Source: an optimization exercise on an open RTL-to-GDS flow (aim: small area). Production flows keep margins and buffers that such runs may drop.
Function was checked by simulation only, so behaviour that the tests miss may differ from the original.
The series may have gaps, and a smaller design here may also do less where the tests do not look.

run_1/pinout.png
The bar under the picture is 100 um long. Pins as bars across the die edge, other pins in gray.
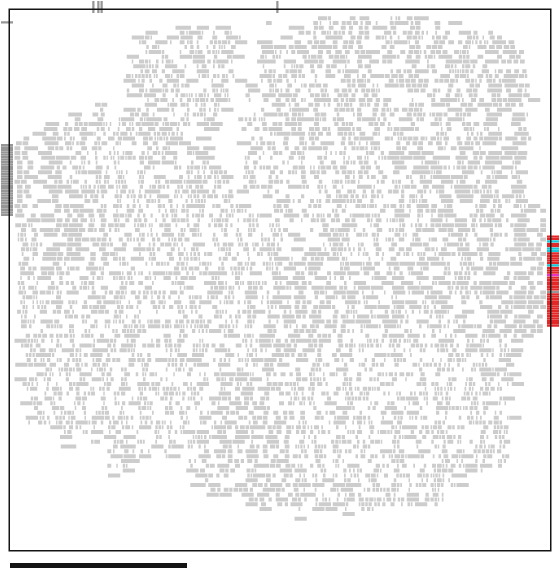
run_1/critical_path.png
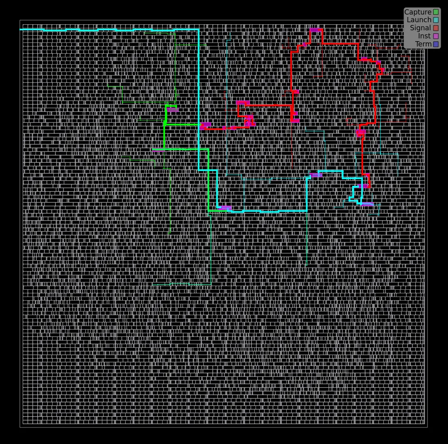
run_1/m3.png
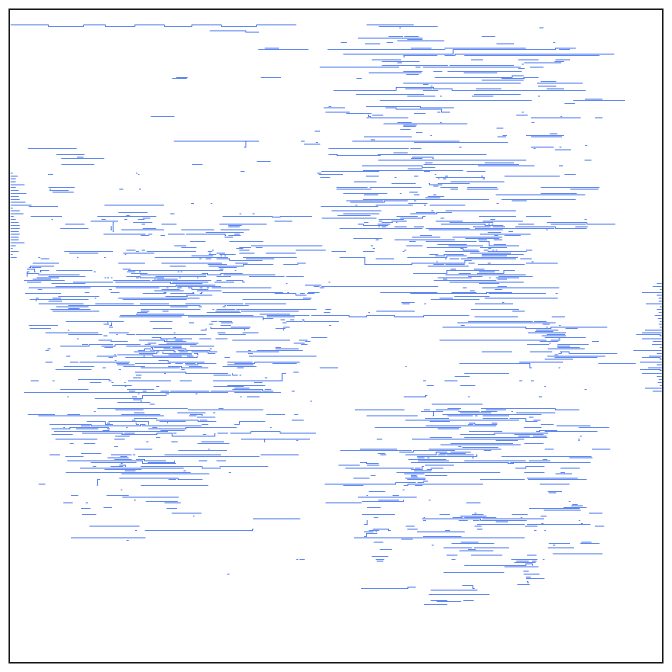
==> flow/design.v <==
package code_defs_pkg;
    typedef enum logic [1:0]
        { SYNC_DATA = 2'b10
        , SYNC_CTL = 2'b01
        } sync_t;
    typedef enum logic [7:0]
        { BT_IDLE = 8'h1e
        , BT_O4   = 8'h2d
        , BT_S4   = 8'h33
        , BT_O0S4 = 8'h66
        , BT_O0O4 = 8'h55
        , BT_S0   = 8'h78
        , BT_O0   = 8'h4b
        , BT_T0   = 8'h87
        , BT_T1   = 8'h99
        , BT_T2   = 8'haa
        , BT_T3   = 8'hb4
        , BT_T4   = 8'hcc
        , BT_T5   = 8'hd2
        , BT_T6   = 8'he1
        , BT_T7   = 8'hff
        } block_type_t;
    typedef enum logic [6:0]
        { CC_IDLE = 7'b00
        , CC_LPI = 7'h06
        , CC_ERROR = 7'h1e
        , CC_RES0 = 7'h2d
        , CC_RES1 = 7'h33
        , CC_RES2 = 7'h4b
        , CC_RES3 = 7'h55
        , CC_RES4 = 7'h66
        , CC_RES5 = 7'h78
        } control_code_t;
    typedef enum logic [3:0]
        { OC_SEQ = 4'h0
        , OC_SIG = 4'hf
        } o_code_t;
    typedef enum logic [7:0]
        { RS_IDLE = 8'h07
        , RS_LPI = 8'h06
        , RS_START = 8'hfb
        , RS_TERM = 8'hfd
        , RS_ERROR = 8'hfe
        , RS_OSEQ = 8'h9c
        , RS_RES0 = 8'h1c
        , RS_RES1 = 8'h3c
        , RS_RES2 = 8'h7c
        , RS_RES3 = 8'hbc
        , RS_RES4 = 8'hdc
        , RS_RES5 = 8'hf7
        , RS_OSIG = 8'h5c
        } rs_code_t;
    typedef enum logic [7:0]
        { MAC_PRE = 8'h55
        , MAC_SFD = 8'hd5
        } mac_code_t;
    function automatic logic [7:0] control_to_rs_code(logic [6:0] icode);
        case (icode)
            CC_IDLE:    control_to_rs_code = RS_IDLE;
            CC_LPI:     control_to_rs_code = RS_LPI;
            CC_ERROR:   control_to_rs_code = RS_ERROR;
            CC_RES0:    control_to_rs_code = RS_RES0;
            CC_RES1:    control_to_rs_code = RS_RES1;
            CC_RES2:    control_to_rs_code = RS_RES2;
            CC_RES3:    control_to_rs_code = RS_RES3;
            CC_RES4:    control_to_rs_code = RS_RES4;
            CC_RES5:    control_to_rs_code = RS_RES5;
            default: begin
                control_to_rs_code = RS_IDLE;
            end
        endcase
    endfunction
    function automatic logic [3:0] rs_to_cc_ocode (input logic [7:0] rs_code);
        rs_to_cc_ocode = rs_code == RS_OSEQ ? OC_SEQ : OC_SIG;
    endfunction
    function automatic logic [7:0] cc_to_rs_ocode (input logic [3:0] cc_ocode);
        cc_to_rs_ocode = cc_ocode == OC_SEQ ? RS_OSEQ : RS_OSIG;
    endfunction
endpackage
`timescale 1ns/1ps
`default_nettype none
module slicing_crc #(
    parameter int SLICE_LENGTH = 4,
    parameter bit [31:0] INITIAL_CRC = 32'hFFFFFFFF,
    parameter bit INVERT_OUTPUT = 1,
    parameter bit REGISTER_OUTPUT = 1
) (
    input wire i_clk,
    input wire i_reset,
    input wire [8*SLICE_LENGTH-1:0] i_data,
    input wire [SLICE_LENGTH-1:0] i_valid,
    output wire [31:0] o_crc
);
    logic [31:0] crc_reg;
    logic [31:0] crc_next;
    function automatic logic [31:0] crc_byte(input logic [31:0] crc, input logic [7:0] data);
        logic [31:0] c;
        c = crc ^ {24'd0, data};
        for (int b = 0; b < 8; b++) begin
            c = c[0] ? ((c >> 1) ^ 32'hEDB88320) : (c >> 1);
        end
        crc_byte = c;
    endfunction
    always_comb begin
        crc_next = crc_reg;
        for (int n = 0; n < SLICE_LENGTH; n++) begin
            if (i_valid[n]) begin
                crc_next = crc_byte(crc_next, i_data[8*n +: 8]);
            end
        end
    end
    always_ff @(posedge i_clk)
    if (i_reset) begin
        crc_reg <= INITIAL_CRC;
    end else begin
        crc_reg <= crc_next;
    end
    generate if (REGISTER_OUTPUT) begin: l_reg_out
        assign o_crc = INVERT_OUTPUT ? ~crc_reg : crc_reg;
    end else begin: l_comb_out
        assign o_crc = INVERT_OUTPUT ? ~crc_next : crc_next;
    end endgenerate
endmodule
`timescale 1ns/1ps
`default_nettype none
module scrambler #(
    parameter bit DESCRAMBLE = 0,
    localparam int DATA_WIDTH = 32
) (
    input wire i_clk,
    input wire i_reset,
    input wire i_init_done,
    input wire i_pause,
    input wire [DATA_WIDTH-1:0] i_data,
    output wire [DATA_WIDTH-1:0] o_data
);
    /*verilator lint_off UNUSED*/
    logic[127:0] scrambler_data;
    /*verilator lint_on UNUSED*/
    logic [127:0] next_scrambler_data;
    logic [95:0] next_scrambler_data_split;
    always_ff @(posedge i_clk) begin
        if (i_reset || !i_init_done) begin
            scrambler_data <= '1;
        end
        else if (!i_pause) begin
            scrambler_data <= next_scrambler_data;
        end
    end
    assign next_scrambler_data_split = {scrambler_data[DATA_WIDTH +: 128 - DATA_WIDTH]};
    assign next_scrambler_data = DESCRAMBLE ? {i_data, next_scrambler_data_split} :
                                                {o_data, next_scrambler_data_split};
    generate
        for (genvar gi = 0; gi < DATA_WIDTH; gi++) begin: l_assign_odata
            assign o_data[gi] = next_scrambler_data_split[(64-DATA_WIDTH) + 6+gi] ^ next_scrambler_data_split[(64-DATA_WIDTH) + 25+gi] ^ i_data[gi];
        end
    endgenerate
endmodule
`timescale 1ns/1ps
`default_nettype none
module rx_gearbox #(
    parameter bit REGISTER_OUTPUT = 1,
    localparam int DATA_WIDTH = 32,
    localparam int HEADER_WIDTH = 2,
    localparam int SEQUENCE_WIDTH = 6
) (
    input wire i_clk,
    input wire i_reset,
    input wire [DATA_WIDTH-1:0] i_data,
    input wire i_slip,
    output logic [DATA_WIDTH-1:0] o_data,
    output logic [HEADER_WIDTH-1:0] o_header,
    output logic o_data_valid,
    output logic o_header_valid
);
    localparam int BUF_SIZE = 2*DATA_WIDTH + HEADER_WIDTH + 1;  
    logic [SEQUENCE_WIDTH-1:0] gearbox_seq;
    logic half_slip;
    always_ff @(posedge i_clk)
    if (i_reset) begin
        gearbox_seq <= '0;
        half_slip <= '0;
    end else begin
        if (!i_slip) begin
            gearbox_seq <= gearbox_seq < 32 ? gearbox_seq + 1 : '0;
        end
        if (i_slip) begin
            half_slip <= ~half_slip;
        end
    end
    logic [BUF_SIZE-1:0] obuf, next_obuf;
    wire frame_word;
    logic [6:0] current_data_idx;
    function automatic logic [6:0] data_idxs(input logic [SEQUENCE_WIDTH-1:0] seq);
        case (seq)
            0: data_idxs = 0;
            1: data_idxs = 32;
            2: data_idxs = 64;
            3: data_idxs = 30;
            4: data_idxs = 62;
            5: data_idxs = 28;
            6: data_idxs = 60;
            7: data_idxs = 26;
            8: data_idxs = 58;
            9: data_idxs = 24;
            10: data_idxs = 56;
            11: data_idxs = 22;
            12: data_idxs = 54;
            13: data_idxs = 20;
            14: data_idxs = 52;
            15: data_idxs = 18;
            16: data_idxs = 50;
            17: data_idxs = 16;
            18: data_idxs = 48;
            19: data_idxs = 14;
            20: data_idxs = 46;
            21: data_idxs = 12;
            22: data_idxs = 44;
            23: data_idxs = 10;
            24: data_idxs = 42;
            25: data_idxs = 8;
            26: data_idxs = 40;
            27: data_idxs = 6;
            28: data_idxs = 38;
            29: data_idxs = 4;
            30: data_idxs = 36;
            31: data_idxs = 2;
            32: data_idxs = 34;
            default: data_idxs = 0;
        endcase
    endfunction
    assign frame_word = (half_slip) ? !gearbox_seq[0] && gearbox_seq != SEQUENCE_WIDTH'(32) : 
                                        !gearbox_seq[0];
    assign current_data_idx = data_idxs(gearbox_seq);
    generate for (genvar gi = 0; gi < BUF_SIZE; gi++) begin: l_assign_obuf
        always @(*) begin
            next_obuf[gi] = obuf[gi];
            if (gi == BUF_SIZE - 1) begin
                next_obuf[gi] = next_obuf[0];  
            end else begin
                if (frame_word) begin
                    if (gearbox_seq != 0 && gi >= current_data_idx) begin
                        next_obuf[gi] = i_data[gi - current_data_idx];
                    end else if (gi < DATA_WIDTH - gearbox_seq) begin
                        next_obuf[gi] = i_data[gi + gearbox_seq];
                    end
                end else begin
                    if (gi >= current_data_idx && gi < current_data_idx + 32) begin
                        next_obuf[gi] = i_data[gi - current_data_idx];
                    end
                end
            end
        end
    end endgenerate
    always_ff @(posedge i_clk)
    if (i_reset) begin
        obuf <= '0;
    end else begin
        obuf <= next_obuf;
    end
    wire [DATA_WIDTH-1:0] odata_int;
    wire [HEADER_WIDTH-1:0] oheader_int;
    wire odata_valid_int;
    wire oheader_valid_int;
    assign odata_valid_int = half_slip ? gearbox_seq != 31 : gearbox_seq != 0;
    assign oheader_int = half_slip ? next_obuf[2:1] : next_obuf[1:0];
    assign oheader_valid_int = !frame_word && odata_valid_int;
    assign odata_int = half_slip ? (!frame_word ? next_obuf[34:3] : next_obuf[66:35]) :
                               (!frame_word ? next_obuf[33:2] : next_obuf[65:34]);
    generate if (REGISTER_OUTPUT) begin: l_register_output
        always_ff @(posedge i_clk)
        if (i_reset) begin
            o_data_valid <= '0;
            o_header <= '0;
            o_header_valid <= '0;
            o_data <= '0;
        end else begin
            o_data_valid <= odata_valid_int;
            o_header <= (oheader_valid_int) ? oheader_int : o_header;
            o_header_valid <= oheader_valid_int;
            o_data <= (odata_valid_int) ? odata_int : o_data;
        end
    end else begin: l_comb_output
        assign o_data_valid = odata_valid_int;
        assign o_header = oheader_int;
        assign o_header_valid = oheader_valid_int;
        assign o_data = odata_int;
    end endgenerate
endmodule
`timescale 1ns/1ps
`default_nettype none
module lock_state(
    input wire i_clk,
    input wire i_reset,
    input wire [1:0] i_header,
    input wire i_valid,
    output wire o_slip
);
    typedef enum logic[3:0] { LOCK_INIT, RESET_CNT, TEST_SH,
        VALID_SH, INVALID_SH, GOOD_64, SLIP} lock_state_t;
    lock_state_t state, next_state;
    /*verilator lint_off UNUSED*/
    logic rx_block_lock, test_sh, slip_done;
    /*verilator lint_on UNUSED*/
    logic [15:0] sh_cnt, sh_invalid_cnt;
    wire sh_valid;
    assign sh_valid = (i_header[1] ^ i_header[0]);
    assign o_slip = (state == SLIP);
    always_ff @(posedge i_clk) begin
        if (i_reset) begin
            state <= LOCK_INIT;
        end else begin
            state <= next_state;
        end
    end
    always_comb begin
        case (state)
            LOCK_INIT: begin
                next_state = RESET_CNT;
            end
            RESET_CNT: begin
                next_state = TEST_SH;
            end
            TEST_SH: begin
                if (!i_valid) begin
                    next_state = TEST_SH;
                end if (sh_valid) begin
                    next_state = VALID_SH;
                end else begin
                    next_state = INVALID_SH;
                end
            end
            VALID_SH: begin
                if (!i_valid) begin
                    next_state = VALID_SH;
                end if (sh_cnt == 64 && sh_invalid_cnt == 0) begin
                    next_state = GOOD_64;
                end else if (sh_cnt == 64 && sh_invalid_cnt != 0) begin
                    next_state = RESET_CNT;
                end else if (sh_cnt < 64 && !sh_valid) begin
                    next_state = INVALID_SH;
                end else begin
                    next_state = VALID_SH;
                end
            end
            INVALID_SH: begin
                if (!i_valid) begin
                    next_state = INVALID_SH;
                end if (sh_cnt == 64 && sh_invalid_cnt < 16) begin
                    next_state = RESET_CNT;
                end else if (sh_invalid_cnt == 16) begin
                    next_state = SLIP;
                end else if (sh_cnt < 64 && !sh_valid) begin
                    next_state = INVALID_SH;
                end else begin
                    next_state = VALID_SH;
                end
            end
            GOOD_64: begin
                next_state = RESET_CNT;
            end
            SLIP: begin
                next_state = RESET_CNT;
            end
            default: begin
                next_state = LOCK_INIT;
            end
            endcase
    end
    always_ff @(posedge i_clk) begin
        if (i_reset) begin
            rx_block_lock <= 1'b0;
            test_sh <= 1'b0;
            sh_cnt <= 0;
            sh_invalid_cnt <= 0;
            slip_done <= 1'b0;
        end else begin
            case (state)
                LOCK_INIT: begin
                    rx_block_lock <= 1'b0;
                    test_sh <= 1'b0;
                end
                RESET_CNT: begin
                    sh_cnt <= 0;
                    sh_invalid_cnt <= 0;
                    slip_done <= 1'b0;
                end
                TEST_SH: begin
                    test_sh <= 1'b0;
                end
                VALID_SH: begin
                    sh_cnt <= (i_valid) ? sh_cnt + 1 : sh_cnt;
                end
                INVALID_SH: begin
                    sh_cnt <= (i_valid) ? sh_cnt + 1 : sh_cnt;
                    sh_invalid_cnt <= (i_valid) ? sh_invalid_cnt + 1 : sh_invalid_cnt;
                end
                GOOD_64: begin
                    rx_block_lock <= 1'b0;
                end
                SLIP: begin
                    rx_block_lock <= 1'b0;
                end
                default: begin
                    rx_block_lock <= 1'b0;
                    test_sh <= 1'b0;
                    sh_cnt <= 0;
                    sh_invalid_cnt <= 0;
                    slip_done <= 1'b0;
                end
            endcase
        end
    end
endmodule
`timescale 1ns/1ps
`default_nettype none
import code_defs_pkg::*;
module decoder #(
    localparam int DATA_WIDTH = 32,
    localparam int DATA_NBYTES = DATA_WIDTH / 8
) (
    input wire i_reset,
    input wire i_rxc,
    input wire [DATA_WIDTH-1:0] i_rxd,
    input wire [1:0] i_rx_header,
    input wire i_rx_data_valid,
    input wire i_rx_header_valid,
    output wire [DATA_WIDTH-1:0] o_rxd,
    output wire [DATA_NBYTES-1:0] o_rxctl
);
    typedef struct packed {
        logic [63:0] odata;
        logic [7:0] octl;
        logic frame_valid;
    } xgmii_data_ctl_t;
    logic [DATA_WIDTH-1:0] delayed_i_rxd;
    wire [63:0] internal_irxd;
    xgmii_data_ctl_t decoded_frame;
    wire output_decode_frame;
    /*verilator lint_off UNUSED*/
    logic [63:0] internal_orxd;
    logic [7:0] internal_orxctl;
    wire frame_valid;
    /*verilator lint_on UNUSED*/
    always_ff @(posedge i_rxc) begin
        if (i_reset) begin
            delayed_i_rxd <= '0;
            internal_orxd <= '0;
            internal_orxctl <= '0;
        end else begin
            if (i_rx_data_valid) begin
                delayed_i_rxd <= i_rxd;
                if (output_decode_frame) begin  
                    internal_orxd <= decoded_frame.odata;
                    internal_orxctl <= decoded_frame.octl;
                end
            end
        end
    end
    assign internal_irxd = {i_rxd, delayed_i_rxd};
    assign output_decode_frame = !i_rx_header_valid  && i_rx_data_valid;  
    assign frame_valid = decoded_frame.frame_valid;
    assign o_rxd = !output_decode_frame ? internal_orxd[32 +: 32] : decoded_frame.odata[0 +: 32];
    assign o_rxctl = !output_decode_frame ? internal_orxctl[4 +: 4] : decoded_frame.octl[0 +: 4];
    function automatic logic [7:0] local_control_to_rs_code(input logic [6:0] icode);
        case (icode)
            CC_IDLE:    local_control_to_rs_code = RS_IDLE;
            CC_LPI:     local_control_to_rs_code = RS_LPI;
            CC_ERROR:   local_control_to_rs_code = RS_ERROR;
            CC_RES0:    local_control_to_rs_code = RS_RES0;
            CC_RES1:    local_control_to_rs_code = RS_RES1;
            CC_RES2:    local_control_to_rs_code = RS_RES2;
            CC_RES3:    local_control_to_rs_code = RS_RES3;
            CC_RES4:    local_control_to_rs_code = RS_RES4;
            CC_RES5:    local_control_to_rs_code = RS_RES5;
            default: begin
                local_control_to_rs_code = RS_IDLE;
            end
        endcase
    endfunction
    function automatic logic [7:0] local_cc_to_rs_ocode(input logic [3:0] cc_ocode);
        local_cc_to_rs_ocode = cc_ocode == OC_SEQ ? RS_OSEQ : RS_OSIG;
    endfunction
    function automatic logic [63:0] control_code_to_rs_lane(input logic [63:0] idata, input bit [7:0] lanes);
        control_code_to_rs_lane = {8{RS_ERROR}};
        for (int i = 0; i < 8; i++) begin
            if (lanes[7-i] == 1) begin
                control_code_to_rs_lane[8*i +: 8] = local_control_to_rs_code(idata[8 + (7*i) +: 7]);
            end
        end
    endfunction
    function automatic logic [72:0] decode_frame(input logic [63:0] idata, input logic [1:0] iheader);
        logic [63:0] odata;
        logic [7:0] octl;
        logic frame_valid;
        odata = '0;
        octl = '0;
        frame_valid = 1;
        if (iheader == SYNC_DATA) begin
            odata = idata;
            octl = '0;
        end else begin
            case (idata[7:0])
                BT_IDLE: begin
                    odata = control_code_to_rs_lane(idata, 8'hFF);
                    octl = '1;
                end
                BT_O4: begin
                    odata = control_code_to_rs_lane(idata, 8'hF0);
                    odata[63:40] = idata[63:40];
                    odata[39:32] = local_cc_to_rs_ocode(idata[39:36]);
                    octl = 8'h1F;
                end
                BT_S4: begin
                    odata = control_code_to_rs_lane(idata, 8'hF0);
                    odata[63:40] = idata[63:40];
                    odata[39:32] = RS_START;
                    octl = 8'h1F;
                end
                BT_O0S4: begin
                    odata[63:40] = idata[63:40];
                    odata[39:32] = RS_START;
                    odata[31: 8] = idata[31: 8];
                    odata[ 7: 0] = local_cc_to_rs_ocode(idata[35:32]);
                    octl = 8'h11;
                end
                BT_O0O4: begin
                    odata[63:40] = idata[63:40];
                    odata[39:32] = local_cc_to_rs_ocode(idata[35:32]);
                    odata[31: 8] = idata[31: 8];
                    odata[ 7: 0] = local_cc_to_rs_ocode(idata[39:36]);
                    octl = 8'h11;
                end
                BT_S0: begin
                    odata[63: 8] = idata[63: 8];
                    odata[ 7: 0] = RS_START;
                    octl = 8'h01;
                end
                BT_O0: begin
                    odata = control_code_to_rs_lane(idata, 8'h0F);
                    odata[31: 8] = idata[31: 8];
                    odata[ 7: 0] = local_cc_to_rs_ocode(idata[35:32]);
                    octl = 8'hF1;
                end
                BT_T0: begin
                    odata = control_code_to_rs_lane(idata, 8'h7F);
                    odata[ 7: 0] = RS_TERM;
                    octl = 8'hFF;
                end
                BT_T1: begin
                    odata = control_code_to_rs_lane(idata, 8'h3F);
                    odata[ 7: 0] = idata[15: 8];
                    odata[15: 8] = RS_TERM;
                    octl = 8'hFE;
                end
                BT_T2: begin
                    odata = control_code_to_rs_lane(idata, 8'h1F);
                    odata[15: 0] = idata[23: 8];
                    odata[23:16] = RS_TERM;
                    octl = 8'hFC;
                end
                BT_T3: begin
                    odata = control_code_to_rs_lane(idata, 8'h0F);
                    odata[23: 0] = idata[31: 8];
                    odata[31:24] = RS_TERM;
                    octl = 8'hF8;
                end
                BT_T4: begin
                    odata = control_code_to_rs_lane(idata, 8'h07);
                    odata[31: 0] = idata[39: 8];
                    odata[39:32] = RS_TERM;
                    octl = 8'hF0;
                end
                BT_T5: begin
                    odata = control_code_to_rs_lane(idata, 8'h03);
                    odata[39: 0] = idata[47: 8];
                    odata[47:40] = RS_TERM;
                    octl = 8'hE0;
                end
                BT_T6: begin
                    odata = control_code_to_rs_lane(idata, 8'h01);
                    odata[47: 0] = idata[55: 8];
                    odata[55:48] = RS_TERM;
                    octl = 8'hC0;
                end
                BT_T7: begin
                    odata[55: 0] = idata[63: 8];
                    odata[63:56] = RS_TERM;
                    octl = 8'h80;
                end
                default: begin
                    octl = 8'hFF;
                    odata[63:0] = {8{RS_ERROR}};
                    frame_valid = 0;
                end
            endcase
        end
        decode_frame = {odata, octl, frame_valid};
    endfunction
    assign decoded_frame = decode_frame(internal_irxd, i_rx_header);
endmodule
`timescale 1ns/1ps
`default_nettype none
import code_defs_pkg::*;
module rx_mac #(
    localparam int DATA_WIDTH = 32,
    localparam int DATA_NBYTES = DATA_WIDTH / 8
) (
    input wire i_reset,
    input wire i_clk,
    input wire [DATA_WIDTH-1:0] i_xgmii_rxd,
    input wire [DATA_NBYTES-1:0] i_xgmii_rxc,
    input wire i_phy_rx_valid,
    input wire [DATA_NBYTES-1:0] i_term_loc,
    output logic [DATA_WIDTH-1:0] m00_axis_tdata,
    output logic [DATA_NBYTES-1:0] m00_axis_tkeep,
    output logic m00_axis_tvalid,
    output logic m00_axis_tlast,
    output logic m00_axis_tuser
);
    typedef enum logic[1:0] {IDLE, PREAMBLE, DATA, TERM} rx_state_t;
    rx_state_t rx_state, rx_next_state;
    wire sfd_found;
    logic [DATA_NBYTES-1:0] start_keep;
    logic sfd_found_del;
    wire start_valid;
    wire term_found;
    wire [DATA_NBYTES-1:0] term_keep;
    wire ctl_found;
    wire data_invalid;
    wire  rx_crc_reset;
    logic [DATA_WIDTH-1:0] rx_crc_input_del;
    logic [31:0] rx_calc_crc;
    logic [31:0] rx_captured_crc;
    logic [DATA_NBYTES-1:0] crc_input_valid;
    logic [DATA_NBYTES-1:0] rx_crc_input_valid_del;
    always_ff @(posedge i_clk)
    if (i_reset) begin
        rx_state <= IDLE;
    end else begin
        rx_state <= rx_next_state;
    end
    always @(*) begin
        m00_axis_tdata = i_xgmii_rxd;
        case (rx_state)
            IDLE: begin
                rx_next_state = (sfd_found) ? DATA : IDLE;
                m00_axis_tvalid = '0;
                m00_axis_tlast = '0;
                m00_axis_tkeep = '0;
                m00_axis_tuser = '0;
            end
            DATA: begin
                if (i_phy_rx_valid && (term_found || ctl_found || data_invalid)) begin
                    rx_next_state = IDLE;
                end else begin
                    rx_next_state = DATA;
                end
                m00_axis_tvalid = i_phy_rx_valid && !data_invalid && (!sfd_found_del || (sfd_found_del && start_valid));
                m00_axis_tlast = rx_next_state == IDLE;
                m00_axis_tkeep = sfd_found_del ? start_keep :
                                    term_found ? term_keep  :
                                                '1;
                m00_axis_tuser = term_found && (rx_calc_crc == rx_captured_crc);
            end
            default: begin
                rx_next_state = IDLE;
                m00_axis_tvalid = '0;
                m00_axis_tlast = '0;
                m00_axis_tkeep = '0;
                m00_axis_tuser = '0;
            end
        endcase
    end
    assign ctl_found = |i_xgmii_rxc;
    assign data_invalid = (i_xgmii_rxc[3] && i_xgmii_rxd[31:24] == RS_ERROR) ||
                            (i_xgmii_rxc[2] && i_xgmii_rxd[23:16] == RS_ERROR) ||
                            (i_xgmii_rxc[1] && i_xgmii_rxd[15: 8] == RS_ERROR) ||
                            (i_xgmii_rxc[0] && i_xgmii_rxd[ 7: 0] == RS_ERROR);
    assign sfd_found = i_phy_rx_valid && (i_xgmii_rxd == {{3{8'h55}}, RS_START}) && (i_xgmii_rxc == 4'b1);
    always_ff @(posedge i_clk)  
    if (i_reset) begin
        sfd_found_del <= '0;
    end else begin
        sfd_found_del <= (i_phy_rx_valid) ? sfd_found : sfd_found_del;
    end
    assign term_found = |i_term_loc;
    assign start_keep = 4'b0000;
    assign start_valid = 1'b0;  
    generate for (genvar gi = 0; gi < DATA_NBYTES; gi++) begin: l_term_keep
        assign term_keep[gi] = (1 << gi) < i_term_loc ? 1'b1 : 1'b0;
    end endgenerate
    always_ff @(posedge i_clk)
    if (i_reset) begin
        rx_crc_input_del <= '0;
        rx_crc_input_valid_del <= '0;
    end else begin
        rx_crc_input_del <= i_phy_rx_valid ? m00_axis_tdata : rx_crc_input_del;
        rx_crc_input_valid_del <= i_phy_rx_valid ? m00_axis_tkeep : rx_crc_input_valid_del;
    end
    always @(*) begin
        if (!i_phy_rx_valid) begin
            crc_input_valid = {DATA_NBYTES{1'b0}};
        end else if (!term_found) begin
            crc_input_valid = rx_crc_input_valid_del;
        end else begin
            case (i_term_loc)
                1: crc_input_valid = 4'b0000;
                2: crc_input_valid = 4'b0001;
                4: crc_input_valid = 4'b0011;
                8: crc_input_valid = 4'b0111;
                default: crc_input_valid = 4'b1111;
            endcase
        end
        case (i_term_loc)
            1: rx_captured_crc = rx_crc_input_del;
            2: rx_captured_crc = {i_xgmii_rxd[0+:8], rx_crc_input_del[8+:24]};
            4: rx_captured_crc = {i_xgmii_rxd[0+:16], rx_crc_input_del[16+:16]};
            8: rx_captured_crc = {i_xgmii_rxd[0+:24], rx_crc_input_del[24+:8]};
            default: rx_captured_crc = i_xgmii_rxd;
        endcase
    end
    assign rx_crc_reset = rx_state == IDLE;
    slicing_crc #(
        .SLICE_LENGTH(DATA_NBYTES),
        .INITIAL_CRC(32'hFFFFFFFF),
        .INVERT_OUTPUT(1),
        .REGISTER_OUTPUT(0)
    ) u_rx_crc (
        .i_clk(i_clk),
        .i_reset(rx_crc_reset),
        .i_data(rx_crc_input_del),
        .i_valid(crc_input_valid),
        .o_crc(rx_calc_crc)
    );
endmodule
`timescale 1ns/1ps
`default_nettype none
import code_defs_pkg::*;
module eth_rx (
    input wire i_clk,
    input wire i_reset,
    input wire [31:0] i_xver_rx_data,
    output logic [31:0] m00_axis_tdata,
    output logic [3:0] m00_axis_tkeep,
    output logic m00_axis_tvalid,
    output logic m00_axis_tlast,
    output logic m00_axis_tuser
);
    wire [31:0] rx_gearbox_data_out, rx_descrambled_data;
    wire [1:0] rx_header;
    wire rx_data_valid, rx_header_valid;
    wire rx_gearbox_slip;
    wire [31:0] rx_decoded_data;
    wire [3:0] rx_decoded_ctl;
    rx_gearbox #(.REGISTER_OUTPUT(1))
    u_rx_gearbox (
        .i_clk(i_clk),
        .i_reset(i_reset),
        .i_data(i_xver_rx_data),
        .i_slip(rx_gearbox_slip),
        .o_data(rx_gearbox_data_out),
        .o_header(rx_header),
        .o_data_valid(rx_data_valid),
        .o_header_valid(rx_header_valid)
    );
    lock_state u_lock_state(
        .i_clk(i_clk),
        .i_reset(i_reset),
        .i_header(rx_header),
        .i_valid(rx_header_valid),
        .o_slip(rx_gearbox_slip)
    );
    scrambler #(
        .DESCRAMBLE(1)
    ) u_descrambler(
        .i_clk(i_clk),
        .i_reset(i_reset),
        .i_init_done(!i_reset),
        .i_pause(!rx_data_valid),
        .i_data(rx_gearbox_data_out),
        .o_data(rx_descrambled_data)
    );
    decoder u_decoder(
        .i_reset(i_reset),
        .i_rxc(i_clk),
        .i_rxd(rx_descrambled_data),
        .i_rx_header(rx_header),
        .i_rx_data_valid(rx_data_valid),
        .i_rx_header_valid(rx_header_valid),
        .o_rxd(rx_decoded_data),
        .o_rxctl(rx_decoded_ctl)
    );
    wire [3:0] early_term_loc;
    generate for (genvar gi = 0; gi < 4; gi++) begin: l_early_term_loc
        assign early_term_loc[gi] = rx_data_valid && rx_decoded_data[gi*8 +: 8] == RS_TERM && rx_decoded_ctl[gi];
    end endgenerate
    logic [31:0] xgmii_rx_data;
    logic [3:0] xgmii_rx_ctl;
    logic phy_rx_valid;
    logic [3:0] term_loc;
    always_ff @(posedge i_clk)
    if (i_reset) begin
        xgmii_rx_data <= '0;
        xgmii_rx_ctl <= '0;
        phy_rx_valid <= '0;
        term_loc <= '0;
    end else begin
        xgmii_rx_data <= rx_decoded_data;
        xgmii_rx_ctl <= rx_decoded_ctl;
        phy_rx_valid <= rx_data_valid;
        term_loc <= early_term_loc;
    end
    wire [31:0] rx_tdata;
    wire [3:0] rx_tkeep;
    wire rx_tvalid;
    wire rx_tlast;
    wire rx_tuser;
    rx_mac u_rx (
        .i_reset(i_reset),
        .i_clk(i_clk),
        .i_xgmii_rxd(xgmii_rx_data),
        .i_xgmii_rxc(xgmii_rx_ctl),
        .i_phy_rx_valid(phy_rx_valid),
        .i_term_loc(term_loc),
        .m00_axis_tdata(rx_tdata),
        .m00_axis_tkeep(rx_tkeep),
        .m00_axis_tvalid(rx_tvalid),
        .m00_axis_tlast(rx_tlast),
        .m00_axis_tuser(rx_tuser)
    );
    always_ff @(posedge i_clk)
    if (i_reset) begin
        m00_axis_tdata <= '0;
        m00_axis_tkeep <= '0;
        m00_axis_tvalid <= '0;
        m00_axis_tlast <= '0;
        m00_axis_tuser <= '0;
    end else begin
        m00_axis_tdata <= rx_tdata;
        m00_axis_tkeep <= rx_tkeep;
        m00_axis_tvalid <= rx_tvalid;
        m00_axis_tlast <= rx_tlast;
        m00_axis_tuser <= rx_tuser;
    end
endmodule
==> flow/run.sh <==
#!/bin/bash
# synth_recipe.tcl (not shown) runs the flow's synth.tcl, then flattens the netlist and writes it again
# the make line also repeats each setting of config.mk as NAME=value (left out here)
make -C /OpenROAD-flow-scripts/flow DESIGN_CONFIG=/design/flow/config.mk WORK_HOME=/design/flow/orfs CLKGATE_MAP_FILE= SYNTH_SCRIPT=/design/flow/synth_recipe.tcl finish
==> flow/config.mk <==
export PLATFORM = sky130hd
export DESIGN_NAME = eth_rx
export DESIGN_NICKNAME = eth_rx
export VERILOG_FILES = /design/flow/design.v
export SDC_FILE = /design/flow/constraint.sdc
export NUM_CORES = 4
export LEC_CHECK = 0
export CAP_MARGIN = 20
export CORE_MARGIN = 2
export CORE_UTILIZATION = 40
export SLEW_MARGIN = 20
==> flow/constraint.sdc <==
create_clock -name core_clock -period 6.5 [get_ports {i_clk}]
set_input_delay 1.3000 -clock core_clock [delete_from_list [all_inputs] [get_ports {i_clk}]]
set_output_delay 1.3000 -clock core_clock [all_outputs]
set_load 0.01 [all_outputs]
==> flow_summary.ini, run 1 <==
[synthesis]
synthAdderAreaFrac_pct = 1.39
synth_compound_area_share_pct = 22.9
ys_ff_latch = 426
ys_seq_area_share_pct = 23.5
synth_top_family_by_area = simple AND/OR/NAND/NOR gates
synthSimpleGateAreaFrac_pct = 23.8
synth-async-reset-ratio_pct = 0
syn_area_um2 = 36300
synth_top_area_share_pct = 23.5
yosysWarningCount = 43
syn_area_per_cell_um2 = 7.63
yosysMostFrequentCell = nor2_1
synth-xor-area-share_pct = 14.5
postSynthCellCount = 4755
muxShareOfSynthArea_pct = 9.30
synth_enable_flop_cells = 0
synth_fp_nets = 4827
synth_area_leaders = dfxtp_1 24%, xnor2_1 6.8%, nor2_1 6.2%

[clock_tree]
clock-sinks = 426
htreeDepth = 2
cts-root-buf = clkbuf_16
path_clk_slew_ps = 60
cts_max_path_buffers = 3
numCtsBuffers = 53
cts_tree = done
ctsResizeCount = 0

[sta]
worstMarginPinSlew_ps = 1240
grt_setup_unrepaired = no
final_hold_viol_count = 0
hold_ws_ps = 455
finClkSkew_ps = 62.0
min_period_over_period_pct = 96.8
relSlewSlack_pct = 17.1
setup_slack_ps = 210
fmax_mhz = 159

[layout]
instances_no_fill = 5903
dominant_cells = multi-input combinational cells
clk_share_pct = 4.65
n_all_buffers = 230
multi_input_area_share_pct = 65.0
diodes = 0
reg_top3 = u_rx_gearbox.obuf x66, u_descrambler.scrambler_data x58
multi_input_area_um2 = 26300
buf_share_pct = 4.83
largest-register = u_rx_gearbox.obuf
nFillCells = 9179
fin_util_pct = 44.9
largest_reg_flops = 66
seq_cells = 426
inverters = 79
fin_area_um2 = 40400
drive_above_1_share_pct = 9.14
nets = 4756
clkbuf_count = 68
seqCellArea_um2 = 8540
comb.multi_input.count = 3894

[grt]
grt_max_degree = 193
antenna_found_initial = 4
grt_pass1_vias = 34200
grtUsageTotal_pct = 30.0
grt_pass1_wl_um = 218000

[drt]
via_per_inst = 6.27
wl_met1_um = 60000
dr_wl_met2_um = 62100
wl_met3_um = 14400
topRoutingLayerUsed = met5
drtIter0Drc = 5345
wire_per_inst_um = 24.6

[floorplan]
rows = 110
io_pins = 73
initial_core_util_pct = 40.3
dieArea_um2 = 93100
die_w_um = 305
die_y_um = 305

[critical_path]
crit_arrival_ps = 6790
cp.required_ps = 7000
setup.worst_path.end = m00_axis_tuser$_SDFF_PP0_
crit_start = term_loc[3]$_SDFF_PP0_
reg2reg_depth = 19
rr_startpoint = term_loc[3]$_SDFF_PP0_
cp-end-kind = flop
cp_max_fo = 30
crit_type = flop to flop
rrSetupSlack_ps = 210

[hold_path]
hold_start = u_decoder.internal_orxd[32]$_SDFFE_PP0P_
hold_path_class = flop to flop
min_to = u_decoder.internal_orxd[32]$_SDFFE_PP0P_

[placed_design]
dp_cells = 5796
io_buffer_count = 72
pre_cts_slack_ps = 202
gp_congestion = 1.04
dp.final_hpwl_um = 107000
placed_area_um2 = 38400

[run]
cap_violations = 0

[status]
status = complete, no violations
Notes on pinout.png above:
Key: `m00_axis_tkeep` = cyan [pins 4, direction output, edge right]; `m00_axis_tlast` = magenta [pins 1, direction output, edge right]; `m00_axis_tdata` = red [pins 32, direction output, edge right]
All pins by edge: 38 right, 31 left, 4 top.

Notes on critical_path.png above:
fin crit period: 6290 ps
Setup TNS: 0 ps

Notes on m3.png above:
The layer holds 9.9% of the routed length. 693 nets have wire on it. The longest straight run is 95.2 um. The layer carries 14400 um of wire. The wires run mostly horizontal.
met3 Use GR: 5.62%
drt total wl: 145000 um
Vias: 37000

==> run 1: per-layer routing <==
metal	GRT usage, %	vias to the layer above
met4	15.7	6
met1	40.4	17400
li1	-	17100
met3	5.62	488
met2	45.6	2099
met5	0	-
==> run 1: worst max-delay path, stage by stage (launching register included) <==
cell	delay, ps
dfxtp_1	310
or3_1	490
o21a_1	260
buf_12	180
and3_1	200
o31a_1	350
nor2_4	330
xnor3_1	430
o21a_1	360
xor2_1	290
o21ai_2	120
xnor2_2	700
xnor2_4	190
xor2_1	150
buf_4	140
xnor3_1	360
or3_1	330
a2111oi_1	380
nand4_1	190
a2111oi_2	370
==> run 1: placed cells by master (no fill, tap or decap), drive strengths merged, types with 50 or more instances in the layout <==
cell / n
a211o: 68
a211oi: 90
a21oi: 344
a31oi: 83
buf: 159
clkbuf: 68
clkdlybuf4s50: 71
dfxtp: 426
inv: 81
mux2i: 182
nand2: 505
nand2b: 50
nand3: 107
nor2: 603
nor2b: 137
nor3: 178
o21ai: 252
xnor2: 296
xor2: 126
==> run 2: a larger rewrite; changed files in full <==
==> flow/design.v <==
package code_defs_pkg;
    typedef enum logic [1:0]
        { SYNC_DATA = 2'b10
        , SYNC_CTL = 2'b01
        } sync_t;
    typedef enum logic [7:0]
        { BT_IDLE = 8'h1e
        , BT_O4   = 8'h2d
        , BT_S4   = 8'h33
        , BT_O0S4 = 8'h66
        , BT_O0O4 = 8'h55
        , BT_S0   = 8'h78
        , BT_O0   = 8'h4b
        , BT_T0   = 8'h87
        , BT_T1   = 8'h99
        , BT_T2   = 8'haa
        , BT_T3   = 8'hb4
        , BT_T4   = 8'hcc
        , BT_T5   = 8'hd2
        , BT_T6   = 8'he1
        , BT_T7   = 8'hff
        } block_type_t;
    typedef enum logic [6:0]
        { CC_IDLE = 7'b00
        , CC_LPI = 7'h06
        , CC_ERROR = 7'h1e
        , CC_RES0 = 7'h2d
        , CC_RES1 = 7'h33
        , CC_RES2 = 7'h4b
        , CC_RES3 = 7'h55
        , CC_RES4 = 7'h66
        , CC_RES5 = 7'h78
        } control_code_t;
    typedef enum logic [3:0]
        { OC_SEQ = 4'h0
        , OC_SIG = 4'hf
        } o_code_t;
    typedef enum logic [7:0]
        { RS_IDLE = 8'h07
        , RS_LPI = 8'h06
        , RS_START = 8'hfb
        , RS_TERM = 8'hfd
        , RS_ERROR = 8'hfe
        , RS_OSEQ = 8'h9c
        , RS_RES0 = 8'h1c
        , RS_RES1 = 8'h3c
        , RS_RES2 = 8'h7c
        , RS_RES3 = 8'hbc
        , RS_RES4 = 8'hdc
        , RS_RES5 = 8'hf7
        , RS_OSIG = 8'h5c
        } rs_code_t;
    typedef enum logic [7:0]
        { MAC_PRE = 8'h55
        , MAC_SFD = 8'hd5
        } mac_code_t;
    function automatic logic [7:0] control_to_rs_code(logic [6:0] icode);
        case (icode)
            CC_IDLE:    control_to_rs_code = RS_IDLE;
            CC_LPI:     control_to_rs_code = RS_LPI;
            CC_ERROR:   control_to_rs_code = RS_ERROR;
            CC_RES0:    control_to_rs_code = RS_RES0;
            CC_RES1:    control_to_rs_code = RS_RES1;
            CC_RES2:    control_to_rs_code = RS_RES2;
            CC_RES3:    control_to_rs_code = RS_RES3;
            CC_RES4:    control_to_rs_code = RS_RES4;
            CC_RES5:    control_to_rs_code = RS_RES5;
            default: begin
                control_to_rs_code = RS_IDLE;
            end
        endcase
    endfunction
    function automatic logic [3:0] rs_to_cc_ocode (input logic [7:0] rs_code);
        rs_to_cc_ocode = rs_code == RS_OSEQ ? OC_SEQ : OC_SIG;
    endfunction
    function automatic logic [7:0] cc_to_rs_ocode (input logic [3:0] cc_ocode);
        cc_to_rs_ocode = cc_ocode == OC_SEQ ? RS_OSEQ : RS_OSIG;
    endfunction
endpackage
`timescale 1ns/1ps
`default_nettype none
module slicing_crc #(
    parameter int SLICE_LENGTH = 4,
    parameter bit [31:0] INITIAL_CRC = 32'hFFFFFFFF,
    parameter bit INVERT_OUTPUT = 1,
    parameter bit REGISTER_OUTPUT = 1
) (
    input wire i_clk,
    input wire i_reset,
    input wire [8*SLICE_LENGTH-1:0] i_data,
    input wire [SLICE_LENGTH-1:0] i_valid,
    output wire [31:0] o_crc
);
    logic [31:0] crc_reg;
    logic [31:0] crc_next;
    function automatic logic [31:0] crc_byte(input logic [31:0] crc, input logic [7:0] data);
        logic [31:0] c;
        c = crc ^ {24'd0, data};
        for (int b = 0; b < 8; b++) begin
            c = c[0] ? ((c >> 1) ^ 32'hEDB88320) : (c >> 1);
        end
        crc_byte = c;
    endfunction
    always_comb begin
        crc_next = crc_reg;
        for (int n = 0; n < SLICE_LENGTH; n++) begin
            if (i_valid[n]) begin
                crc_next = crc_byte(crc_next, i_data[8*n +: 8]);
            end
        end
    end
    always_ff @(posedge i_clk)
    if (i_reset) begin
        crc_reg <= INITIAL_CRC;
    end else begin
        crc_reg <= crc_next;
    end
    generate if (REGISTER_OUTPUT) begin: l_reg_out
        assign o_crc = INVERT_OUTPUT ? ~crc_reg : crc_reg;
    end else begin: l_comb_out
        assign o_crc = INVERT_OUTPUT ? ~crc_next : crc_next;
    end endgenerate
endmodule
`timescale 1ns/1ps
`default_nettype none
module scrambler #(
    parameter bit DESCRAMBLE = 0,
    localparam int DATA_WIDTH = 32
) (
    input wire i_clk,
    input wire i_reset,
    input wire i_init_done,
    input wire i_pause,
    input wire [DATA_WIDTH-1:0] i_data,
    output wire [DATA_WIDTH-1:0] o_data
);
    /*verilator lint_off UNUSED*/
    logic[127:0] scrambler_data;
    /*verilator lint_on UNUSED*/
    logic [127:0] next_scrambler_data;
    logic [95:0] next_scrambler_data_split;
    always_ff @(posedge i_clk) begin
        if (i_reset || !i_init_done) begin
            scrambler_data <= '1;
        end
        else if (!i_pause) begin
            scrambler_data <= next_scrambler_data;
        end
    end
    assign next_scrambler_data_split = {scrambler_data[DATA_WIDTH +: 128 - DATA_WIDTH]};
    assign next_scrambler_data = DESCRAMBLE ? {i_data, next_scrambler_data_split} :
                                                {o_data, next_scrambler_data_split};
    generate
        for (genvar gi = 0; gi < DATA_WIDTH; gi++) begin: l_assign_odata
            assign o_data[gi] = next_scrambler_data_split[(64-DATA_WIDTH) + 6+gi] ^ next_scrambler_data_split[(64-DATA_WIDTH) + 25+gi] ^ i_data[gi];
        end
    endgenerate
endmodule
`timescale 1ns/1ps
`default_nettype none
module rx_gearbox #(
    parameter bit REGISTER_OUTPUT = 1,
    localparam int DATA_WIDTH = 32,
    localparam int HEADER_WIDTH = 2,
    localparam int SEQUENCE_WIDTH = 6
) (
    input wire i_clk,
    input wire i_reset,
    input wire [DATA_WIDTH-1:0] i_data,
    input wire i_slip,
    output logic [DATA_WIDTH-1:0] o_data,
    output logic [HEADER_WIDTH-1:0] o_header,
    output logic o_data_valid,
    output logic o_header_valid
);
    logic [SEQUENCE_WIDTH-1:0] gearbox_seq;
    logic half_slip;
    always_ff @(posedge i_clk)
    if (i_reset) begin
        gearbox_seq <= '0;
        half_slip <= '0;
    end else begin
        if (!i_slip) begin
            gearbox_seq <= gearbox_seq < 32 ? gearbox_seq + 1 : '0;
        end
        if (i_slip) begin
            half_slip <= ~half_slip;
        end
    end
    logic [DATA_WIDTH-1:0] prev;
    logic prev2_msb;
    always_ff @(posedge i_clk)
    if (!i_slip) begin
        prev <= i_data;
        prev2_msb <= prev[DATA_WIDTH-1];
    end
    wire frame_word;
    wire [64:0] window;
    logic [4:0] start;
    wire [33:0] slice;
    assign frame_word = (half_slip) ? !gearbox_seq[0] && gearbox_seq != SEQUENCE_WIDTH'(32) :
                                      !gearbox_seq[0];
    always_comb begin
        logic [5:0] s1;
        s1 = half_slip ? gearbox_seq + 6'd1 : gearbox_seq - 6'd1;
        start = {s1[4:1], !half_slip};
    end
    assign window = {i_data, prev, prev2_msb};
    assign slice = 34'(window >> start);
    wire odata_valid_int;
    wire oheader_valid_int;
    assign odata_valid_int = half_slip ? gearbox_seq != 31 : gearbox_seq != 0;
    assign oheader_valid_int = !frame_word && odata_valid_int;
    always_ff @(posedge i_clk)
    if (i_reset) begin
        o_data_valid <= '0;
        o_header <= '0;
        o_header_valid <= '0;
    end else begin
        o_data_valid <= odata_valid_int;
        o_header <= (oheader_valid_int) ? slice[1:0] : o_header;
        o_header_valid <= oheader_valid_int;
    end
    always_ff @(posedge i_clk)
        o_data <= slice[33:2];
endmodule
`timescale 1ns/1ps
`default_nettype none
module lock_state(
    input wire i_clk,
    input wire i_reset,
    input wire [1:0] i_header,
    input wire i_valid,
    output wire o_slip
);
    typedef enum logic[2:0] { LOCK_INIT = 3'd0, RESET_CNT = 3'd1, TEST_SH = 3'd2,
        VALID_SH = 3'd4, INVALID_SH = 3'd5, SLIP = 3'd3} lock_state_t;
    lock_state_t state, next_state;
    logic [6:0] sh_cnt;
    logic [4:0] sh_invalid_cnt;
    wire sh_valid;
    wire cnt_64, inv_16, inv_zero;
    assign sh_valid = (i_header[1] ^ i_header[0]);
    assign o_slip = (state == SLIP);
    assign cnt_64 = sh_cnt[6];
    assign inv_16 = sh_invalid_cnt[4];
    assign inv_zero = sh_invalid_cnt == 0;
    always_ff @(posedge i_clk) begin
        if (i_reset) begin
            state <= LOCK_INIT;
        end else begin
            state <= next_state;
        end
    end
    always_comb begin
        case (state)
            LOCK_INIT: next_state = RESET_CNT;
            RESET_CNT: next_state = TEST_SH;
            TEST_SH: next_state = sh_valid ? VALID_SH : INVALID_SH;
            VALID_SH: begin
                if (cnt_64) begin
                    next_state = inv_zero ? LOCK_INIT : RESET_CNT;
                end else begin
                    next_state = sh_valid ? VALID_SH : INVALID_SH;
                end
            end
            INVALID_SH: begin
                if (cnt_64 && !inv_16) begin
                    next_state = RESET_CNT;
                end else if (inv_16) begin
                    next_state = SLIP;
                end else begin
                    next_state = sh_valid ? VALID_SH : INVALID_SH;
                end
            end
            default: next_state = RESET_CNT;   
        endcase
    end
    always_ff @(posedge i_clk) begin
        if (state == RESET_CNT) begin
            sh_cnt <= 0;
            sh_invalid_cnt <= 0;
        end else if (state[2] && i_valid) begin
            sh_cnt <= sh_cnt + 1;
            if (state[0]) begin
                sh_invalid_cnt <= sh_invalid_cnt + 1;
            end
        end
    end
endmodule
`timescale 1ns/1ps
`default_nettype none
import code_defs_pkg::*;
module decoder #(
    localparam int DATA_WIDTH = 32,
    localparam int DATA_NBYTES = DATA_WIDTH / 8
) (
    input wire i_reset,
    input wire i_rxc,
    input wire [DATA_WIDTH-1:0] i_rxd,
    input wire [1:0] i_rx_header,
    input wire i_rx_data_valid,
    input wire i_rx_header_valid,
    output wire [DATA_WIDTH-1:0] o_rxd,
    output wire [DATA_NBYTES-1:0] o_rxctl
);
    typedef struct packed {
        logic [63:0] odata;
        logic [7:0] octl;
        logic frame_valid;
    } xgmii_data_ctl_t;
    logic [DATA_WIDTH-1:0] delayed_i_rxd;
    wire [63:0] internal_irxd;
    xgmii_data_ctl_t decoded_frame;
    wire output_decode_frame;
    /*verilator lint_off UNUSED*/
    logic [63:0] internal_orxd;
    logic [7:0] internal_orxctl;
    wire frame_valid;
    /*verilator lint_on UNUSED*/
    always_ff @(posedge i_rxc) begin
        if (i_reset) begin
            delayed_i_rxd <= '0;
            internal_orxd <= '0;
            internal_orxctl <= '0;
        end else begin
            if (i_rx_data_valid) begin
                delayed_i_rxd <= i_rxd;
                if (output_decode_frame) begin  
                    internal_orxd <= decoded_frame.odata;
                    internal_orxctl <= decoded_frame.octl;
                end
            end
        end
    end
    assign internal_irxd = {i_rxd, delayed_i_rxd};
    assign output_decode_frame = !i_rx_header_valid  && i_rx_data_valid;  
    assign frame_valid = decoded_frame.frame_valid;
    assign o_rxd = !output_decode_frame ? internal_orxd[32 +: 32] : decoded_frame.odata[0 +: 32];
    assign o_rxctl = !output_decode_frame ? internal_orxctl[4 +: 4] : decoded_frame.octl[0 +: 4];
    function automatic logic [7:0] local_control_to_rs_code(input logic [6:0] icode);
        case (icode)
            CC_IDLE:    local_control_to_rs_code = RS_IDLE;
            CC_LPI:     local_control_to_rs_code = RS_LPI;
            CC_ERROR:   local_control_to_rs_code = RS_ERROR;
            CC_RES0:    local_control_to_rs_code = RS_RES0;
            CC_RES1:    local_control_to_rs_code = RS_RES1;
            CC_RES2:    local_control_to_rs_code = RS_RES2;
            CC_RES3:    local_control_to_rs_code = RS_RES3;
            CC_RES4:    local_control_to_rs_code = RS_RES4;
            CC_RES5:    local_control_to_rs_code = RS_RES5;
            default: begin
                local_control_to_rs_code = RS_IDLE;
            end
        endcase
    endfunction
    function automatic logic [7:0] local_cc_to_rs_ocode(input logic [3:0] cc_ocode);
        local_cc_to_rs_ocode = cc_ocode == OC_SEQ ? RS_OSEQ : RS_OSIG;
    endfunction
    function automatic logic [63:0] control_code_to_rs_lane(input logic [63:0] idata, input bit [7:0] lanes);
        control_code_to_rs_lane = {8{RS_ERROR}};
        for (int i = 0; i < 8; i++) begin
            if (lanes[7-i] == 1) begin
                control_code_to_rs_lane[8*i +: 8] = local_control_to_rs_code(idata[8 + (7*i) +: 7]);
            end
        end
    endfunction
    function automatic logic [72:0] decode_frame(input logic [63:0] idata, input logic [1:0] iheader);
        logic [63:0] odata;
        logic [7:0] octl;
        logic frame_valid;
        odata = '0;
        octl = '0;
        frame_valid = 1;
        if (iheader == SYNC_DATA) begin
            odata = idata;
            octl = '0;
        end else begin
            case (idata[7:0])
                BT_IDLE: begin
                    odata = control_code_to_rs_lane(idata, 8'hFF);
                    octl = '1;
                end
                BT_O4: begin
                    odata = control_code_to_rs_lane(idata, 8'hF0);
                    odata[63:40] = idata[63:40];
                    odata[39:32] = local_cc_to_rs_ocode(idata[39:36]);
                    octl = 8'h1F;
                end
                BT_S4: begin
                    odata = control_code_to_rs_lane(idata, 8'hF0);
                    odata[63:40] = idata[63:40];
                    odata[39:32] = RS_START;
                    octl = 8'h1F;
                end
                BT_O0S4: begin
                    odata[63:40] = idata[63:40];
                    odata[39:32] = RS_START;
                    odata[31: 8] = idata[31: 8];
                    odata[ 7: 0] = local_cc_to_rs_ocode(idata[35:32]);
                    octl = 8'h11;
                end
                BT_O0O4: begin
                    odata[63:40] = idata[63:40];
                    odata[39:32] = local_cc_to_rs_ocode(idata[35:32]);
                    odata[31: 8] = idata[31: 8];
                    odata[ 7: 0] = local_cc_to_rs_ocode(idata[39:36]);
                    octl = 8'h11;
                end
                BT_S0: begin
                    odata[63: 8] = idata[63: 8];
                    odata[ 7: 0] = RS_START;
                    octl = 8'h01;
                end
                BT_O0: begin
                    odata = control_code_to_rs_lane(idata, 8'h0F);
                    odata[31: 8] = idata[31: 8];
                    odata[ 7: 0] = local_cc_to_rs_ocode(idata[35:32]);
                    octl = 8'hF1;
                end
                BT_T0: begin
                    odata = control_code_to_rs_lane(idata, 8'h7F);
                    odata[ 7: 0] = RS_TERM;
                    octl = 8'hFF;
                end
                BT_T1: begin
                    odata = control_code_to_rs_lane(idata, 8'h3F);
                    odata[ 7: 0] = idata[15: 8];
                    odata[15: 8] = RS_TERM;
                    octl = 8'hFE;
                end
                BT_T2: begin
                    odata = control_code_to_rs_lane(idata, 8'h1F);
                    odata[15: 0] = idata[23: 8];
                    odata[23:16] = RS_TERM;
                    octl = 8'hFC;
                end
                BT_T3: begin
                    odata = control_code_to_rs_lane(idata, 8'h0F);
                    odata[23: 0] = idata[31: 8];
                    odata[31:24] = RS_TERM;
                    octl = 8'hF8;
                end
                BT_T4: begin
                    odata = control_code_to_rs_lane(idata, 8'h07);
                    odata[31: 0] = idata[39: 8];
                    odata[39:32] = RS_TERM;
                    octl = 8'hF0;
                end
                BT_T5: begin
                    odata = control_code_to_rs_lane(idata, 8'h03);
                    odata[39: 0] = idata[47: 8];
                    odata[47:40] = RS_TERM;
                    octl = 8'hE0;
                end
                BT_T6: begin
                    odata = control_code_to_rs_lane(idata, 8'h01);
                    odata[47: 0] = idata[55: 8];
                    odata[55:48] = RS_TERM;
                    octl = 8'hC0;
                end
                BT_T7: begin
                    odata[55: 0] = idata[63: 8];
                    odata[63:56] = RS_TERM;
                    octl = 8'h80;
                end
                default: begin
                    octl = 8'hFF;
                    odata[63:0] = {8{RS_ERROR}};
                    frame_valid = 0;
                end
            endcase
        end
        decode_frame = {odata, octl, frame_valid};
    endfunction
    assign decoded_frame = decode_frame(internal_irxd, i_rx_header);
endmodule
`timescale 1ns/1ps
`default_nettype none
import code_defs_pkg::*;
module rx_mac #(
    localparam int DATA_WIDTH = 32,
    localparam int DATA_NBYTES = DATA_WIDTH / 8
) (
    input wire i_reset,
    input wire i_clk,
    input wire [DATA_WIDTH-1:0] i_xgmii_rxd,
    input wire [DATA_NBYTES-1:0] i_xgmii_rxc,
    input wire i_phy_rx_valid,
    output logic [DATA_WIDTH-1:0] m00_axis_tdata,
    output logic [DATA_NBYTES-1:0] m00_axis_tkeep,
    output logic m00_axis_tvalid,
    output logic m00_axis_tlast,
    output logic m00_axis_tuser
);
    logic in_frame;      
    logic next_in_frame;
    logic sfd_found_del;
    wire sfd_found;
    wire [DATA_NBYTES-1:0] term_loc;
    wire term_found;
    wire ctl_found;
    wire data_invalid;
    wire frame_end;
    logic [DATA_NBYTES-1:0] tkeep;
    logic [DATA_NBYTES-1:0] crc_input_valid;
    logic [31:0] rx_captured_crc;
    wire [31:0] rx_calc_crc;
    generate for (genvar gi = 0; gi < DATA_NBYTES; gi++) begin: l_term_loc
        assign term_loc[gi] = i_phy_rx_valid && i_xgmii_rxc[gi] && i_xgmii_rxd[gi*8 +: 8] == RS_TERM;
    end endgenerate
    assign term_found = |term_loc;
    assign ctl_found = |i_xgmii_rxc;
    assign data_invalid = (i_xgmii_rxc[3] && i_xgmii_rxd[31:24] == RS_ERROR) ||
                          (i_xgmii_rxc[2] && i_xgmii_rxd[23:16] == RS_ERROR) ||
                          (i_xgmii_rxc[1] && i_xgmii_rxd[15: 8] == RS_ERROR) ||
                          (i_xgmii_rxc[0] && i_xgmii_rxd[ 7: 0] == RS_ERROR);
    assign sfd_found = i_phy_rx_valid && (i_xgmii_rxd == {{3{8'h55}}, RS_START}) && (i_xgmii_rxc == 4'b1);
    assign frame_end = i_phy_rx_valid && ctl_found;
    assign next_in_frame = in_frame ? !frame_end : sfd_found;
    always_comb begin
        if (sfd_found_del) begin
            tkeep = 4'b0000;
        end else begin
            case (1'b1)
                term_loc[0]: tkeep = 4'b0000;
                term_loc[1]: tkeep = 4'b0001;
                term_loc[2]: tkeep = 4'b0011;
                term_loc[3]: tkeep = 4'b0111;
                default: tkeep = 4'b1111;
            endcase
        end
    end
    always_ff @(posedge i_clk)
    if (i_reset) begin
        in_frame <= 1'b0;
        m00_axis_tvalid <= 1'b0;
    end else begin
        in_frame <= next_in_frame;
        m00_axis_tvalid <= in_frame && i_phy_rx_valid && !data_invalid && !sfd_found_del;
    end
    always_ff @(posedge i_clk) begin
        m00_axis_tlast <= in_frame && frame_end;
        m00_axis_tuser <= in_frame && term_found && (rx_calc_crc == rx_captured_crc);
        if (i_phy_rx_valid) begin
            sfd_found_del <= sfd_found;
            m00_axis_tdata <= i_xgmii_rxd;
            m00_axis_tkeep <= in_frame ? tkeep : 4'b0000;
        end
    end
    always_comb begin
        if (!i_phy_rx_valid) begin
            crc_input_valid = 4'b0000;
        end else begin
            case (1'b1)
                term_loc[0]: crc_input_valid = 4'b0000;
                term_loc[1]: crc_input_valid = 4'b0001;
                term_loc[2]: crc_input_valid = 4'b0011;
                term_loc[3]: crc_input_valid = 4'b0111;
                default: crc_input_valid = m00_axis_tkeep;
            endcase
        end
        case (1'b1)
            term_loc[0]: rx_captured_crc = m00_axis_tdata;
            term_loc[1]: rx_captured_crc = {i_xgmii_rxd[0+:8], m00_axis_tdata[8+:24]};
            term_loc[2]: rx_captured_crc = {i_xgmii_rxd[0+:16], m00_axis_tdata[16+:16]};
            term_loc[3]: rx_captured_crc = {i_xgmii_rxd[0+:24], m00_axis_tdata[24+:8]};
            default: rx_captured_crc = i_xgmii_rxd;
        endcase
    end
    slicing_crc #(
        .SLICE_LENGTH(DATA_NBYTES),
        .INITIAL_CRC(32'hFFFFFFFF),
        .INVERT_OUTPUT(1),
        .REGISTER_OUTPUT(0)
    ) u_rx_crc (
        .i_clk(i_clk),
        .i_reset(!in_frame),
        .i_data(m00_axis_tdata),
        .i_valid(crc_input_valid),
        .o_crc(rx_calc_crc)
    );
endmodule
`timescale 1ns/1ps
`default_nettype none
import code_defs_pkg::*;
module eth_rx (
    input wire i_clk,
    input wire i_reset,
    input wire [31:0] i_xver_rx_data,
    output logic [31:0] m00_axis_tdata,
    output logic [3:0] m00_axis_tkeep,
    output logic m00_axis_tvalid,
    output logic m00_axis_tlast,
    output logic m00_axis_tuser
);
    wire [31:0] rx_gearbox_data_out, rx_descrambled_data;
    wire [1:0] rx_header;
    wire rx_data_valid, rx_header_valid;
    wire rx_gearbox_slip;
    wire [31:0] rx_decoded_data;
    wire [3:0] rx_decoded_ctl;
    rx_gearbox #(.REGISTER_OUTPUT(1))
    u_rx_gearbox (
        .i_clk(i_clk),
        .i_reset(i_reset),
        .i_data(i_xver_rx_data),
        .i_slip(rx_gearbox_slip),
        .o_data(rx_gearbox_data_out),
        .o_header(rx_header),
        .o_data_valid(rx_data_valid),
        .o_header_valid(rx_header_valid)
    );
    lock_state u_lock_state(
        .i_clk(i_clk),
        .i_reset(i_reset),
        .i_header(rx_header),
        .i_valid(rx_header_valid),
        .o_slip(rx_gearbox_slip)
    );
    scrambler #(
        .DESCRAMBLE(1)
    ) u_descrambler(
        .i_clk(i_clk),
        .i_reset(i_reset),
        .i_init_done(!i_reset),
        .i_pause(!rx_data_valid),
        .i_data(rx_gearbox_data_out),
        .o_data(rx_descrambled_data)
    );
    decoder u_decoder(
        .i_reset(i_reset),
        .i_rxc(i_clk),
        .i_rxd(rx_descrambled_data),
        .i_rx_header(rx_header),
        .i_rx_data_valid(rx_data_valid),
        .i_rx_header_valid(rx_header_valid),
        .o_rxd(rx_decoded_data),
        .o_rxctl(rx_decoded_ctl)
    );
    logic [31:0] xgmii_rx_data;
    logic [3:0] xgmii_rx_ctl;
    logic phy_rx_valid;
    always_ff @(posedge i_clk)
    if (i_reset) begin
        phy_rx_valid <= '0;
    end else begin
        phy_rx_valid <= rx_data_valid;
    end
    always_ff @(posedge i_clk) begin
        xgmii_rx_data <= rx_decoded_data;
        xgmii_rx_ctl <= rx_decoded_ctl;
    end
    rx_mac u_rx (
        .i_reset(i_reset),
        .i_clk(i_clk),
        .i_xgmii_rxd(xgmii_rx_data),
        .i_xgmii_rxc(xgmii_rx_ctl),
        .i_phy_rx_valid(phy_rx_valid),
        .m00_axis_tdata(m00_axis_tdata),
        .m00_axis_tkeep(m00_axis_tkeep),
        .m00_axis_tvalid(m00_axis_tvalid),
        .m00_axis_tlast(m00_axis_tlast),
        .m00_axis_tuser(m00_axis_tuser)
    );
endmodule
run_2/m3.png
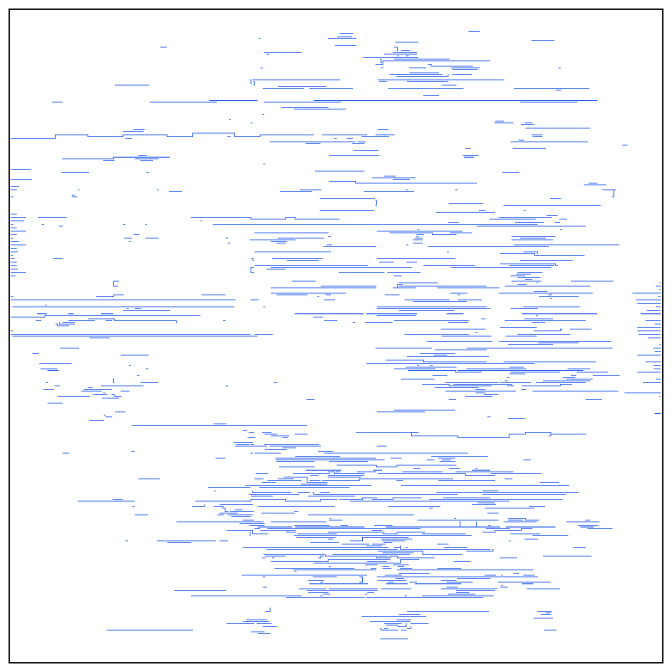
The layer holds 9.1% of the routed length. 510 nets have wire on it.

run_2/ir_map.png
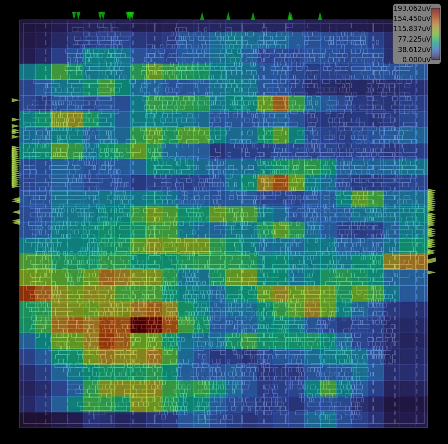

run_2/ff_map.png
The bar under the picture is 100 um long.
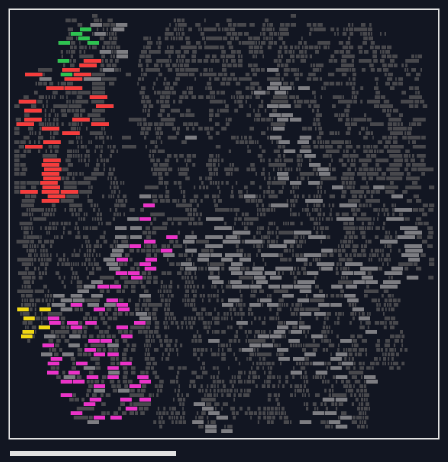
Key: `u_rx_gearbox.prev` = red [sequential cells 32]; `u_rx_gearbox.gearbox_seq` = yellow [sequential cells 6, where lower left]; `u_descrambler.scrambler_data` = magenta [sequential cells 58, where lower left]; `u_lock_state.sh_cnt` = green [sequential cells 7, where upper left]
Another 224 sequential cells are not colored.
total area of sequential cells: 7250 um2
fraction of area in registers: 24.6%
Layout Utilization: 46.0%

==> run 2 against run 1 <==
Compared with the run above:
- synthesized area down 29%
- worst hold slack worse by 17 ps
- highest routed layer is now met4
==> flow_summary.ini, run 2 <==
[layout]
comb.multi_input.count = 2539
multi_input_area_share_pct = 60.4
buf_share_pct = 6.32
largest_reg_flops = 58
seq_cells = 327
drive_above_1_share_pct = 11.5
diodes = 1
clkbuf_count = 48
clk_share_pct = 4.52
nets = 3214
multi_input_area_um2 = 17800
dominant_cells = multi-input combinational cells
fin_area_um2 = 29500
instances_no_fill = 4055
inverters = 40
n_all_buffers = 222
final_common_cell = nand2_1

[critical_path]
cp_max_fo = 9
crit_type = flop to flop
cp.required_ps = 6980
reg2reg_depth = 18
rr_startpoint = u_rx.m00_axis_tdata[0]$_DFFE_PP_

[synthesis]
synth_enable_flop_cells = 70
synth-xor-area-share_pct = 18.0
syn_area_per_cell_um2 = 8.27
ys_ff_latch = 327
synth-async-reset-ratio_pct = 0
yosysMostFrequentCell = nand2_1
syn_area_um2 = 25800
synth_top_area_share_pct = 20.0
postSynthCellCount = 3115
synth_top_family_by_area = simple AND/OR/NAND/NOR gates
muxShareOfSynthArea_pct = 8.23
synth_fp_nets = 3159
synth_area_leaders = dfxtp_1 20%, xnor2_1 8.5%, edfxtp_1 8.2%
yosysWarningCount = 7
synth_compound_area_share_pct = 20.5
synthAdderAreaFrac_pct = 0.515
synthSimpleGateAreaFrac_pct = 21.0

[sta]
worstMarginPinSlew_ps = 1130
finalSetupTns_ps = 0
final_hold_viol_count = 0
relSlewSlack_pct = 23.9
setup_slack_ps = 237
post-route-min-period_ps = 6260
grt_setup_unrepaired = no
hold_ws_ps = 438

[clock_tree]
clock-sinks = 327
htreeDepth = 2
cts_max_path_buffers = 3
path_clk_slew_ps = 60
numCtsBuffers = 40
cts-root-buf = clkbuf_16
ctsResizeCount = 0

[drt]
topRoutingLayerUsed = met4
wl_met3_um = 9450
routed_wl_um = 104000
drtIter0Drc = 2983
dr_wl_met2_um = 45900
wire_per_inst_um = 25.6

[placed_design]
dp.final_hpwl_um = 81500
io_buffer_count = 72
dp_cells = 3981
gp_congestion = 1.01
pre_cts_slack_ps = 189
placed_area_um2 = 28000

[status]
status = complete, no violations

[grt]
antenna_found_initial = 0
grt_pass1_wl_um = 153000
globalRoute.busiestLayer = met2
grt_pass1_vias = 23200
met2_usage_pct = 46.6
grtUsageTotal_pct = 30.2
grtUsageMet1_pct = 43.5
met3_usage_pct = 4.88

[floorplan]
die_w_um = 258
io_pins = 73
rows = 93
dieArea_um2 = 66500
initial_core_util_pct = 40.2
die_y_um = 258

[hold_path]
hold_start = u_decoder.internal_orxd[59]$_SDFFE_PP0P_

[run]
cap_violations = 0
-- run 2: cell types whose count changed in the layout (fill, tap and decap cells not counted), moves of 51 or more --
cell / previous run / this run
a211oi_1: 89 / 34
nor3_1: 178 / 55
a31oi_1: 80 / 29
a21oi_1: 344 / 195
dfxtp_1: 420 / 254
nor2b_1: 137 / 84
nor2_1: 599 / 258
nand2_1: 501 / 440
edfxtp_1: 0 / 70
mux2i_1: 179 / 123
-- run 2: path summary, 6_finish.rpt --
check / to / slack, ps
setup reg to reg: u_rx.m00_axis_tuser$_DFF_P_ / 240
hold reg to reg: xgmii_rx_data[27]$_DFF_P_ / 440
setup / recovery: u_rx.m00_axis_tuser$_DFF_P_ / 240
hold / removal: xgmii_rx_data[27]$_DFF_P_ / 440
-- run 2: critical path, stage by stage, from the launching register on --
cell and delay (ps):
edfxtp_1 500, xnor3_1 500, xor3_1 320, xor3_1 510, or3_4 370, and4_4 200, o211a_1 250, or4_4 510
nand2_4 190, xnor3_1 350, o21ai_2 280, xnor2_2 290, xor3_2 600, xnor2_2 190, xnor2_1 270, o2111ai_1 130
a21oi_1 270, nand4_1 160, nor4bb_1 270
## Run 3: files that changed since run 2, shown whole
==> flow/design.v <==
package code_defs_pkg;
    typedef enum logic [1:0]
        { SYNC_DATA = 2'b10
        , SYNC_CTL = 2'b01
        } sync_t;
    typedef enum logic [7:0]
        { BT_IDLE = 8'h1e
        , BT_O4   = 8'h2d
        , BT_S4   = 8'h33
        , BT_O0S4 = 8'h66
        , BT_O0O4 = 8'h55
        , BT_S0   = 8'h78
        , BT_O0   = 8'h4b
        , BT_T0   = 8'h87
        , BT_T1   = 8'h99
        , BT_T2   = 8'haa
        , BT_T3   = 8'hb4
        , BT_T4   = 8'hcc
        , BT_T5   = 8'hd2
        , BT_T6   = 8'he1
        , BT_T7   = 8'hff
        } block_type_t;
    typedef enum logic [6:0]
        { CC_IDLE = 7'b00
        , CC_LPI = 7'h06
        , CC_ERROR = 7'h1e
        , CC_RES0 = 7'h2d
        , CC_RES1 = 7'h33
        , CC_RES2 = 7'h4b
        , CC_RES3 = 7'h55
        , CC_RES4 = 7'h66
        , CC_RES5 = 7'h78
        } control_code_t;
    typedef enum logic [3:0]
        { OC_SEQ = 4'h0
        , OC_SIG = 4'hf
        } o_code_t;
    typedef enum logic [7:0]
        { RS_IDLE = 8'h07
        , RS_LPI = 8'h06
        , RS_START = 8'hfb
        , RS_TERM = 8'hfd
        , RS_ERROR = 8'hfe
        , RS_OSEQ = 8'h9c
        , RS_RES0 = 8'h1c
        , RS_RES1 = 8'h3c
        , RS_RES2 = 8'h7c
        , RS_RES3 = 8'hbc
        , RS_RES4 = 8'hdc
        , RS_RES5 = 8'hf7
        , RS_OSIG = 8'h5c
        } rs_code_t;
    typedef enum logic [7:0]
        { MAC_PRE = 8'h55
        , MAC_SFD = 8'hd5
        } mac_code_t;
    function automatic logic [7:0] control_to_rs_code(logic [6:0] icode);
        case (icode)
            CC_IDLE:    control_to_rs_code = RS_IDLE;
            CC_LPI:     control_to_rs_code = RS_LPI;
            CC_ERROR:   control_to_rs_code = RS_ERROR;
            CC_RES0:    control_to_rs_code = RS_RES0;
            CC_RES1:    control_to_rs_code = RS_RES1;
            CC_RES2:    control_to_rs_code = RS_RES2;
            CC_RES3:    control_to_rs_code = RS_RES3;
            CC_RES4:    control_to_rs_code = RS_RES4;
            CC_RES5:    control_to_rs_code = RS_RES5;
            default: begin
                control_to_rs_code = RS_IDLE;
            end
        endcase
    endfunction
    function automatic logic [3:0] rs_to_cc_ocode (input logic [7:0] rs_code);
        rs_to_cc_ocode = rs_code == RS_OSEQ ? OC_SEQ : OC_SIG;
    endfunction
    function automatic logic [7:0] cc_to_rs_ocode (input logic [3:0] cc_ocode);
        cc_to_rs_ocode = cc_ocode == OC_SEQ ? RS_OSEQ : RS_OSIG;
    endfunction
endpackage
`timescale 1ns/1ps
`default_nettype none
module slicing_crc (
    input wire i_clk,
    input wire i_init,
    input wire i_en,
    input wire [31:0] i_data,
    output wire [31:0] o_crc_next
);
    logic [31:0] crc_reg;
    function automatic logic [31:0] crc_word(input logic [31:0] x);
        logic [31:0] c;
        c = x;
        for (int b = 0; b < 32; b++) begin
            c = c[0] ? ((c >> 1) ^ 32'hEDB88320) : (c >> 1);
        end
        crc_word = c;
    endfunction
    assign o_crc_next = crc_word(crc_reg ^ i_data);
    always_ff @(posedge i_clk)
    if (i_init) begin
        crc_reg <= 32'hFFFFFFFF;
    end else if (i_en) begin
        crc_reg <= o_crc_next;
    end
endmodule
`timescale 1ns/1ps
`default_nettype none
module scrambler #(
    parameter bit DESCRAMBLE = 0,
    localparam int DATA_WIDTH = 32
) (
    input wire i_clk,
    input wire i_reset,
    input wire i_init_done,
    input wire i_pause,
    input wire [DATA_WIDTH-1:0] i_data,
    output wire [DATA_WIDTH-1:0] o_data
);
    /*verilator lint_off UNUSED*/
    logic[127:0] scrambler_data;
    /*verilator lint_on UNUSED*/
    logic [127:0] next_scrambler_data;
    logic [95:0] next_scrambler_data_split;
    always_ff @(posedge i_clk) begin
        if (i_reset || !i_init_done) begin
            scrambler_data <= '1;
        end
        else if (!i_pause) begin
            scrambler_data <= next_scrambler_data;
        end
    end
    assign next_scrambler_data_split = {scrambler_data[DATA_WIDTH +: 128 - DATA_WIDTH]};
    assign next_scrambler_data = DESCRAMBLE ? {i_data, next_scrambler_data_split} :
                                                {o_data, next_scrambler_data_split};
    generate
        for (genvar gi = 0; gi < DATA_WIDTH; gi++) begin: l_assign_odata
            assign o_data[gi] = next_scrambler_data_split[(64-DATA_WIDTH) + 6+gi] ^ next_scrambler_data_split[(64-DATA_WIDTH) + 25+gi] ^ i_data[gi];
        end
    endgenerate
endmodule
`timescale 1ns/1ps
`default_nettype none
module rx_gearbox #(
    parameter bit REGISTER_OUTPUT = 1,
    localparam int DATA_WIDTH = 32,
    localparam int HEADER_WIDTH = 2,
    localparam int SEQUENCE_WIDTH = 6
) (
    input wire i_clk,
    input wire i_reset,
    input wire [DATA_WIDTH-1:0] i_data,
    input wire i_slip,
    output logic [DATA_WIDTH-1:0] o_data,
    output logic [HEADER_WIDTH-1:0] o_header,
    output logic o_data_valid,
    output logic o_header_valid
);
    logic [SEQUENCE_WIDTH-1:0] gearbox_seq;
    logic half_slip;
    always_ff @(posedge i_clk)
    if (i_reset) begin
        gearbox_seq <= '0;
        half_slip <= '0;
    end else begin
        if (!i_slip) begin
            gearbox_seq <= gearbox_seq < 32 ? gearbox_seq + 1 : '0;
        end
        if (i_slip) begin
            half_slip <= ~half_slip;
        end
    end
    logic [DATA_WIDTH-1:0] prev;
    logic prev2_msb;
    always_ff @(posedge i_clk)
    if (!i_slip) begin
        prev <= i_data;
        prev2_msb <= prev[DATA_WIDTH-1];
    end
    wire frame_word;
    wire [64:0] window;
    logic [4:0] start;
    wire [33:0] slice;
    assign frame_word = (half_slip) ? !gearbox_seq[0] && gearbox_seq != SEQUENCE_WIDTH'(32) :
                                      !gearbox_seq[0];
    always_comb begin
        logic [5:0] s1;
        s1 = half_slip ? gearbox_seq + 6'd1 : gearbox_seq - 6'd1;
        start = {s1[4:1], !half_slip};
    end
    assign window = {i_data, prev, prev2_msb};
    assign slice = 34'(window >> start);
    wire odata_valid_int;
    wire oheader_valid_int;
    assign odata_valid_int = half_slip ? gearbox_seq != 31 : gearbox_seq != 0;
    assign oheader_valid_int = !frame_word && odata_valid_int;
    always_ff @(posedge i_clk)
    if (i_reset) begin
        o_data_valid <= '0;
        o_header <= '0;
        o_header_valid <= '0;
    end else begin
        o_data_valid <= odata_valid_int;
        o_header <= (oheader_valid_int) ? slice[1:0] : o_header;
        o_header_valid <= oheader_valid_int;
    end
    always_ff @(posedge i_clk)
        o_data <= slice[33:2];
endmodule
`timescale 1ns/1ps
`default_nettype none
module lock_state(
    input wire i_clk,
    input wire i_reset,
    input wire [1:0] i_header,
    input wire i_valid,
    output wire o_slip
);
    typedef enum logic[2:0] { LOCK_INIT = 3'd0, RESET_CNT = 3'd1, TEST_SH = 3'd2,
        VALID_SH = 3'd4, INVALID_SH = 3'd5, SLIP = 3'd3} lock_state_t;
    lock_state_t state, next_state;
    logic [6:0] sh_cnt;
    logic [4:0] sh_invalid_cnt;
    wire sh_valid;
    wire cnt_64, inv_16, inv_zero;
    assign sh_valid = (i_header[1] ^ i_header[0]);
    assign o_slip = (state == SLIP);
    assign cnt_64 = sh_cnt[6];
    assign inv_16 = sh_invalid_cnt[4];
    assign inv_zero = sh_invalid_cnt == 0;
    always_ff @(posedge i_clk) begin
        if (i_reset) begin
            state <= LOCK_INIT;
        end else begin
            state <= next_state;
        end
    end
    always_comb begin
        case (state)
            LOCK_INIT: next_state = RESET_CNT;
            RESET_CNT: next_state = TEST_SH;
            TEST_SH: next_state = sh_valid ? VALID_SH : INVALID_SH;
            VALID_SH: begin
                if (cnt_64) begin
                    next_state = inv_zero ? LOCK_INIT : RESET_CNT;
                end else begin
                    next_state = sh_valid ? VALID_SH : INVALID_SH;
                end
            end
            INVALID_SH: begin
                if (cnt_64 && !inv_16) begin
                    next_state = RESET_CNT;
                end else if (inv_16) begin
                    next_state = SLIP;
                end else begin
                    next_state = sh_valid ? VALID_SH : INVALID_SH;
                end
            end
            default: next_state = RESET_CNT;   
        endcase
    end
    always_ff @(posedge i_clk) begin
        if (state == RESET_CNT) begin
            sh_cnt <= 0;
            sh_invalid_cnt <= 0;
        end else if (state[2] && i_valid) begin
            sh_cnt <= sh_cnt + 1;
            if (state[0]) begin
                sh_invalid_cnt <= sh_invalid_cnt + 1;
            end
        end
    end
endmodule
`timescale 1ns/1ps
`default_nettype none
import code_defs_pkg::*;
module decoder #(
    localparam int DATA_WIDTH = 32,
    localparam int DATA_NBYTES = DATA_WIDTH / 8
) (
    input wire i_reset,
    input wire i_rxc,
    input wire [DATA_WIDTH-1:0] i_rxd,
    input wire [1:0] i_rx_header,
    input wire i_rx_data_valid,
    input wire i_rx_header_valid,
    output wire [DATA_WIDTH-1:0] o_rxd,
    output wire [DATA_NBYTES-1:0] o_rxctl
);
    logic [DATA_WIDTH-1:0] delayed_i_rxd;
    logic [31:0] upper_rxd;
    logic [3:0] upper_rxctl;
    wire [63:0] idata;
    wire output_decode_frame;
    logic [63:0] odata;
    logic [7:0] octl;
    assign idata = {i_rxd, delayed_i_rxd};
    assign output_decode_frame = !i_rx_header_valid && i_rx_data_valid;
    always_ff @(posedge i_rxc) begin
        if (i_rx_data_valid) begin
            delayed_i_rxd <= i_rxd;
        end
    end
    always_ff @(posedge i_rxc) begin
        if (i_reset) begin
            upper_rxctl <= '0;
        end else if (output_decode_frame) begin
            upper_rxctl <= octl[7:4];
        end
    end
    always_ff @(posedge i_rxc) begin
        if (output_decode_frame) begin
            upper_rxd <= odata[63:32];
        end
    end
    assign o_rxd = !output_decode_frame ? upper_rxd : odata[31:0];
    assign o_rxctl = !output_decode_frame ? upper_rxctl : octl[3:0];
    function automatic logic [7:0] cc_map(input logic [6:0] icode);
        case (icode)
            CC_IDLE:    cc_map = RS_IDLE;
            CC_LPI:     cc_map = RS_LPI;
            CC_ERROR:   cc_map = RS_ERROR;
            CC_RES0:    cc_map = RS_RES0;
            CC_RES1:    cc_map = RS_RES1;
            CC_RES2:    cc_map = RS_RES2;
            CC_RES3:    cc_map = RS_RES3;
            CC_RES4:    cc_map = RS_RES4;
            CC_RES5:    cc_map = RS_RES5;
            default:    cc_map = RS_IDLE;
        endcase
    endfunction
    wire is_data = i_rx_header == SYNC_DATA;
    wire [7:0] bt = idata[7:0];
    wire t_idle = !is_data && bt == BT_IDLE;
    wire t_o4   = !is_data && bt == BT_O4;
    wire t_s4   = !is_data && bt == BT_S4;
    wire t_o0s4 = !is_data && bt == BT_O0S4;
    wire t_o0o4 = !is_data && bt == BT_O0O4;
    wire t_s0   = !is_data && bt == BT_S0;
    wire t_o0   = !is_data && bt == BT_O0;
    wire [7:0] t_term;    
    assign t_term[0] = !is_data && bt == BT_T0;
    assign t_term[1] = !is_data && bt == BT_T1;
    assign t_term[2] = !is_data && bt == BT_T2;
    assign t_term[3] = !is_data && bt == BT_T3;
    assign t_term[4] = !is_data && bt == BT_T4;
    assign t_term[5] = !is_data && bt == BT_T5;
    assign t_term[6] = !is_data && bt == BT_T6;
    assign t_term[7] = !is_data && bt == BT_T7;
    wire t_known = is_data | t_idle | t_o4 | t_s4 | t_o0s4 | t_o0o4 | t_s0 | t_o0 | (|t_term);
    wire [7:0] oc_a = idata[35:32] == OC_SEQ ? RS_OSEQ : RS_OSIG;
    wire [7:0] oc_b = idata[39:36] == OC_SEQ ? RS_OSEQ : RS_OSIG;
    always_comb begin
        for (int j = 0; j < 8; j++) begin
            logic s_raw, s_shf, s_map, s_fb, s_fd, s_oca, s_ocb, s_ctl;
            logic [7:0] raw, shf;
            raw = idata[8*j +: 8];
            shf = (j < 7) ? idata[8*j+8 +: 8] : 8'h00;
            s_raw = is_data || (j >= 1 && j != 4 && (t_o0s4 || t_o0o4 || t_o0)) ||
                    (j >= 5 && (t_o4 || t_s4)) || (j >= 1 && t_s0);
            s_shf = 1'b0;
            s_fd = 1'b0;
            s_map = t_idle || (j < 4 && (t_o4 || t_s4)) || (j >= 4 && t_o0);
            for (int n = 0; n < 8; n++) begin
                if (j < n) s_shf = s_shf || t_term[n];
                if (j == n) s_fd = s_fd || t_term[n];
                if (j > n) s_map = s_map || t_term[n];
            end
            s_fb = (j == 4 && (t_s4 || t_o0s4)) || (j == 0 && t_s0);
            s_oca = (j == 0 && (t_o0s4 || t_o0)) || (j == 4 && t_o0o4);
            s_ocb = (j == 4 && t_o4) || (j == 0 && t_o0o4);
            s_ctl = !t_known || s_map || s_fb || s_fd || s_oca || s_ocb;
            odata[8*j +: 8] = ({8{s_raw}} & raw) | ({8{s_shf}} & shf) |
                              ({8{s_map}} & cc_map(idata[8 + 7*j +: 7])) |
                              ({8{s_fb}} & RS_START) | ({8{s_fd}} & RS_TERM) |
                              ({8{s_oca}} & oc_a) | ({8{s_ocb}} & oc_b) |
                              ({8{!t_known}} & RS_ERROR);
            octl[j] = s_ctl;
        end
    end
endmodule
`timescale 1ns/1ps
`default_nettype none
import code_defs_pkg::*;
module rx_mac #(
    localparam int DATA_WIDTH = 32,
    localparam int DATA_NBYTES = DATA_WIDTH / 8
) (
    input wire i_reset,
    input wire i_clk,
    input wire [DATA_WIDTH-1:0] i_xgmii_rxd,
    input wire [DATA_NBYTES-1:0] i_xgmii_rxc,
    input wire i_phy_rx_valid,
    output logic [DATA_WIDTH-1:0] m00_axis_tdata,
    output logic [DATA_NBYTES-1:0] m00_axis_tkeep,
    output logic m00_axis_tvalid,
    output logic m00_axis_tlast,
    output logic m00_axis_tuser
);
    logic in_frame;      
    logic next_in_frame;
    logic sfd_found_del;
    wire sfd_found;
    wire [DATA_NBYTES-1:0] term_loc;
    wire term_found;
    wire ctl_found;
    wire data_invalid;
    wire frame_end;
    logic [DATA_NBYTES-1:0] tkeep;
    logic fcs_ok;
    generate for (genvar gi = 0; gi < DATA_NBYTES; gi++) begin: l_term_loc
        assign term_loc[gi] = i_phy_rx_valid && i_xgmii_rxc[gi] && i_xgmii_rxd[gi*8 +: 8] == RS_TERM;
    end endgenerate
    assign term_found = |term_loc;
    assign ctl_found = |i_xgmii_rxc;
    assign data_invalid = (i_xgmii_rxc[3] && i_xgmii_rxd[31:24] == RS_ERROR) ||
                          (i_xgmii_rxc[2] && i_xgmii_rxd[23:16] == RS_ERROR) ||
                          (i_xgmii_rxc[1] && i_xgmii_rxd[15: 8] == RS_ERROR) ||
                          (i_xgmii_rxc[0] && i_xgmii_rxd[ 7: 0] == RS_ERROR);
    assign sfd_found = i_phy_rx_valid && (i_xgmii_rxd == {{3{8'h55}}, RS_START}) && (i_xgmii_rxc == 4'b1);
    assign frame_end = i_phy_rx_valid && ctl_found;
    assign next_in_frame = in_frame ? !frame_end : sfd_found;
    always_comb begin
        if (sfd_found_del) begin
            tkeep = 4'b0000;
        end else begin
            case (1'b1)
                term_loc[0]: tkeep = 4'b0000;
                term_loc[1]: tkeep = 4'b0001;
                term_loc[2]: tkeep = 4'b0011;
                term_loc[3]: tkeep = 4'b0111;
                default: tkeep = 4'b1111;
            endcase
        end
    end
    always_ff @(posedge i_clk)
    if (i_reset) begin
        in_frame <= 1'b0;
        m00_axis_tvalid <= 1'b0;
    end else begin
        in_frame <= next_in_frame;
        m00_axis_tvalid <= in_frame && i_phy_rx_valid && !data_invalid && !sfd_found_del;
    end
    always_ff @(posedge i_clk) begin
        m00_axis_tlast <= in_frame && frame_end;
        m00_axis_tuser <= in_frame && fcs_ok;
        if (i_phy_rx_valid) begin
            sfd_found_del <= sfd_found;
            m00_axis_tdata <= i_xgmii_rxd;
            m00_axis_tkeep <= in_frame ? tkeep : 4'b0000;
        end
    end
    wire [31:0] crc_word_next;
    slicing_crc u_rx_crc (
        .i_clk(i_clk),
        .i_init(!in_frame),
        .i_en(i_phy_rx_valid && m00_axis_tkeep[3]),
        .i_data(m00_axis_tdata),
        .o_crc_next(crc_word_next)
    );
    always_comb begin
        case (1'b1)
            term_loc[0]: fcs_ok = crc_word_next == 32'hDEBB20E3;
            term_loc[1]: fcs_ok = crc_word_next == ({24'd0, i_xgmii_rxd[7:0]} ^ 32'h00BE26ED);
            term_loc[2]: fcs_ok = crc_word_next == ({16'd0, i_xgmii_rxd[15:0]} ^ 32'hBE26ED00);
            term_loc[3]: fcs_ok = crc_word_next == ({8'd0, i_xgmii_rxd[23:0]} ^ 32'h2DFD1072);
            default: fcs_ok = 1'b0;
        endcase
    end
endmodule
`timescale 1ns/1ps
`default_nettype none
import code_defs_pkg::*;
module eth_rx (
    input wire i_clk,
    input wire i_reset,
    input wire [31:0] i_xver_rx_data,
    output logic [31:0] m00_axis_tdata,
    output logic [3:0] m00_axis_tkeep,
    output logic m00_axis_tvalid,
    output logic m00_axis_tlast,
    output logic m00_axis_tuser
);
    wire [31:0] rx_gearbox_data_out, rx_descrambled_data;
    wire [1:0] rx_header;
    wire rx_data_valid, rx_header_valid;
    wire rx_gearbox_slip;
    wire [31:0] rx_decoded_data;
    wire [3:0] rx_decoded_ctl;
    rx_gearbox #(.REGISTER_OUTPUT(1))
    u_rx_gearbox (
        .i_clk(i_clk),
        .i_reset(i_reset),
        .i_data(i_xver_rx_data),
        .i_slip(rx_gearbox_slip),
        .o_data(rx_gearbox_data_out),
        .o_header(rx_header),
        .o_data_valid(rx_data_valid),
        .o_header_valid(rx_header_valid)
    );
    lock_state u_lock_state(
        .i_clk(i_clk),
        .i_reset(i_reset),
        .i_header(rx_header),
        .i_valid(rx_header_valid),
        .o_slip(rx_gearbox_slip)
    );
    scrambler #(
        .DESCRAMBLE(1)
    ) u_descrambler(
        .i_clk(i_clk),
        .i_reset(i_reset),
        .i_init_done(!i_reset),
        .i_pause(!rx_data_valid),
        .i_data(rx_gearbox_data_out),
        .o_data(rx_descrambled_data)
    );
    decoder u_decoder(
        .i_reset(i_reset),
        .i_rxc(i_clk),
        .i_rxd(rx_descrambled_data),
        .i_rx_header(rx_header),
        .i_rx_data_valid(rx_data_valid),
        .i_rx_header_valid(rx_header_valid),
        .o_rxd(rx_decoded_data),
        .o_rxctl(rx_decoded_ctl)
    );
    logic [31:0] xgmii_rx_data;
    logic [3:0] xgmii_rx_ctl;
    logic phy_rx_valid;
    always_ff @(posedge i_clk)
    if (i_reset) begin
        phy_rx_valid <= '0;
    end else begin
        phy_rx_valid <= rx_data_valid;
    end
    always_ff @(posedge i_clk) begin
        xgmii_rx_data <= rx_decoded_data;
        xgmii_rx_ctl <= rx_decoded_ctl;
    end
    rx_mac u_rx (
        .i_reset(i_reset),
        .i_clk(i_clk),
        .i_xgmii_rxd(xgmii_rx_data),
        .i_xgmii_rxc(xgmii_rx_ctl),
        .i_phy_rx_valid(phy_rx_valid),
        .m00_axis_tdata(m00_axis_tdata),
        .m00_axis_tkeep(m00_axis_tkeep),
        .m00_axis_tvalid(m00_axis_tvalid),
        .m00_axis_tlast(m00_axis_tlast),
        .m00_axis_tuser(m00_axis_tuser)
    );
endmodule
==> flow/config.mk <==
export PLATFORM = sky130hd
export DESIGN_NAME = eth_rx
export DESIGN_NICKNAME = eth_rx
export VERILOG_FILES = /design/flow/design.v
export SDC_FILE = /design/flow/constraint.sdc
export NUM_CORES = 4
export LEC_CHECK = 0
export CAP_MARGIN = 0
export CORE_MARGIN = 2
export CORE_UTILIZATION = 40
export CTS_BUF_LIST = sky130_fd_sc_hd__clkbuf_4
export SLEW_MARGIN = 0
run_3/pinout.png
The bar under the picture is 50 um long. Pins as bars across the die edge, other pins in gray.
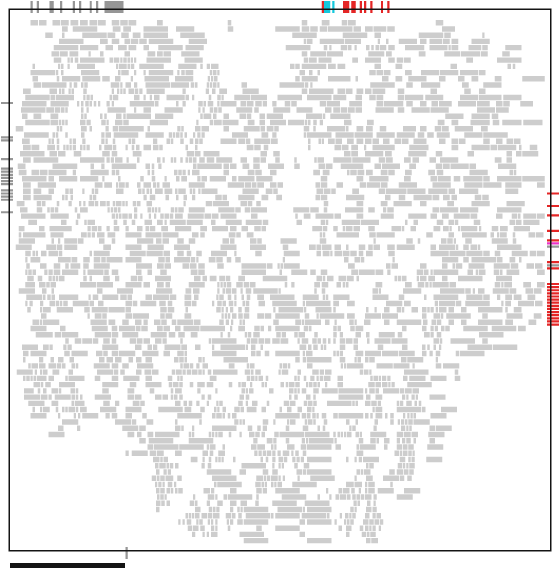
Key: `m00_axis_tdata` = red [pins 32, direction output, edge 21 right, 11 top]; `m00_axis_tkeep` = cyan [pins 4, direction output, edge top]; `m00_axis_tlast` = magenta [pins 1, direction output, edge right]
All pins by edge: 33 top, 24 right, 15 left, 1 bottom.
IO Port Bufs: 72
Die X: 235 um
Die Span Y: 235 um

run_3/m3.png
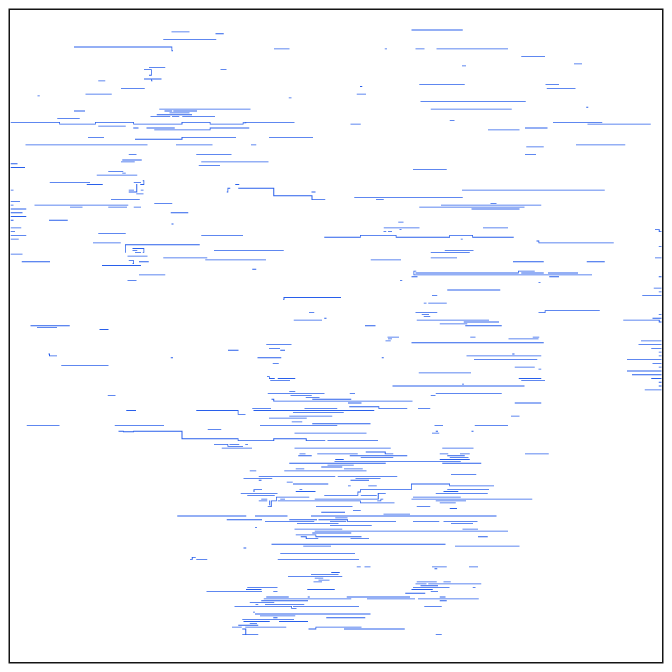
The layer carries 4660 um of wire. 288 nets have wire on it. The longest straight run is 69.5 um. The layer holds 6.7% of the routed length. The wires run mostly horizontal.

run_3/ff_map.png
The bar under the picture is 50 um long.
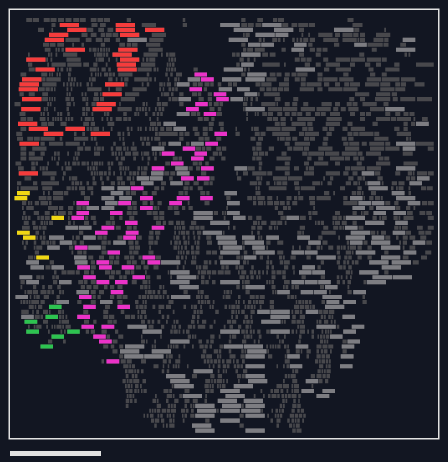
Key: `u_lock_state.sh_cnt` = green [sequential cells 7, where lower left]; `u_rx_gearbox.prev` = red [sequential cells 32, where upper left]; `u_rx_gearbox.gearbox_seq` = yellow [sequential cells 6, where middle left]; `u_descrambler.scrambler_data` = magenta [sequential cells 58]
Another 224 sequential cells are not colored.

==> run 3 against run 2 <==
Compared with the run above:
- worst hold slack improved by 3.3 ps
- utilization down 0.63 points
- register-to-register slack better by 1300 ps
- critical endpoint unchanged
==> flow_summary.ini, run 3 <==
[status]
status = complete, no violations

[grt]
grtUsageTotal_pct = 24.6
met2_usage_pct = 41.1
met3_usage_pct = 4.50
antenna_found_initial = 4
grtUsageMet1_pct = 32.0
grt_pass1_vias = 17000
grt_max_degree = 85
grt_pass1_wl_um = 104000
globalRoute.busiestLayer = met2
overflow = 0

[sta]
relSlewSlack_pct = 20.4
grt_setup_unrepaired = no
finalSetupTns_ps = 0
setup_violations = 0
post-route-min-period_ps = 5010
min_period_over_period_pct = 77.0
worstMarginPinSlew_ps = 1190
hold_ws_ps = 441
drv_slew = 0
final_hold_viol_count = 0

[critical_path]
cp_max_fo = 7
slowest_stage = xor3_1
max_stage_delay_ps = 650
crit_type = flop to flop
path_cells = xnor2_2, xor3_1, xnor3_1, xnor3_1, xnor3_1, xnor3_1, xor2_1, or4b_1, nor4b_1, a22oi_1, o32ai_1
rrSetupSlack_ps = 1490
reg2reg_depth = 11
rr_startpoint = u_rx.m00_axis_tdata[6]$_DFFE_PP_
crit_top_cell = xnor3_1
setup.worst_path.end = u_rx.m00_axis_tuser$_DFF_P_
r2r_end = u_rx.m00_axis_tuser$_DFF_P_
crit_start = u_rx.m00_axis_tdata[6]$_DFFE_PP_
cp.required_ps = 7250

[floorplan]
rows = 84
initial_core_util_pct = 40.6
io_pins = 73
dieArea_um2 = 55400

[synthesis]
yosysMostFrequentCell = nand2_1
synth_area_leaders = edfxtp_1 19%, dfxtp_1 18%, xnor2_1 8.0%
synth_fp_nets = 2275
synth_compound_area_share_pct = 13.7
postSynthCellCount = 2229
synthSimpleGateAreaFrac_pct = 18.4
synth-xor-area-share_pct = 21.4
synth_top_family_by_area = XOR/XNOR gates
synth_top_area_share_pct = 18.8
syn_area_um2 = 21400
synthAdderAreaFrac_pct = 0.736
muxShareOfSynthArea_pct = 5.93
syn_area_per_cell_um2 = 9.61
yosysWarningCount = 7
ys_ff_latch = 327
synth_enable_flop_cells = 134

[clock_tree]
cts_max_path_buffers = 3
ctsResizeCount = 0
htreeDepth = 3
numCtsBuffers = 92
path_clk_slew_ps = 70
clock-sinks = 327
cts-root-buf = clkbuf_4

[drt]
topRoutingLayerUsed = met4
wire_per_inst_um = 22.6
drtIter0Drc = 1803
wl_met3_um = 4660
routed_wl_um = 69200
dr_wl_met2_um = 33300

[hold_path]
hold_start = xgmii_rx_data[22]$_DFF_P_
worstHoldPathCells = 0
min_to = u_rx.m00_axis_tdata[22]$_DFFE_PP_

[run]
cap_violations = 0

[layout]
final_common_cell = nand2_1
drive_above_1_share_pct = 10.9
largest_reg_flops = 58
nets = 2349

[placed_design]
gp_congestion = 0.955
dp.final_hpwl_um = 52400
## run 3: layout make-up
class | count | area [um2]
Fill cell | 5063 | 28800
Multi-Input combinational cell | 1733 | 12900
Sequential cell | 327 | 7890
Clock buffer | 125 | 938
Timing Repair Buffer | 95 | 888
Tap cell | 688 | 861
Clock inverter | 42 | 213
Inverter | 54 | 205
Antenna cell | 3 | 7.51
## run 3: per-stage QoR
stage	utilization (%)	std cells	cell area (um2)	setup slack (ps)
detailed placement	43.2	2897	22800	1620
floorplan	-	2229	21400	2120
finish	45.4	3067	24000	1490
global route	45.4	3067	24000	1330
CTS	45.4	3064	23900	1500
global placement	43.2	2897	22800	1620
## run 3: critical path, delay by kind of cell (launching register included)
kind                      cells  cell delay, ps
DFF                           1             430
AOI/OAI and AO/OA             2             230
xor gates and xnor gates      7            3340
and+or+nand+nor               2             860
--- run 4 (diff from run 3) ---
--- a/flow/config.mk
+++ b/flow/config.mk
@@ -7,6 +7,5 @@
 export LEC_CHECK = 0
-export CAP_MARGIN = 0
+export CAP_MARGIN = 20
 export CORE_MARGIN = 2
 export CORE_UTILIZATION = 40
-export CTS_BUF_LIST = sky130_fd_sc_hd__clkbuf_4
-export SLEW_MARGIN = 0
+export SLEW_MARGIN = 20
run_4/m3.png
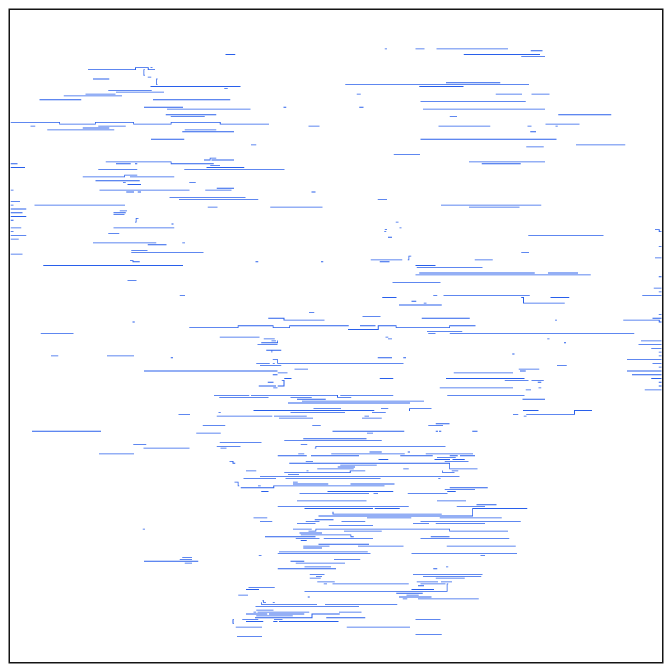
The layer holds 7.4% of the routed length. 287 nets have wire on it. The wires run mostly horizontal.
Vias: 17400
drt total wl: 68900 um
met3 Use GR: 3.30%

run_4/ir_map.png
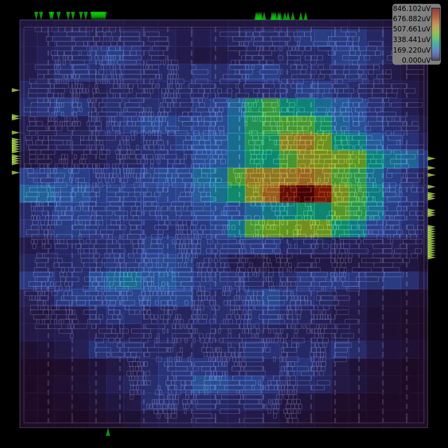

run_4/util_map.png
24 x 24 tiles, from dark blue (low) to red (high), 0 to 100% covered.
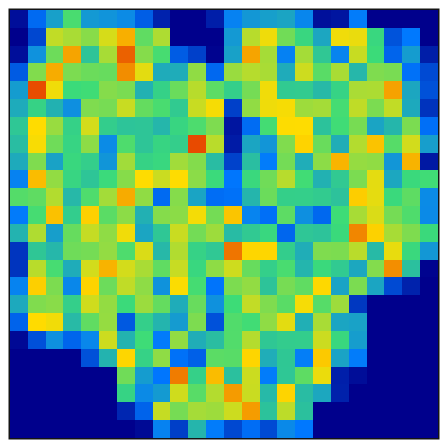
6.6% of the tiles are over 75% full. The emptiest ninth of the die: lower right. 14% of the tiles are nearly empty. The fullest tile reaches 92%. The mean over all tiles is 42%.

==> run 4 against run 3 <==
Compared with the run above:
- sequential share of layout area shrank 0.30 points
- register-to-register slack gained 80 ps
- largest cell class unchanged
- synthesized cell count is the same
- first-iteration DRC count grew 2.4%
- critical path type unchanged
- global-route usage shrank 0.31 points
- still clean
==> flow_summary.ini, run 4 <==
[grt]
overflow = 0
globalRoute.busiestLayer = met2
antenna_found_initial = 0
grtUsageMet1_pct = 32.5
grt_pass1_wl_um = 103000
grt_pass1_vias = 16500
grt_max_degree = 85
grtUsageTotal_pct = 24.3

[layout]
buf_share_pct = 3.67
instances_no_fill = 2971
nets = 2297
final_common_cell = nand2_1
n_all_buffers = 95
inverters = 54
sh_seq_area_pct = 32.6
fin_area_um2 = 24200
multi_input_area_share_pct = 53.6
clk_share_pct = 5.70
comb.multi_input.count = 1733
fin_util_pct = 45.8
seq_cells = 327
nFillCells = 5001
largest_reg_flops = 58
diodes = 0
clkbuf_count = 57
multi_input_area_um2 = 13000
seqCellArea_um2 = 7890

[critical_path]
slowest_stage = xor3_1
path_cells = xnor2_2, xor3_1, xnor3_1, xnor3_1, xnor3_1, xnor3_1, xor2_1, or4b_1, nor4b_1, a22oi_1, o32ai_1
cp.required_ps = 6960
rr_startpoint = u_rx.m00_axis_tdata[6]$_DFFE_PP_
cp_max_fo = 7
crit_family = XOR/XNOR gates
max_stage_delay_ps = 650
crit_start = u_rx.m00_axis_tdata[6]$_DFFE_PP_

[placed_design]
io_buffer_count = 72
dp_cells = 2897
dp.final_hpwl_um = 52400
pre_cts_slack_ps = 1620
gp_congestion = 0.955

[sta]
final_hold_viol_count = 0
hold_ws_ps = 446
worstMarginPinSlew_ps = 1120
grt_setup_unrepaired = no
setup_violations = 0
finalSetupTns_ps = 0
relSlewSlack_pct = 24.6
min_period_over_period_pct = 75.8
drv_slew = 0

[drt]
dr_wl_met2_um = 33000
topRoutingLayerUsed = met4
drtIter0Drc = 1846
wl_met3_um = 5070

[synthesis]
synth_enable_flop_cells = 134
muxShareOfSynthArea_pct = 5.93
ys_ff_latch = 327
yosysWarningCount = 7
synth_fp_nets = 2275
synthAdderAreaFrac_pct = 0.736
synth_top_area_share_pct = 18.8
syn_area_um2 = 21400
yosysMostFrequentCell = nand2_1
postSynthCellCount = 2229
synth_area_leaders = edfxtp_1 19%, dfxtp_1 18%, xnor2_1 8.0%
syn_area_per_cell_um2 = 9.61

[floorplan]
tap_cells = 688
die_w_um = 235
rows = 84
initial_core_util_pct = 40.6
dieArea_um2 = 55400
die_y_um = 235

[clock_tree]
path_clk_slew_ps = 60
clock-sinks = 327
cts-root-buf = clkbuf_16
cts_max_path_buffers = 3

[hold_path]
hold_start = u_descrambler.scrambler_data[127]$_SDFFE_PP1P_

[status]
status = complete, no violations
run 4: path summary, 6_finish.rpt:
path,end,slack [ps],cells after the start
worst max-delay path,u_rx.m00_axis_tuser$_DFF_P_,1570,11
worst min-delay path,u_descrambler.scrambler_data[95]$_SDFFE_PP1P_,450,1
worst max register to register,u_rx.m00_axis_tuser$_DFF_P_,1570,11
worst min register to register,u_descrambler.scrambler_data[95]$_SDFFE_PP1P_,450,1
run 4: worst register-to-register path, cell delays in order (launching register included):
cell and delay, ps:
edfxtp_1 420, xnor2_2 570, xor3_1 660, xnor3_1 390
xnor3_1 520, xnor3_1 570, xnor3_1 480, xor2_1 160
or4b_1 510, nor4b_1 340, a22oi_1 110, o32ai_1 120
--- run 5 (diff from run 4) ---
--- a/flow/design.v
+++ b/flow/design.v
@@ -89,11 +89,107 @@
     logic [31:0] crc_reg;
-    function automatic logic [31:0] crc_word(input logic [31:0] x);
-        logic [31:0] c;
-        c = x;
-        for (int b = 0; b < 32; b++) begin
-            c = c[0] ? ((c >> 1) ^ 32'hEDB88320) : (c >> 1);
-        end
-        crc_word = c;
-    endfunction
-    assign o_crc_next = crc_word(crc_reg ^ i_data);
+    wire [31:0] x;
+    assign x = crc_reg ^ i_data;
+    wire t0 = x[0] ^ x[22];
+    wire t1 = x[2] ^ x[7];
+    wire t2 = x[3] ^ x[21];
+    wire t3 = x[4] ^ t0;
+    wire t4 = x[1] ^ x[23];
+    wire t5 = x[16] ^ x[28];
+    wire t6 = x[10] ^ x[26];
+    wire t7 = x[11] ^ x[25];
+    wire t8 = x[5] ^ x[31];
+    wire t9 = x[14] ^ x[30];
+    wire t10 = x[17] ^ x[29];
+    wire t11 = x[6] ^ x[9];
+    wire t12 = x[19] ^ x[27];
+    wire t13 = x[15] ^ x[24];
+    wire t14 = x[5] ^ x[8];
+    wire t15 = x[20] ^ t1;
+    wire t16 = x[13] ^ x[18];
+    wire t17 = x[24] ^ x[27];
+    wire t18 = x[0] ^ x[12];
+    wire t19 = x[15] ^ t8;
+    wire t20 = x[23] ^ t5;
+    wire t21 = x[7] ^ x[25];
+    wire t22 = t1 ^ t2;
+    wire t23 = x[4] ^ x[11];
+    wire t24 = t7 ^ t11;
+    wire t25 = t3 ^ t9;
+    wire t26 = x[26] ^ t16;
+    wire t27 = x[12] ^ x[18];
+    wire t28 = t4 ^ t6;
+    wire t29 = x[8] ^ t3;
+    wire t30 = t2 ^ t10;
+    wire t31 = x[29] ^ t12;
+    wire t32 = x[3] ^ x[10];
+    wire t33 = t11 ^ t13;
+    wire t34 = x[9] ^ x[14];
+    wire t35 = x[30] ^ t26;
+    wire t36 = t14 ^ t17;
+    wire t37 = x[2] ^ x[20];
+    wire t38 = x[31] ^ t6;
+    wire t39 = x[6] ^ t4;
+    wire t40 = t9 ^ t13;
+    wire t41 = x[13] ^ t18;
+    wire t42 = t15 ^ t39;
+    wire t43 = t20 ^ t33;
+    wire t44 = t7 ^ t27;
+    wire t45 = x[25] ^ x[28];
+    wire t46 = t24 ^ t28;
+    wire t47 = x[2] ^ t19;
+    wire t48 = x[3] ^ x[7];
+    wire t49 = t16 ^ t21;
+    wire t50 = t15 ^ t23;
+    wire t51 = x[17] ^ t29;
+    wire t52 = x[4] ^ x[19];
+    wire t53 = x[6] ^ t25;
+    wire t54 = t10 ^ t37;
+    wire t55 = t12 ^ t28;
+    wire t56 = x[28] ^ t2;
+    wire t57 = x[3] ^ x[26];
+    wire t58 = x[30] ^ t17;
+    wire t59 = x[20] ^ x[31];
+    wire t60 = t18 ^ t30;
+    wire t61 = x[12] ^ t36;
+    wire t62 = x[16] ^ t25;
+    wire t63 = x[24] ^ t14;
+    wire t64 = t22 ^ t38;
+    wire t65 = x[8] ^ t56;
+    wire t66 = x[12] ^ x[13];
+    wire t67 = t0 ^ t10;
+    wire t68 = x[13] ^ t23;
+    wire t69 = x[19] ^ t19;
+    wire t70 = t1 ^ t34;
+    assign o_crc_next[0] = x[16] ^ t29 ^ t42 ^ t57;
+    assign o_crc_next[1] = x[4] ^ x[9] ^ x[17] ^ t4 ^ t22 ^ t36;
+    assign o_crc_next[2] = x[2] ^ x[18] ^ t3 ^ t11 ^ t32 ^ t45 ^ t63;
+    assign o_crc_next[3] = x[5] ^ x[29] ^ t46 ^ t48 ^ t52;
+    assign o_crc_next[4] = x[6] ^ x[30] ^ t6 ^ t50 ^ t61;
+    assign o_crc_next[5] = x[7] ^ x[27] ^ t8 ^ t24 ^ t41 ^ t65;
+    assign o_crc_next[6] = x[29] ^ t20 ^ t32 ^ t34 ^ t37 ^ t41;
+    assign o_crc_next[7] = x[1] ^ x[10] ^ t30 ^ t40 ^ t68;
+    assign o_crc_next[8] = t44 ^ t47 ^ t62;
+    assign o_crc_next[9] = t15 ^ t51 ^ t66 ^ t69;
+    assign o_crc_next[10] = x[5] ^ x[21] ^ t3 ^ t26 ^ t70;
+    assign o_crc_next[11] = x[14] ^ x[15] ^ x[22] ^ t12 ^ t14 ^ t32 ^ t39;
+    assign o_crc_next[12] = t43 ^ t50;
+    assign o_crc_next[13] = x[10] ^ x[16] ^ t21 ^ t60 ^ t63;
+    assign o_crc_next[14] = x[1] ^ t24 ^ t35 ^ t51;
+    assign o_crc_next[15] = t8 ^ t27 ^ t55 ^ t70;
+    assign o_crc_next[16] = x[7] ^ x[22] ^ t5 ^ t13 ^ t55 ^ t68;
+    assign o_crc_next[17] = x[14] ^ t7 ^ t20 ^ t54 ^ t61;
+    assign o_crc_next[18] = t33 ^ t35 ^ t45 ^ t60;
+    assign o_crc_next[19] = x[1] ^ t31 ^ t38 ^ t49 ^ t62;
+    assign o_crc_next[20] = x[11] ^ x[17] ^ t5 ^ t12 ^ t19 ^ t48 ^ t53;
+    assign o_crc_next[21] = x[28] ^ t27 ^ t47 ^ t57 ^ t67;
+    assign o_crc_next[22] = x[8] ^ x[22] ^ t15 ^ t31 ^ t35;
+    assign o_crc_next[23] = x[0] ^ x[9] ^ x[23] ^ t9 ^ t12 ^ t59 ^ t65;
+    assign o_crc_next[24] = x[8] ^ x[29] ^ t43 ^ t64;
+    assign o_crc_next[25] = t46 ^ t54 ^ t58;
+    assign o_crc_next[26] = x[28] ^ t44 ^ t58 ^ t64;
+    assign o_crc_next[27] = x[31] ^ t5 ^ t7 ^ t31 ^ t41 ^ t42;
+    assign o_crc_next[28] = x[21] ^ x[24] ^ t10 ^ t20 ^ t53 ^ t66;
+    assign o_crc_next[29] = t4 ^ t8 ^ t40 ^ t49 ^ t67;
+    assign o_crc_next[30] = x[3] ^ x[18] ^ x[22] ^ t21 ^ t40 ^ t52 ^ t59;
+    assign o_crc_next[31] = x[1] ^ x[6] ^ x[25] ^ t0 ^ t22 ^ t69;
     always_ff @(posedge i_clk)
@@ -155,3 +251,4 @@
     output logic o_data_valid,
-    output logic o_header_valid
+    output logic o_header_valid,
+    output wire o_next_second_word    
 );
@@ -195,2 +292,3 @@
     assign oheader_valid_int = !frame_word && odata_valid_int;
+    assign o_next_second_word = odata_valid_int && frame_word;
     always_ff @(posedge i_clk)
@@ -285,2 +383,3 @@
     input wire i_rx_header_valid,
+    input wire i_next_decode,      
     output wire [DATA_WIDTH-1:0] o_rxd,
@@ -288,14 +387,11 @@
 );
-    logic [DATA_WIDTH-1:0] delayed_i_rxd;
-    logic [31:0] upper_rxd;
-    logic [3:0] upper_rxctl;
-    wire [63:0] idata;
+    logic [DATA_WIDTH-1:0] rxd_q;
+    logic [1:0] hdr_q;
+    logic [7:0] bt_q;
     wire output_decode_frame;
-    logic [63:0] odata;
-    logic [7:0] octl;
-    assign idata = {i_rxd, delayed_i_rxd};
+    wire [71:0] dec_lo, dec_hi;
     assign output_decode_frame = !i_rx_header_valid && i_rx_data_valid;
     always_ff @(posedge i_rxc) begin
-        if (i_rx_data_valid) begin
-            delayed_i_rxd <= i_rxd;
+        if (i_rx_data_valid && (output_decode_frame || i_next_decode)) begin
+            rxd_q <= i_rxd;
         end
@@ -304,5 +400,5 @@
         if (i_reset) begin
-            upper_rxctl <= '0;
+            hdr_q <= SYNC_DATA;
         end else if (output_decode_frame) begin
-            upper_rxctl <= octl[7:4];
+            hdr_q <= i_rx_header;
         end
@@ -311,7 +407,9 @@
         if (output_decode_frame) begin
-            upper_rxd <= odata[63:32];
+            bt_q <= rxd_q[7:0];
         end
     end
-    assign o_rxd = !output_decode_frame ? upper_rxd : odata[31:0];
-    assign o_rxctl = !output_decode_frame ? upper_rxctl : octl[3:0];
+    assign dec_lo = decode_frame({i_rxd, rxd_q}, i_rx_header);
+    assign dec_hi = decode_frame({rxd_q, 24'd0, bt_q}, hdr_q);
+    assign o_rxd = output_decode_frame ? dec_lo[8 +: 32] : dec_hi[40 +: 32];
+    assign o_rxctl = output_decode_frame ? dec_lo[0 +: 4] : dec_hi[4 +: 4];
     function automatic logic [7:0] cc_map(input logic [6:0] icode);
@@ -330,26 +428,30 @@
     endfunction
-    wire is_data = i_rx_header == SYNC_DATA;
-    wire [7:0] bt = idata[7:0];
-    wire t_idle = !is_data && bt == BT_IDLE;
-    wire t_o4   = !is_data && bt == BT_O4;
-    wire t_s4   = !is_data && bt == BT_S4;
-    wire t_o0s4 = !is_data && bt == BT_O0S4;
-    wire t_o0o4 = !is_data && bt == BT_O0O4;
-    wire t_s0   = !is_data && bt == BT_S0;
-    wire t_o0   = !is_data && bt == BT_O0;
-    wire [7:0] t_term;    
-    assign t_term[0] = !is_data && bt == BT_T0;
-    assign t_term[1] = !is_data && bt == BT_T1;
-    assign t_term[2] = !is_data && bt == BT_T2;
-    assign t_term[3] = !is_data && bt == BT_T3;
-    assign t_term[4] = !is_data && bt == BT_T4;
-    assign t_term[5] = !is_data && bt == BT_T5;
-    assign t_term[6] = !is_data && bt == BT_T6;
-    assign t_term[7] = !is_data && bt == BT_T7;
-    wire t_known = is_data | t_idle | t_o4 | t_s4 | t_o0s4 | t_o0o4 | t_s0 | t_o0 | (|t_term);
-    wire [7:0] oc_a = idata[35:32] == OC_SEQ ? RS_OSEQ : RS_OSIG;
-    wire [7:0] oc_b = idata[39:36] == OC_SEQ ? RS_OSEQ : RS_OSIG;
-    always_comb begin
+    function automatic logic [71:0] decode_frame(input logic [63:0] idata, input logic [1:0] iheader);
+        logic [63:0] odata;
+        logic [7:0] octl;
+        logic is_data, t_idle, t_o4, t_s4, t_o0s4, t_o0o4, t_s0, t_o0, t_known;
+        logic [7:0] t_term;    
+        logic [7:0] bt, oc_a, oc_b;
+        is_data = iheader == SYNC_DATA;
+        bt = idata[7:0];
+        t_idle = !is_data && bt == BT_IDLE;
+        t_o4   = !is_data && bt == BT_O4;
+        t_s4   = !is_data && bt == BT_S4;
+        t_o0s4 = !is_data && bt == BT_O0S4;
+        t_o0o4 = !is_data && bt == BT_O0O4;
+        t_s0   = !is_data && bt == BT_S0;
+        t_o0   = !is_data && bt == BT_O0;
+        t_term[0] = !is_data && bt == BT_T0;
+        t_term[1] = !is_data && bt == BT_T1;
+        t_term[2] = !is_data && bt == BT_T2;
+        t_term[3] = !is_data && bt == BT_T3;
+        t_term[4] = !is_data && bt == BT_T4;
+        t_term[5] = !is_data && bt == BT_T5;
+        t_term[6] = !is_data && bt == BT_T6;
+        t_term[7] = !is_data && bt == BT_T7;
+        t_known = is_data | t_idle | t_o4 | t_s4 | t_o0s4 | t_o0o4 | t_s0 | t_o0 | (|t_term);
+        oc_a = idata[35:32] == OC_SEQ ? RS_OSEQ : RS_OSIG;
+        oc_b = idata[39:36] == OC_SEQ ? RS_OSEQ : RS_OSIG;
         for (int j = 0; j < 8; j++) begin
-            logic s_raw, s_shf, s_map, s_fb, s_fd, s_oca, s_ocb, s_ctl;
+            logic s_raw, s_shf, s_map, s_fb, s_fd, s_oca, s_ocb;
             logic [7:0] raw, shf;
@@ -357,4 +459,4 @@
             shf = (j < 7) ? idata[8*j+8 +: 8] : 8'h00;
-            s_raw = is_data || (j >= 1 && j != 4 && (t_o0s4 || t_o0o4 || t_o0)) ||
-                    (j >= 5 && (t_o4 || t_s4)) || (j >= 1 && t_s0);
+            s_raw = is_data || (j >= 1 && j <= 3 && (t_o0s4 || t_o0o4 || t_o0)) ||
+                    (j >= 5 && (t_o4 || t_s4 || t_o0s4 || t_o0o4)) || (j >= 1 && t_s0);
             s_shf = 1'b0;
@@ -370,3 +472,2 @@
             s_ocb = (j == 4 && t_o4) || (j == 0 && t_o0o4);
-            s_ctl = !t_known || s_map || s_fb || s_fd || s_oca || s_ocb;
             odata[8*j +: 8] = ({8{s_raw}} & raw) | ({8{s_shf}} & shf) |
@@ -376,5 +477,6 @@
                               ({8{!t_known}} & RS_ERROR);
-            octl[j] = s_ctl;
+            octl[j] = !t_known || s_map || s_fb || s_fd || s_oca || s_ocb;
         end
-    end
+        decode_frame = {odata, octl};
+    endfunction
 endmodule
@@ -484,3 +586,3 @@
     wire [1:0] rx_header;
-    wire rx_data_valid, rx_header_valid;
+    wire rx_data_valid, rx_header_valid, rx_next_second_word;
     wire rx_gearbox_slip;
@@ -497,3 +599,4 @@
         .o_data_valid(rx_data_valid),
-        .o_header_valid(rx_header_valid)
+        .o_header_valid(rx_header_valid),
+        .o_next_second_word(rx_next_second_word)
     );
@@ -523,2 +626,3 @@
         .i_rx_header_valid(rx_header_valid),
+        .i_next_decode(rx_next_second_word),
         .o_rxd(rx_decoded_data),
--- a/flow/config.mk
+++ b/flow/config.mk
@@ -7,5 +7,6 @@
 export LEC_CHECK = 0
-export CAP_MARGIN = 20
+export CAP_MARGIN = 0
 export CORE_MARGIN = 2
 export CORE_UTILIZATION = 40
-export SLEW_MARGIN = 20
+export CTS_BUF_LIST = sky130_fd_sc_hd__clkbuf_4
+export SLEW_MARGIN = 0
run_5/critical_path.png
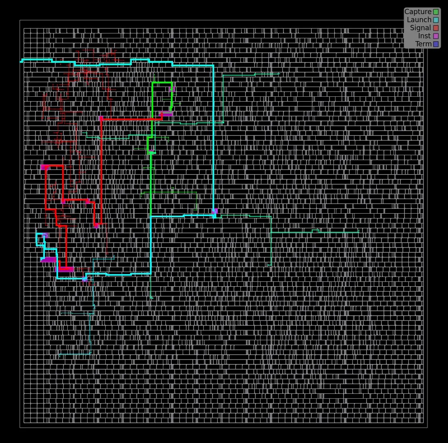
Setup WS post-layout: 2530 ps
Non-Filler Instances: 2875
Layout Utilization: 45.5%
fin crit period: 3970 ps

run_5/ir_map.png
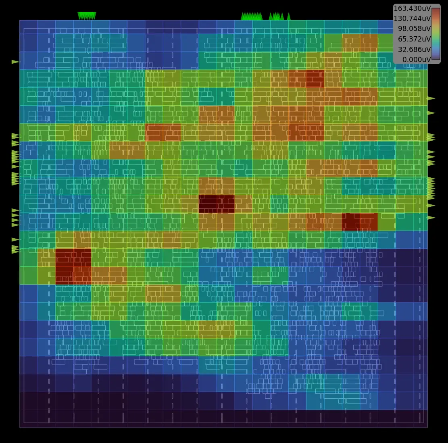

run_5/ff_map.png
The bar under the picture is 50 um long.
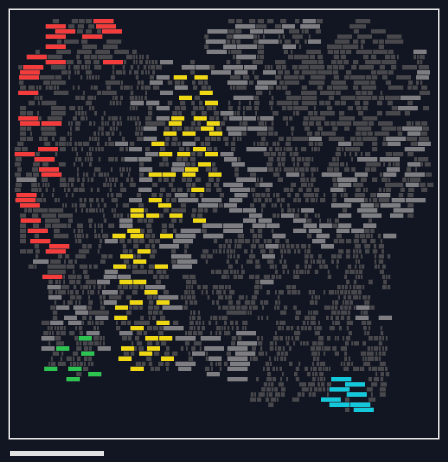
Key: `u_descrambler.scrambler_data` = yellow [sequential cells 58]; `u_decoder.bt_q` = cyan [sequential cells 8, where lower right]; `u_lock_state.sh_cnt` = green [sequential cells 7, where lower left]; `u_rx_gearbox.prev` = red [sequential cells 32]
Another 196 sequential cells are not colored.

==> run 5 against run 4 <==
Compared with the run above:
- non-clock buffer count down 9
- synthesized cell count down 5.3%
- utilization down 0.37 points
- wire length down 10%
- fmax up 24%
- flip-flop and latch count down 26
- largest cell class unchanged
- still clean on timing, DRC and antenna
- synthesized area down 6.6%
- worst hold slack worse by 11 ps
- global-route usage down 0.44 points
==> flow_summary.ini, run 5 <==
[grt]
antenna_found_initial = 1
overflow = 0
grtUsageTotal_pct = 23.9
grt_max_degree = 73
grt_pass1_vias = 16000
grt_pass1_wl_um = 94600

[layout]
mostFrequentLayoutCells = 285 x nand2_1, 188 x dfxtp_1, 162 x xnor2_1
fin_area_um2 = 22300
final_common_cell = nand2_1
largest-register = u_descrambler.scrambler_data
drive_above_1_share_pct = 10.7
largest_reg_flops = 58
nets = 2189

[placed_design]
io_buffer_count = 72
dp_cells = 2723
pre_cts_slack_ps = 2440
gp_congestion = 1.03
placed_area_um2 = 21200
dp.final_hpwl_um = 45900

[critical_path]
reg2reg_depth = 6
cp-end-kind = flop
worst-path-stages = 6
max_stage_delay_ps = 1580
r2r_end = u_rx_gearbox.o_data[31]$_DFF_P_
cp_max_fo = 69
crit_start = u_rx_gearbox.half_slip$_SDFFE_PP0N_
rrSetupSlack_ps = 2530
crit_buf_inv = 0
slowest_stage = fa_4
cp.required_ps = 7110
setup.worst_path.end = u_rx_gearbox.o_data[31]$_DFF_P_
crit_family = adder cells
path_cells = fa_4, mux2_2, o21ai_0, o21ai_0, o21ai_0, o21ai_0
rr_startpoint = u_rx_gearbox.half_slip$_SDFFE_PP0N_

[synthesis]
yosysMostFrequentCell = nand2_1
synthSimpleGateAreaFrac_pct = 20.3
synth-async-reset-ratio_pct = 0
synth_compound_area_share_pct = 15.0
synth_enable_flop_cells = 110
yosysWarningCount = 7
ys_ff_latch = 301
synth_top_family_by_area = simple AND/OR/NAND/NOR gates
ys_types = 80
syn_area_per_cell_um2 = 9.48
synth_top_area_share_pct = 19.1
muxShareOfSynthArea_pct = 6.52
synth_fp_nets = 2155
synthAdderAreaFrac_pct = 0.663
synth_area_leaders = dfxtp_1 19%, edfxtp_1 17%, xnor2_1 7.2%
synth-main-ff-cell = dfxtp_1
synth-xor-area-share_pct = 18.7
postSynthCellCount = 2111
syn_area_um2 = 20000
ys_seq_area_share_pct = 35.6

[sta]
final_hold_viol_count = 0
finalSetupTns_ps = 0
finClkSkew_ps = 55.3
grt_setup_unrepaired = no
setup_violations = 0
drv_slew = 0
relSlewSlack_pct = 24.0
fmax_mhz = 252
hold_ws_ps = 435
worstMarginPinSlew_ps = 1140
min_period_over_period_pct = 61.1

[hold_path]
hold_start = u_descrambler.scrambler_data[123]$_SDFFE_PP1P_
min_to = u_descrambler.scrambler_data[91]$_SDFFE_PP1P_
hold_path_class = flop to flop
worstHoldPathCells = 1

[clock_tree]
ctsResizeCount = 0
cts-root-buf = clkbuf_4
clock-sinks = 301
path_clk_slew_ps = 60
clk_latency_ps = 820
ctsHoldBuffers = 0
cts_max_path_buffers = 3

[drt]
via_per_inst = 5.82
drtAntennaViolNets = 0
drtIter0Drc = 1731
wire_per_inst_um = 21.5
dr.pass1.iters = 7
routed_wl_um = 61700
num_vias = 16700
route.detailed.drc = 0

[floorplan]
dieArea_um2 = 51800
rows = 81
io_pins = 73
die_y_um = 228
initial_core_util_pct = 40.7
die_w_um = 228

[status]
status = complete, no violations

[run]
cap_violations = 0
==> run 5: cell count changes in the layout (fill, tap and decap cells not counted), sizes merged, moves of 24 or more <==
cell	delta
inv	-28
xor2	-32
o21ai	-24
edfxtp	-24
nor2	-27
clkbuf	+65
xnor2	-30
==> run 5: cell type report <==
type                       count  area [um2]
clock buffer                 122         916
tap                          664         831
sequential                   301        7140
antenna                        1        2.50
multi-input combinational   1640       12300
inverter                      32         120
timing repair buffer          86         821
clock inverter                29         208
fill                        4733       26800
==> run 5: worst reg2reg max path, delay by kind of cell, from the launching register on <==
| family | cells | cell delay, ps |
|---|---|---|
| multiplexers | 1 | 490 |
| adder cells (fa/ha/maj) | 1 | 1590 |
| AO/OA/AOI/OAI | 4 | 1150 |
| flip-flops | 1 | 590 |
==> run 5: per-layer routing <==
metal / GRT usage, % / routed length [um]
met5: 0 / 0
met3: 4.19 / 4190
met1: 31.1 / 25900
met2: 39.2 / 29100
met4: 10.1 / 2480

==> notes/layouts.md <==
Pictures saved along the way, in no particular order.

Local utilization.
panel A
26 x 26 tiles, from dark blue (low) to red (high), 0 to 100% covered.
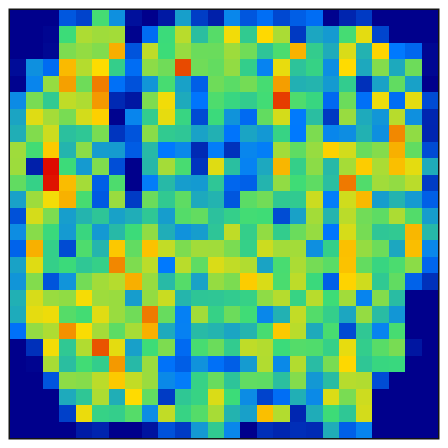
panel B
31 x 31 tiles, from dark blue (low) to red (high), 0 to 100% covered.
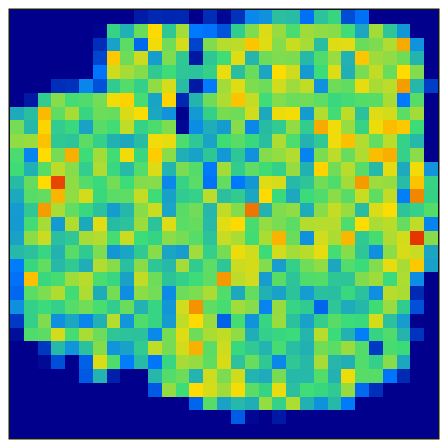
panel C
23 x 23 tiles, from dark blue (low) to red (high), 0 to 100% covered.
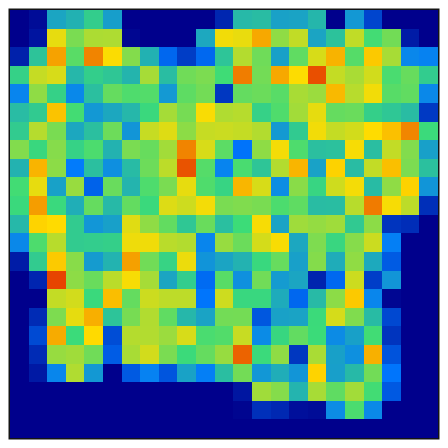
panel D
24 x 24 tiles, from dark blue (low) to red (high), 0 to 100% covered.
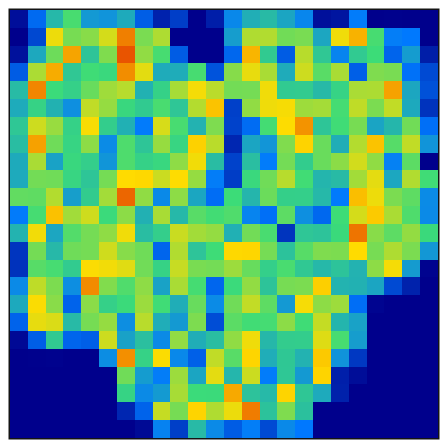
- panel C = run 5
- panel B = run 1
- panel A = run 2
- panel D = run 3

Key to panel D:
The emptiest ninth of the die: lower right. The fullest tile reaches 91%. The mean over all tiles is 42%. 15% of the tiles are nearly empty. 6.1% of the tiles are over 75% full.


## Gallery

Pin map.
(a)
The bar under the picture is 50 um long. Pins as bars across the die edge, other pins in gray.
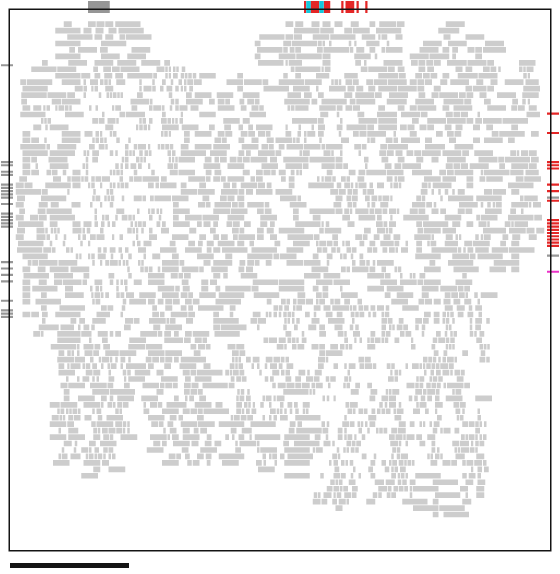
(b)
The bar under the picture is 100 um long. Pins as bars across the die edge, other pins in gray.
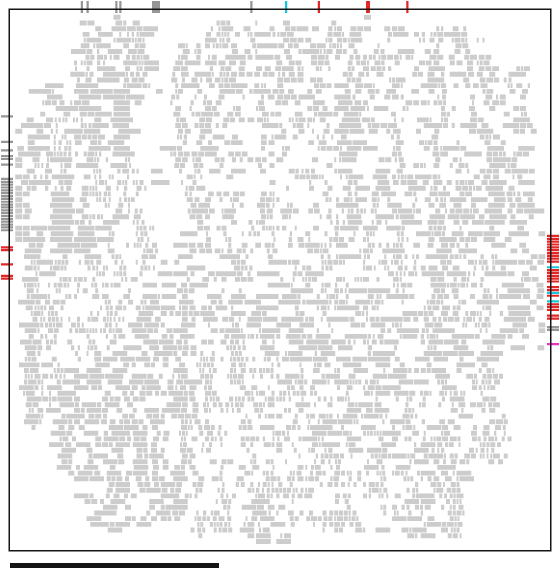
(b) comes from run 2.
(a) comes from run 5.
Of these, largest die: (b)

==> port drivers added, routing unchanged <==
Ports are ideal in the flow. The routed layouts listed here were re-timed in OpenROAD. Step 1: set_driving_cell puts a clkbuf_16 on i_clk and a buf_2 on each other input, an assumption about the parent block. Step 2, shift: input delay + t, output delay - t, t = (earliest + latest rising clock arrival at the registers) / 2. This alone moves slack from input paths to output paths. Slacks: no drivers / after step 1 / after step 2; pairs: no drivers / after step 1.
run | t (ns) | setup WS [ns] | worst hold slack (ns) | latest minus earliest clock arrival (ns) | slew at the worst register clock pin (ns)
run 1 | 0.689 | 0.210 / 0.210 / 0.210 | 0.455 / 0.455 / 0.455 | 0.064 / 0.065 | 0.07 / 0.07
run 2 | 0.624 | 0.237 / 0.237 / 0.237 | 0.438 / 0.438 / 0.438 | 0.036 / 0.036 | 0.07 / 0.07
run 3 | 0.887 | 1.492 / 1.492 / 1.492 | 0.441 / 0.441 / 0.441 | 0.084 / 0.084 | 0.07 / 0.07
run 4 | 0.617 | 1.573 / 1.573 / 1.573 | 0.446 / 0.446 / 0.446 | 0.027 / 0.027 | 0.07 / 0.07
run 5 | 0.841 | 2.526 / 2.526 / 2.526 | 0.435 / 0.435 / 0.435 | 0.062 / 0.063 | 0.08 / 0.08
After both steps every run listed still meets setup and hold.
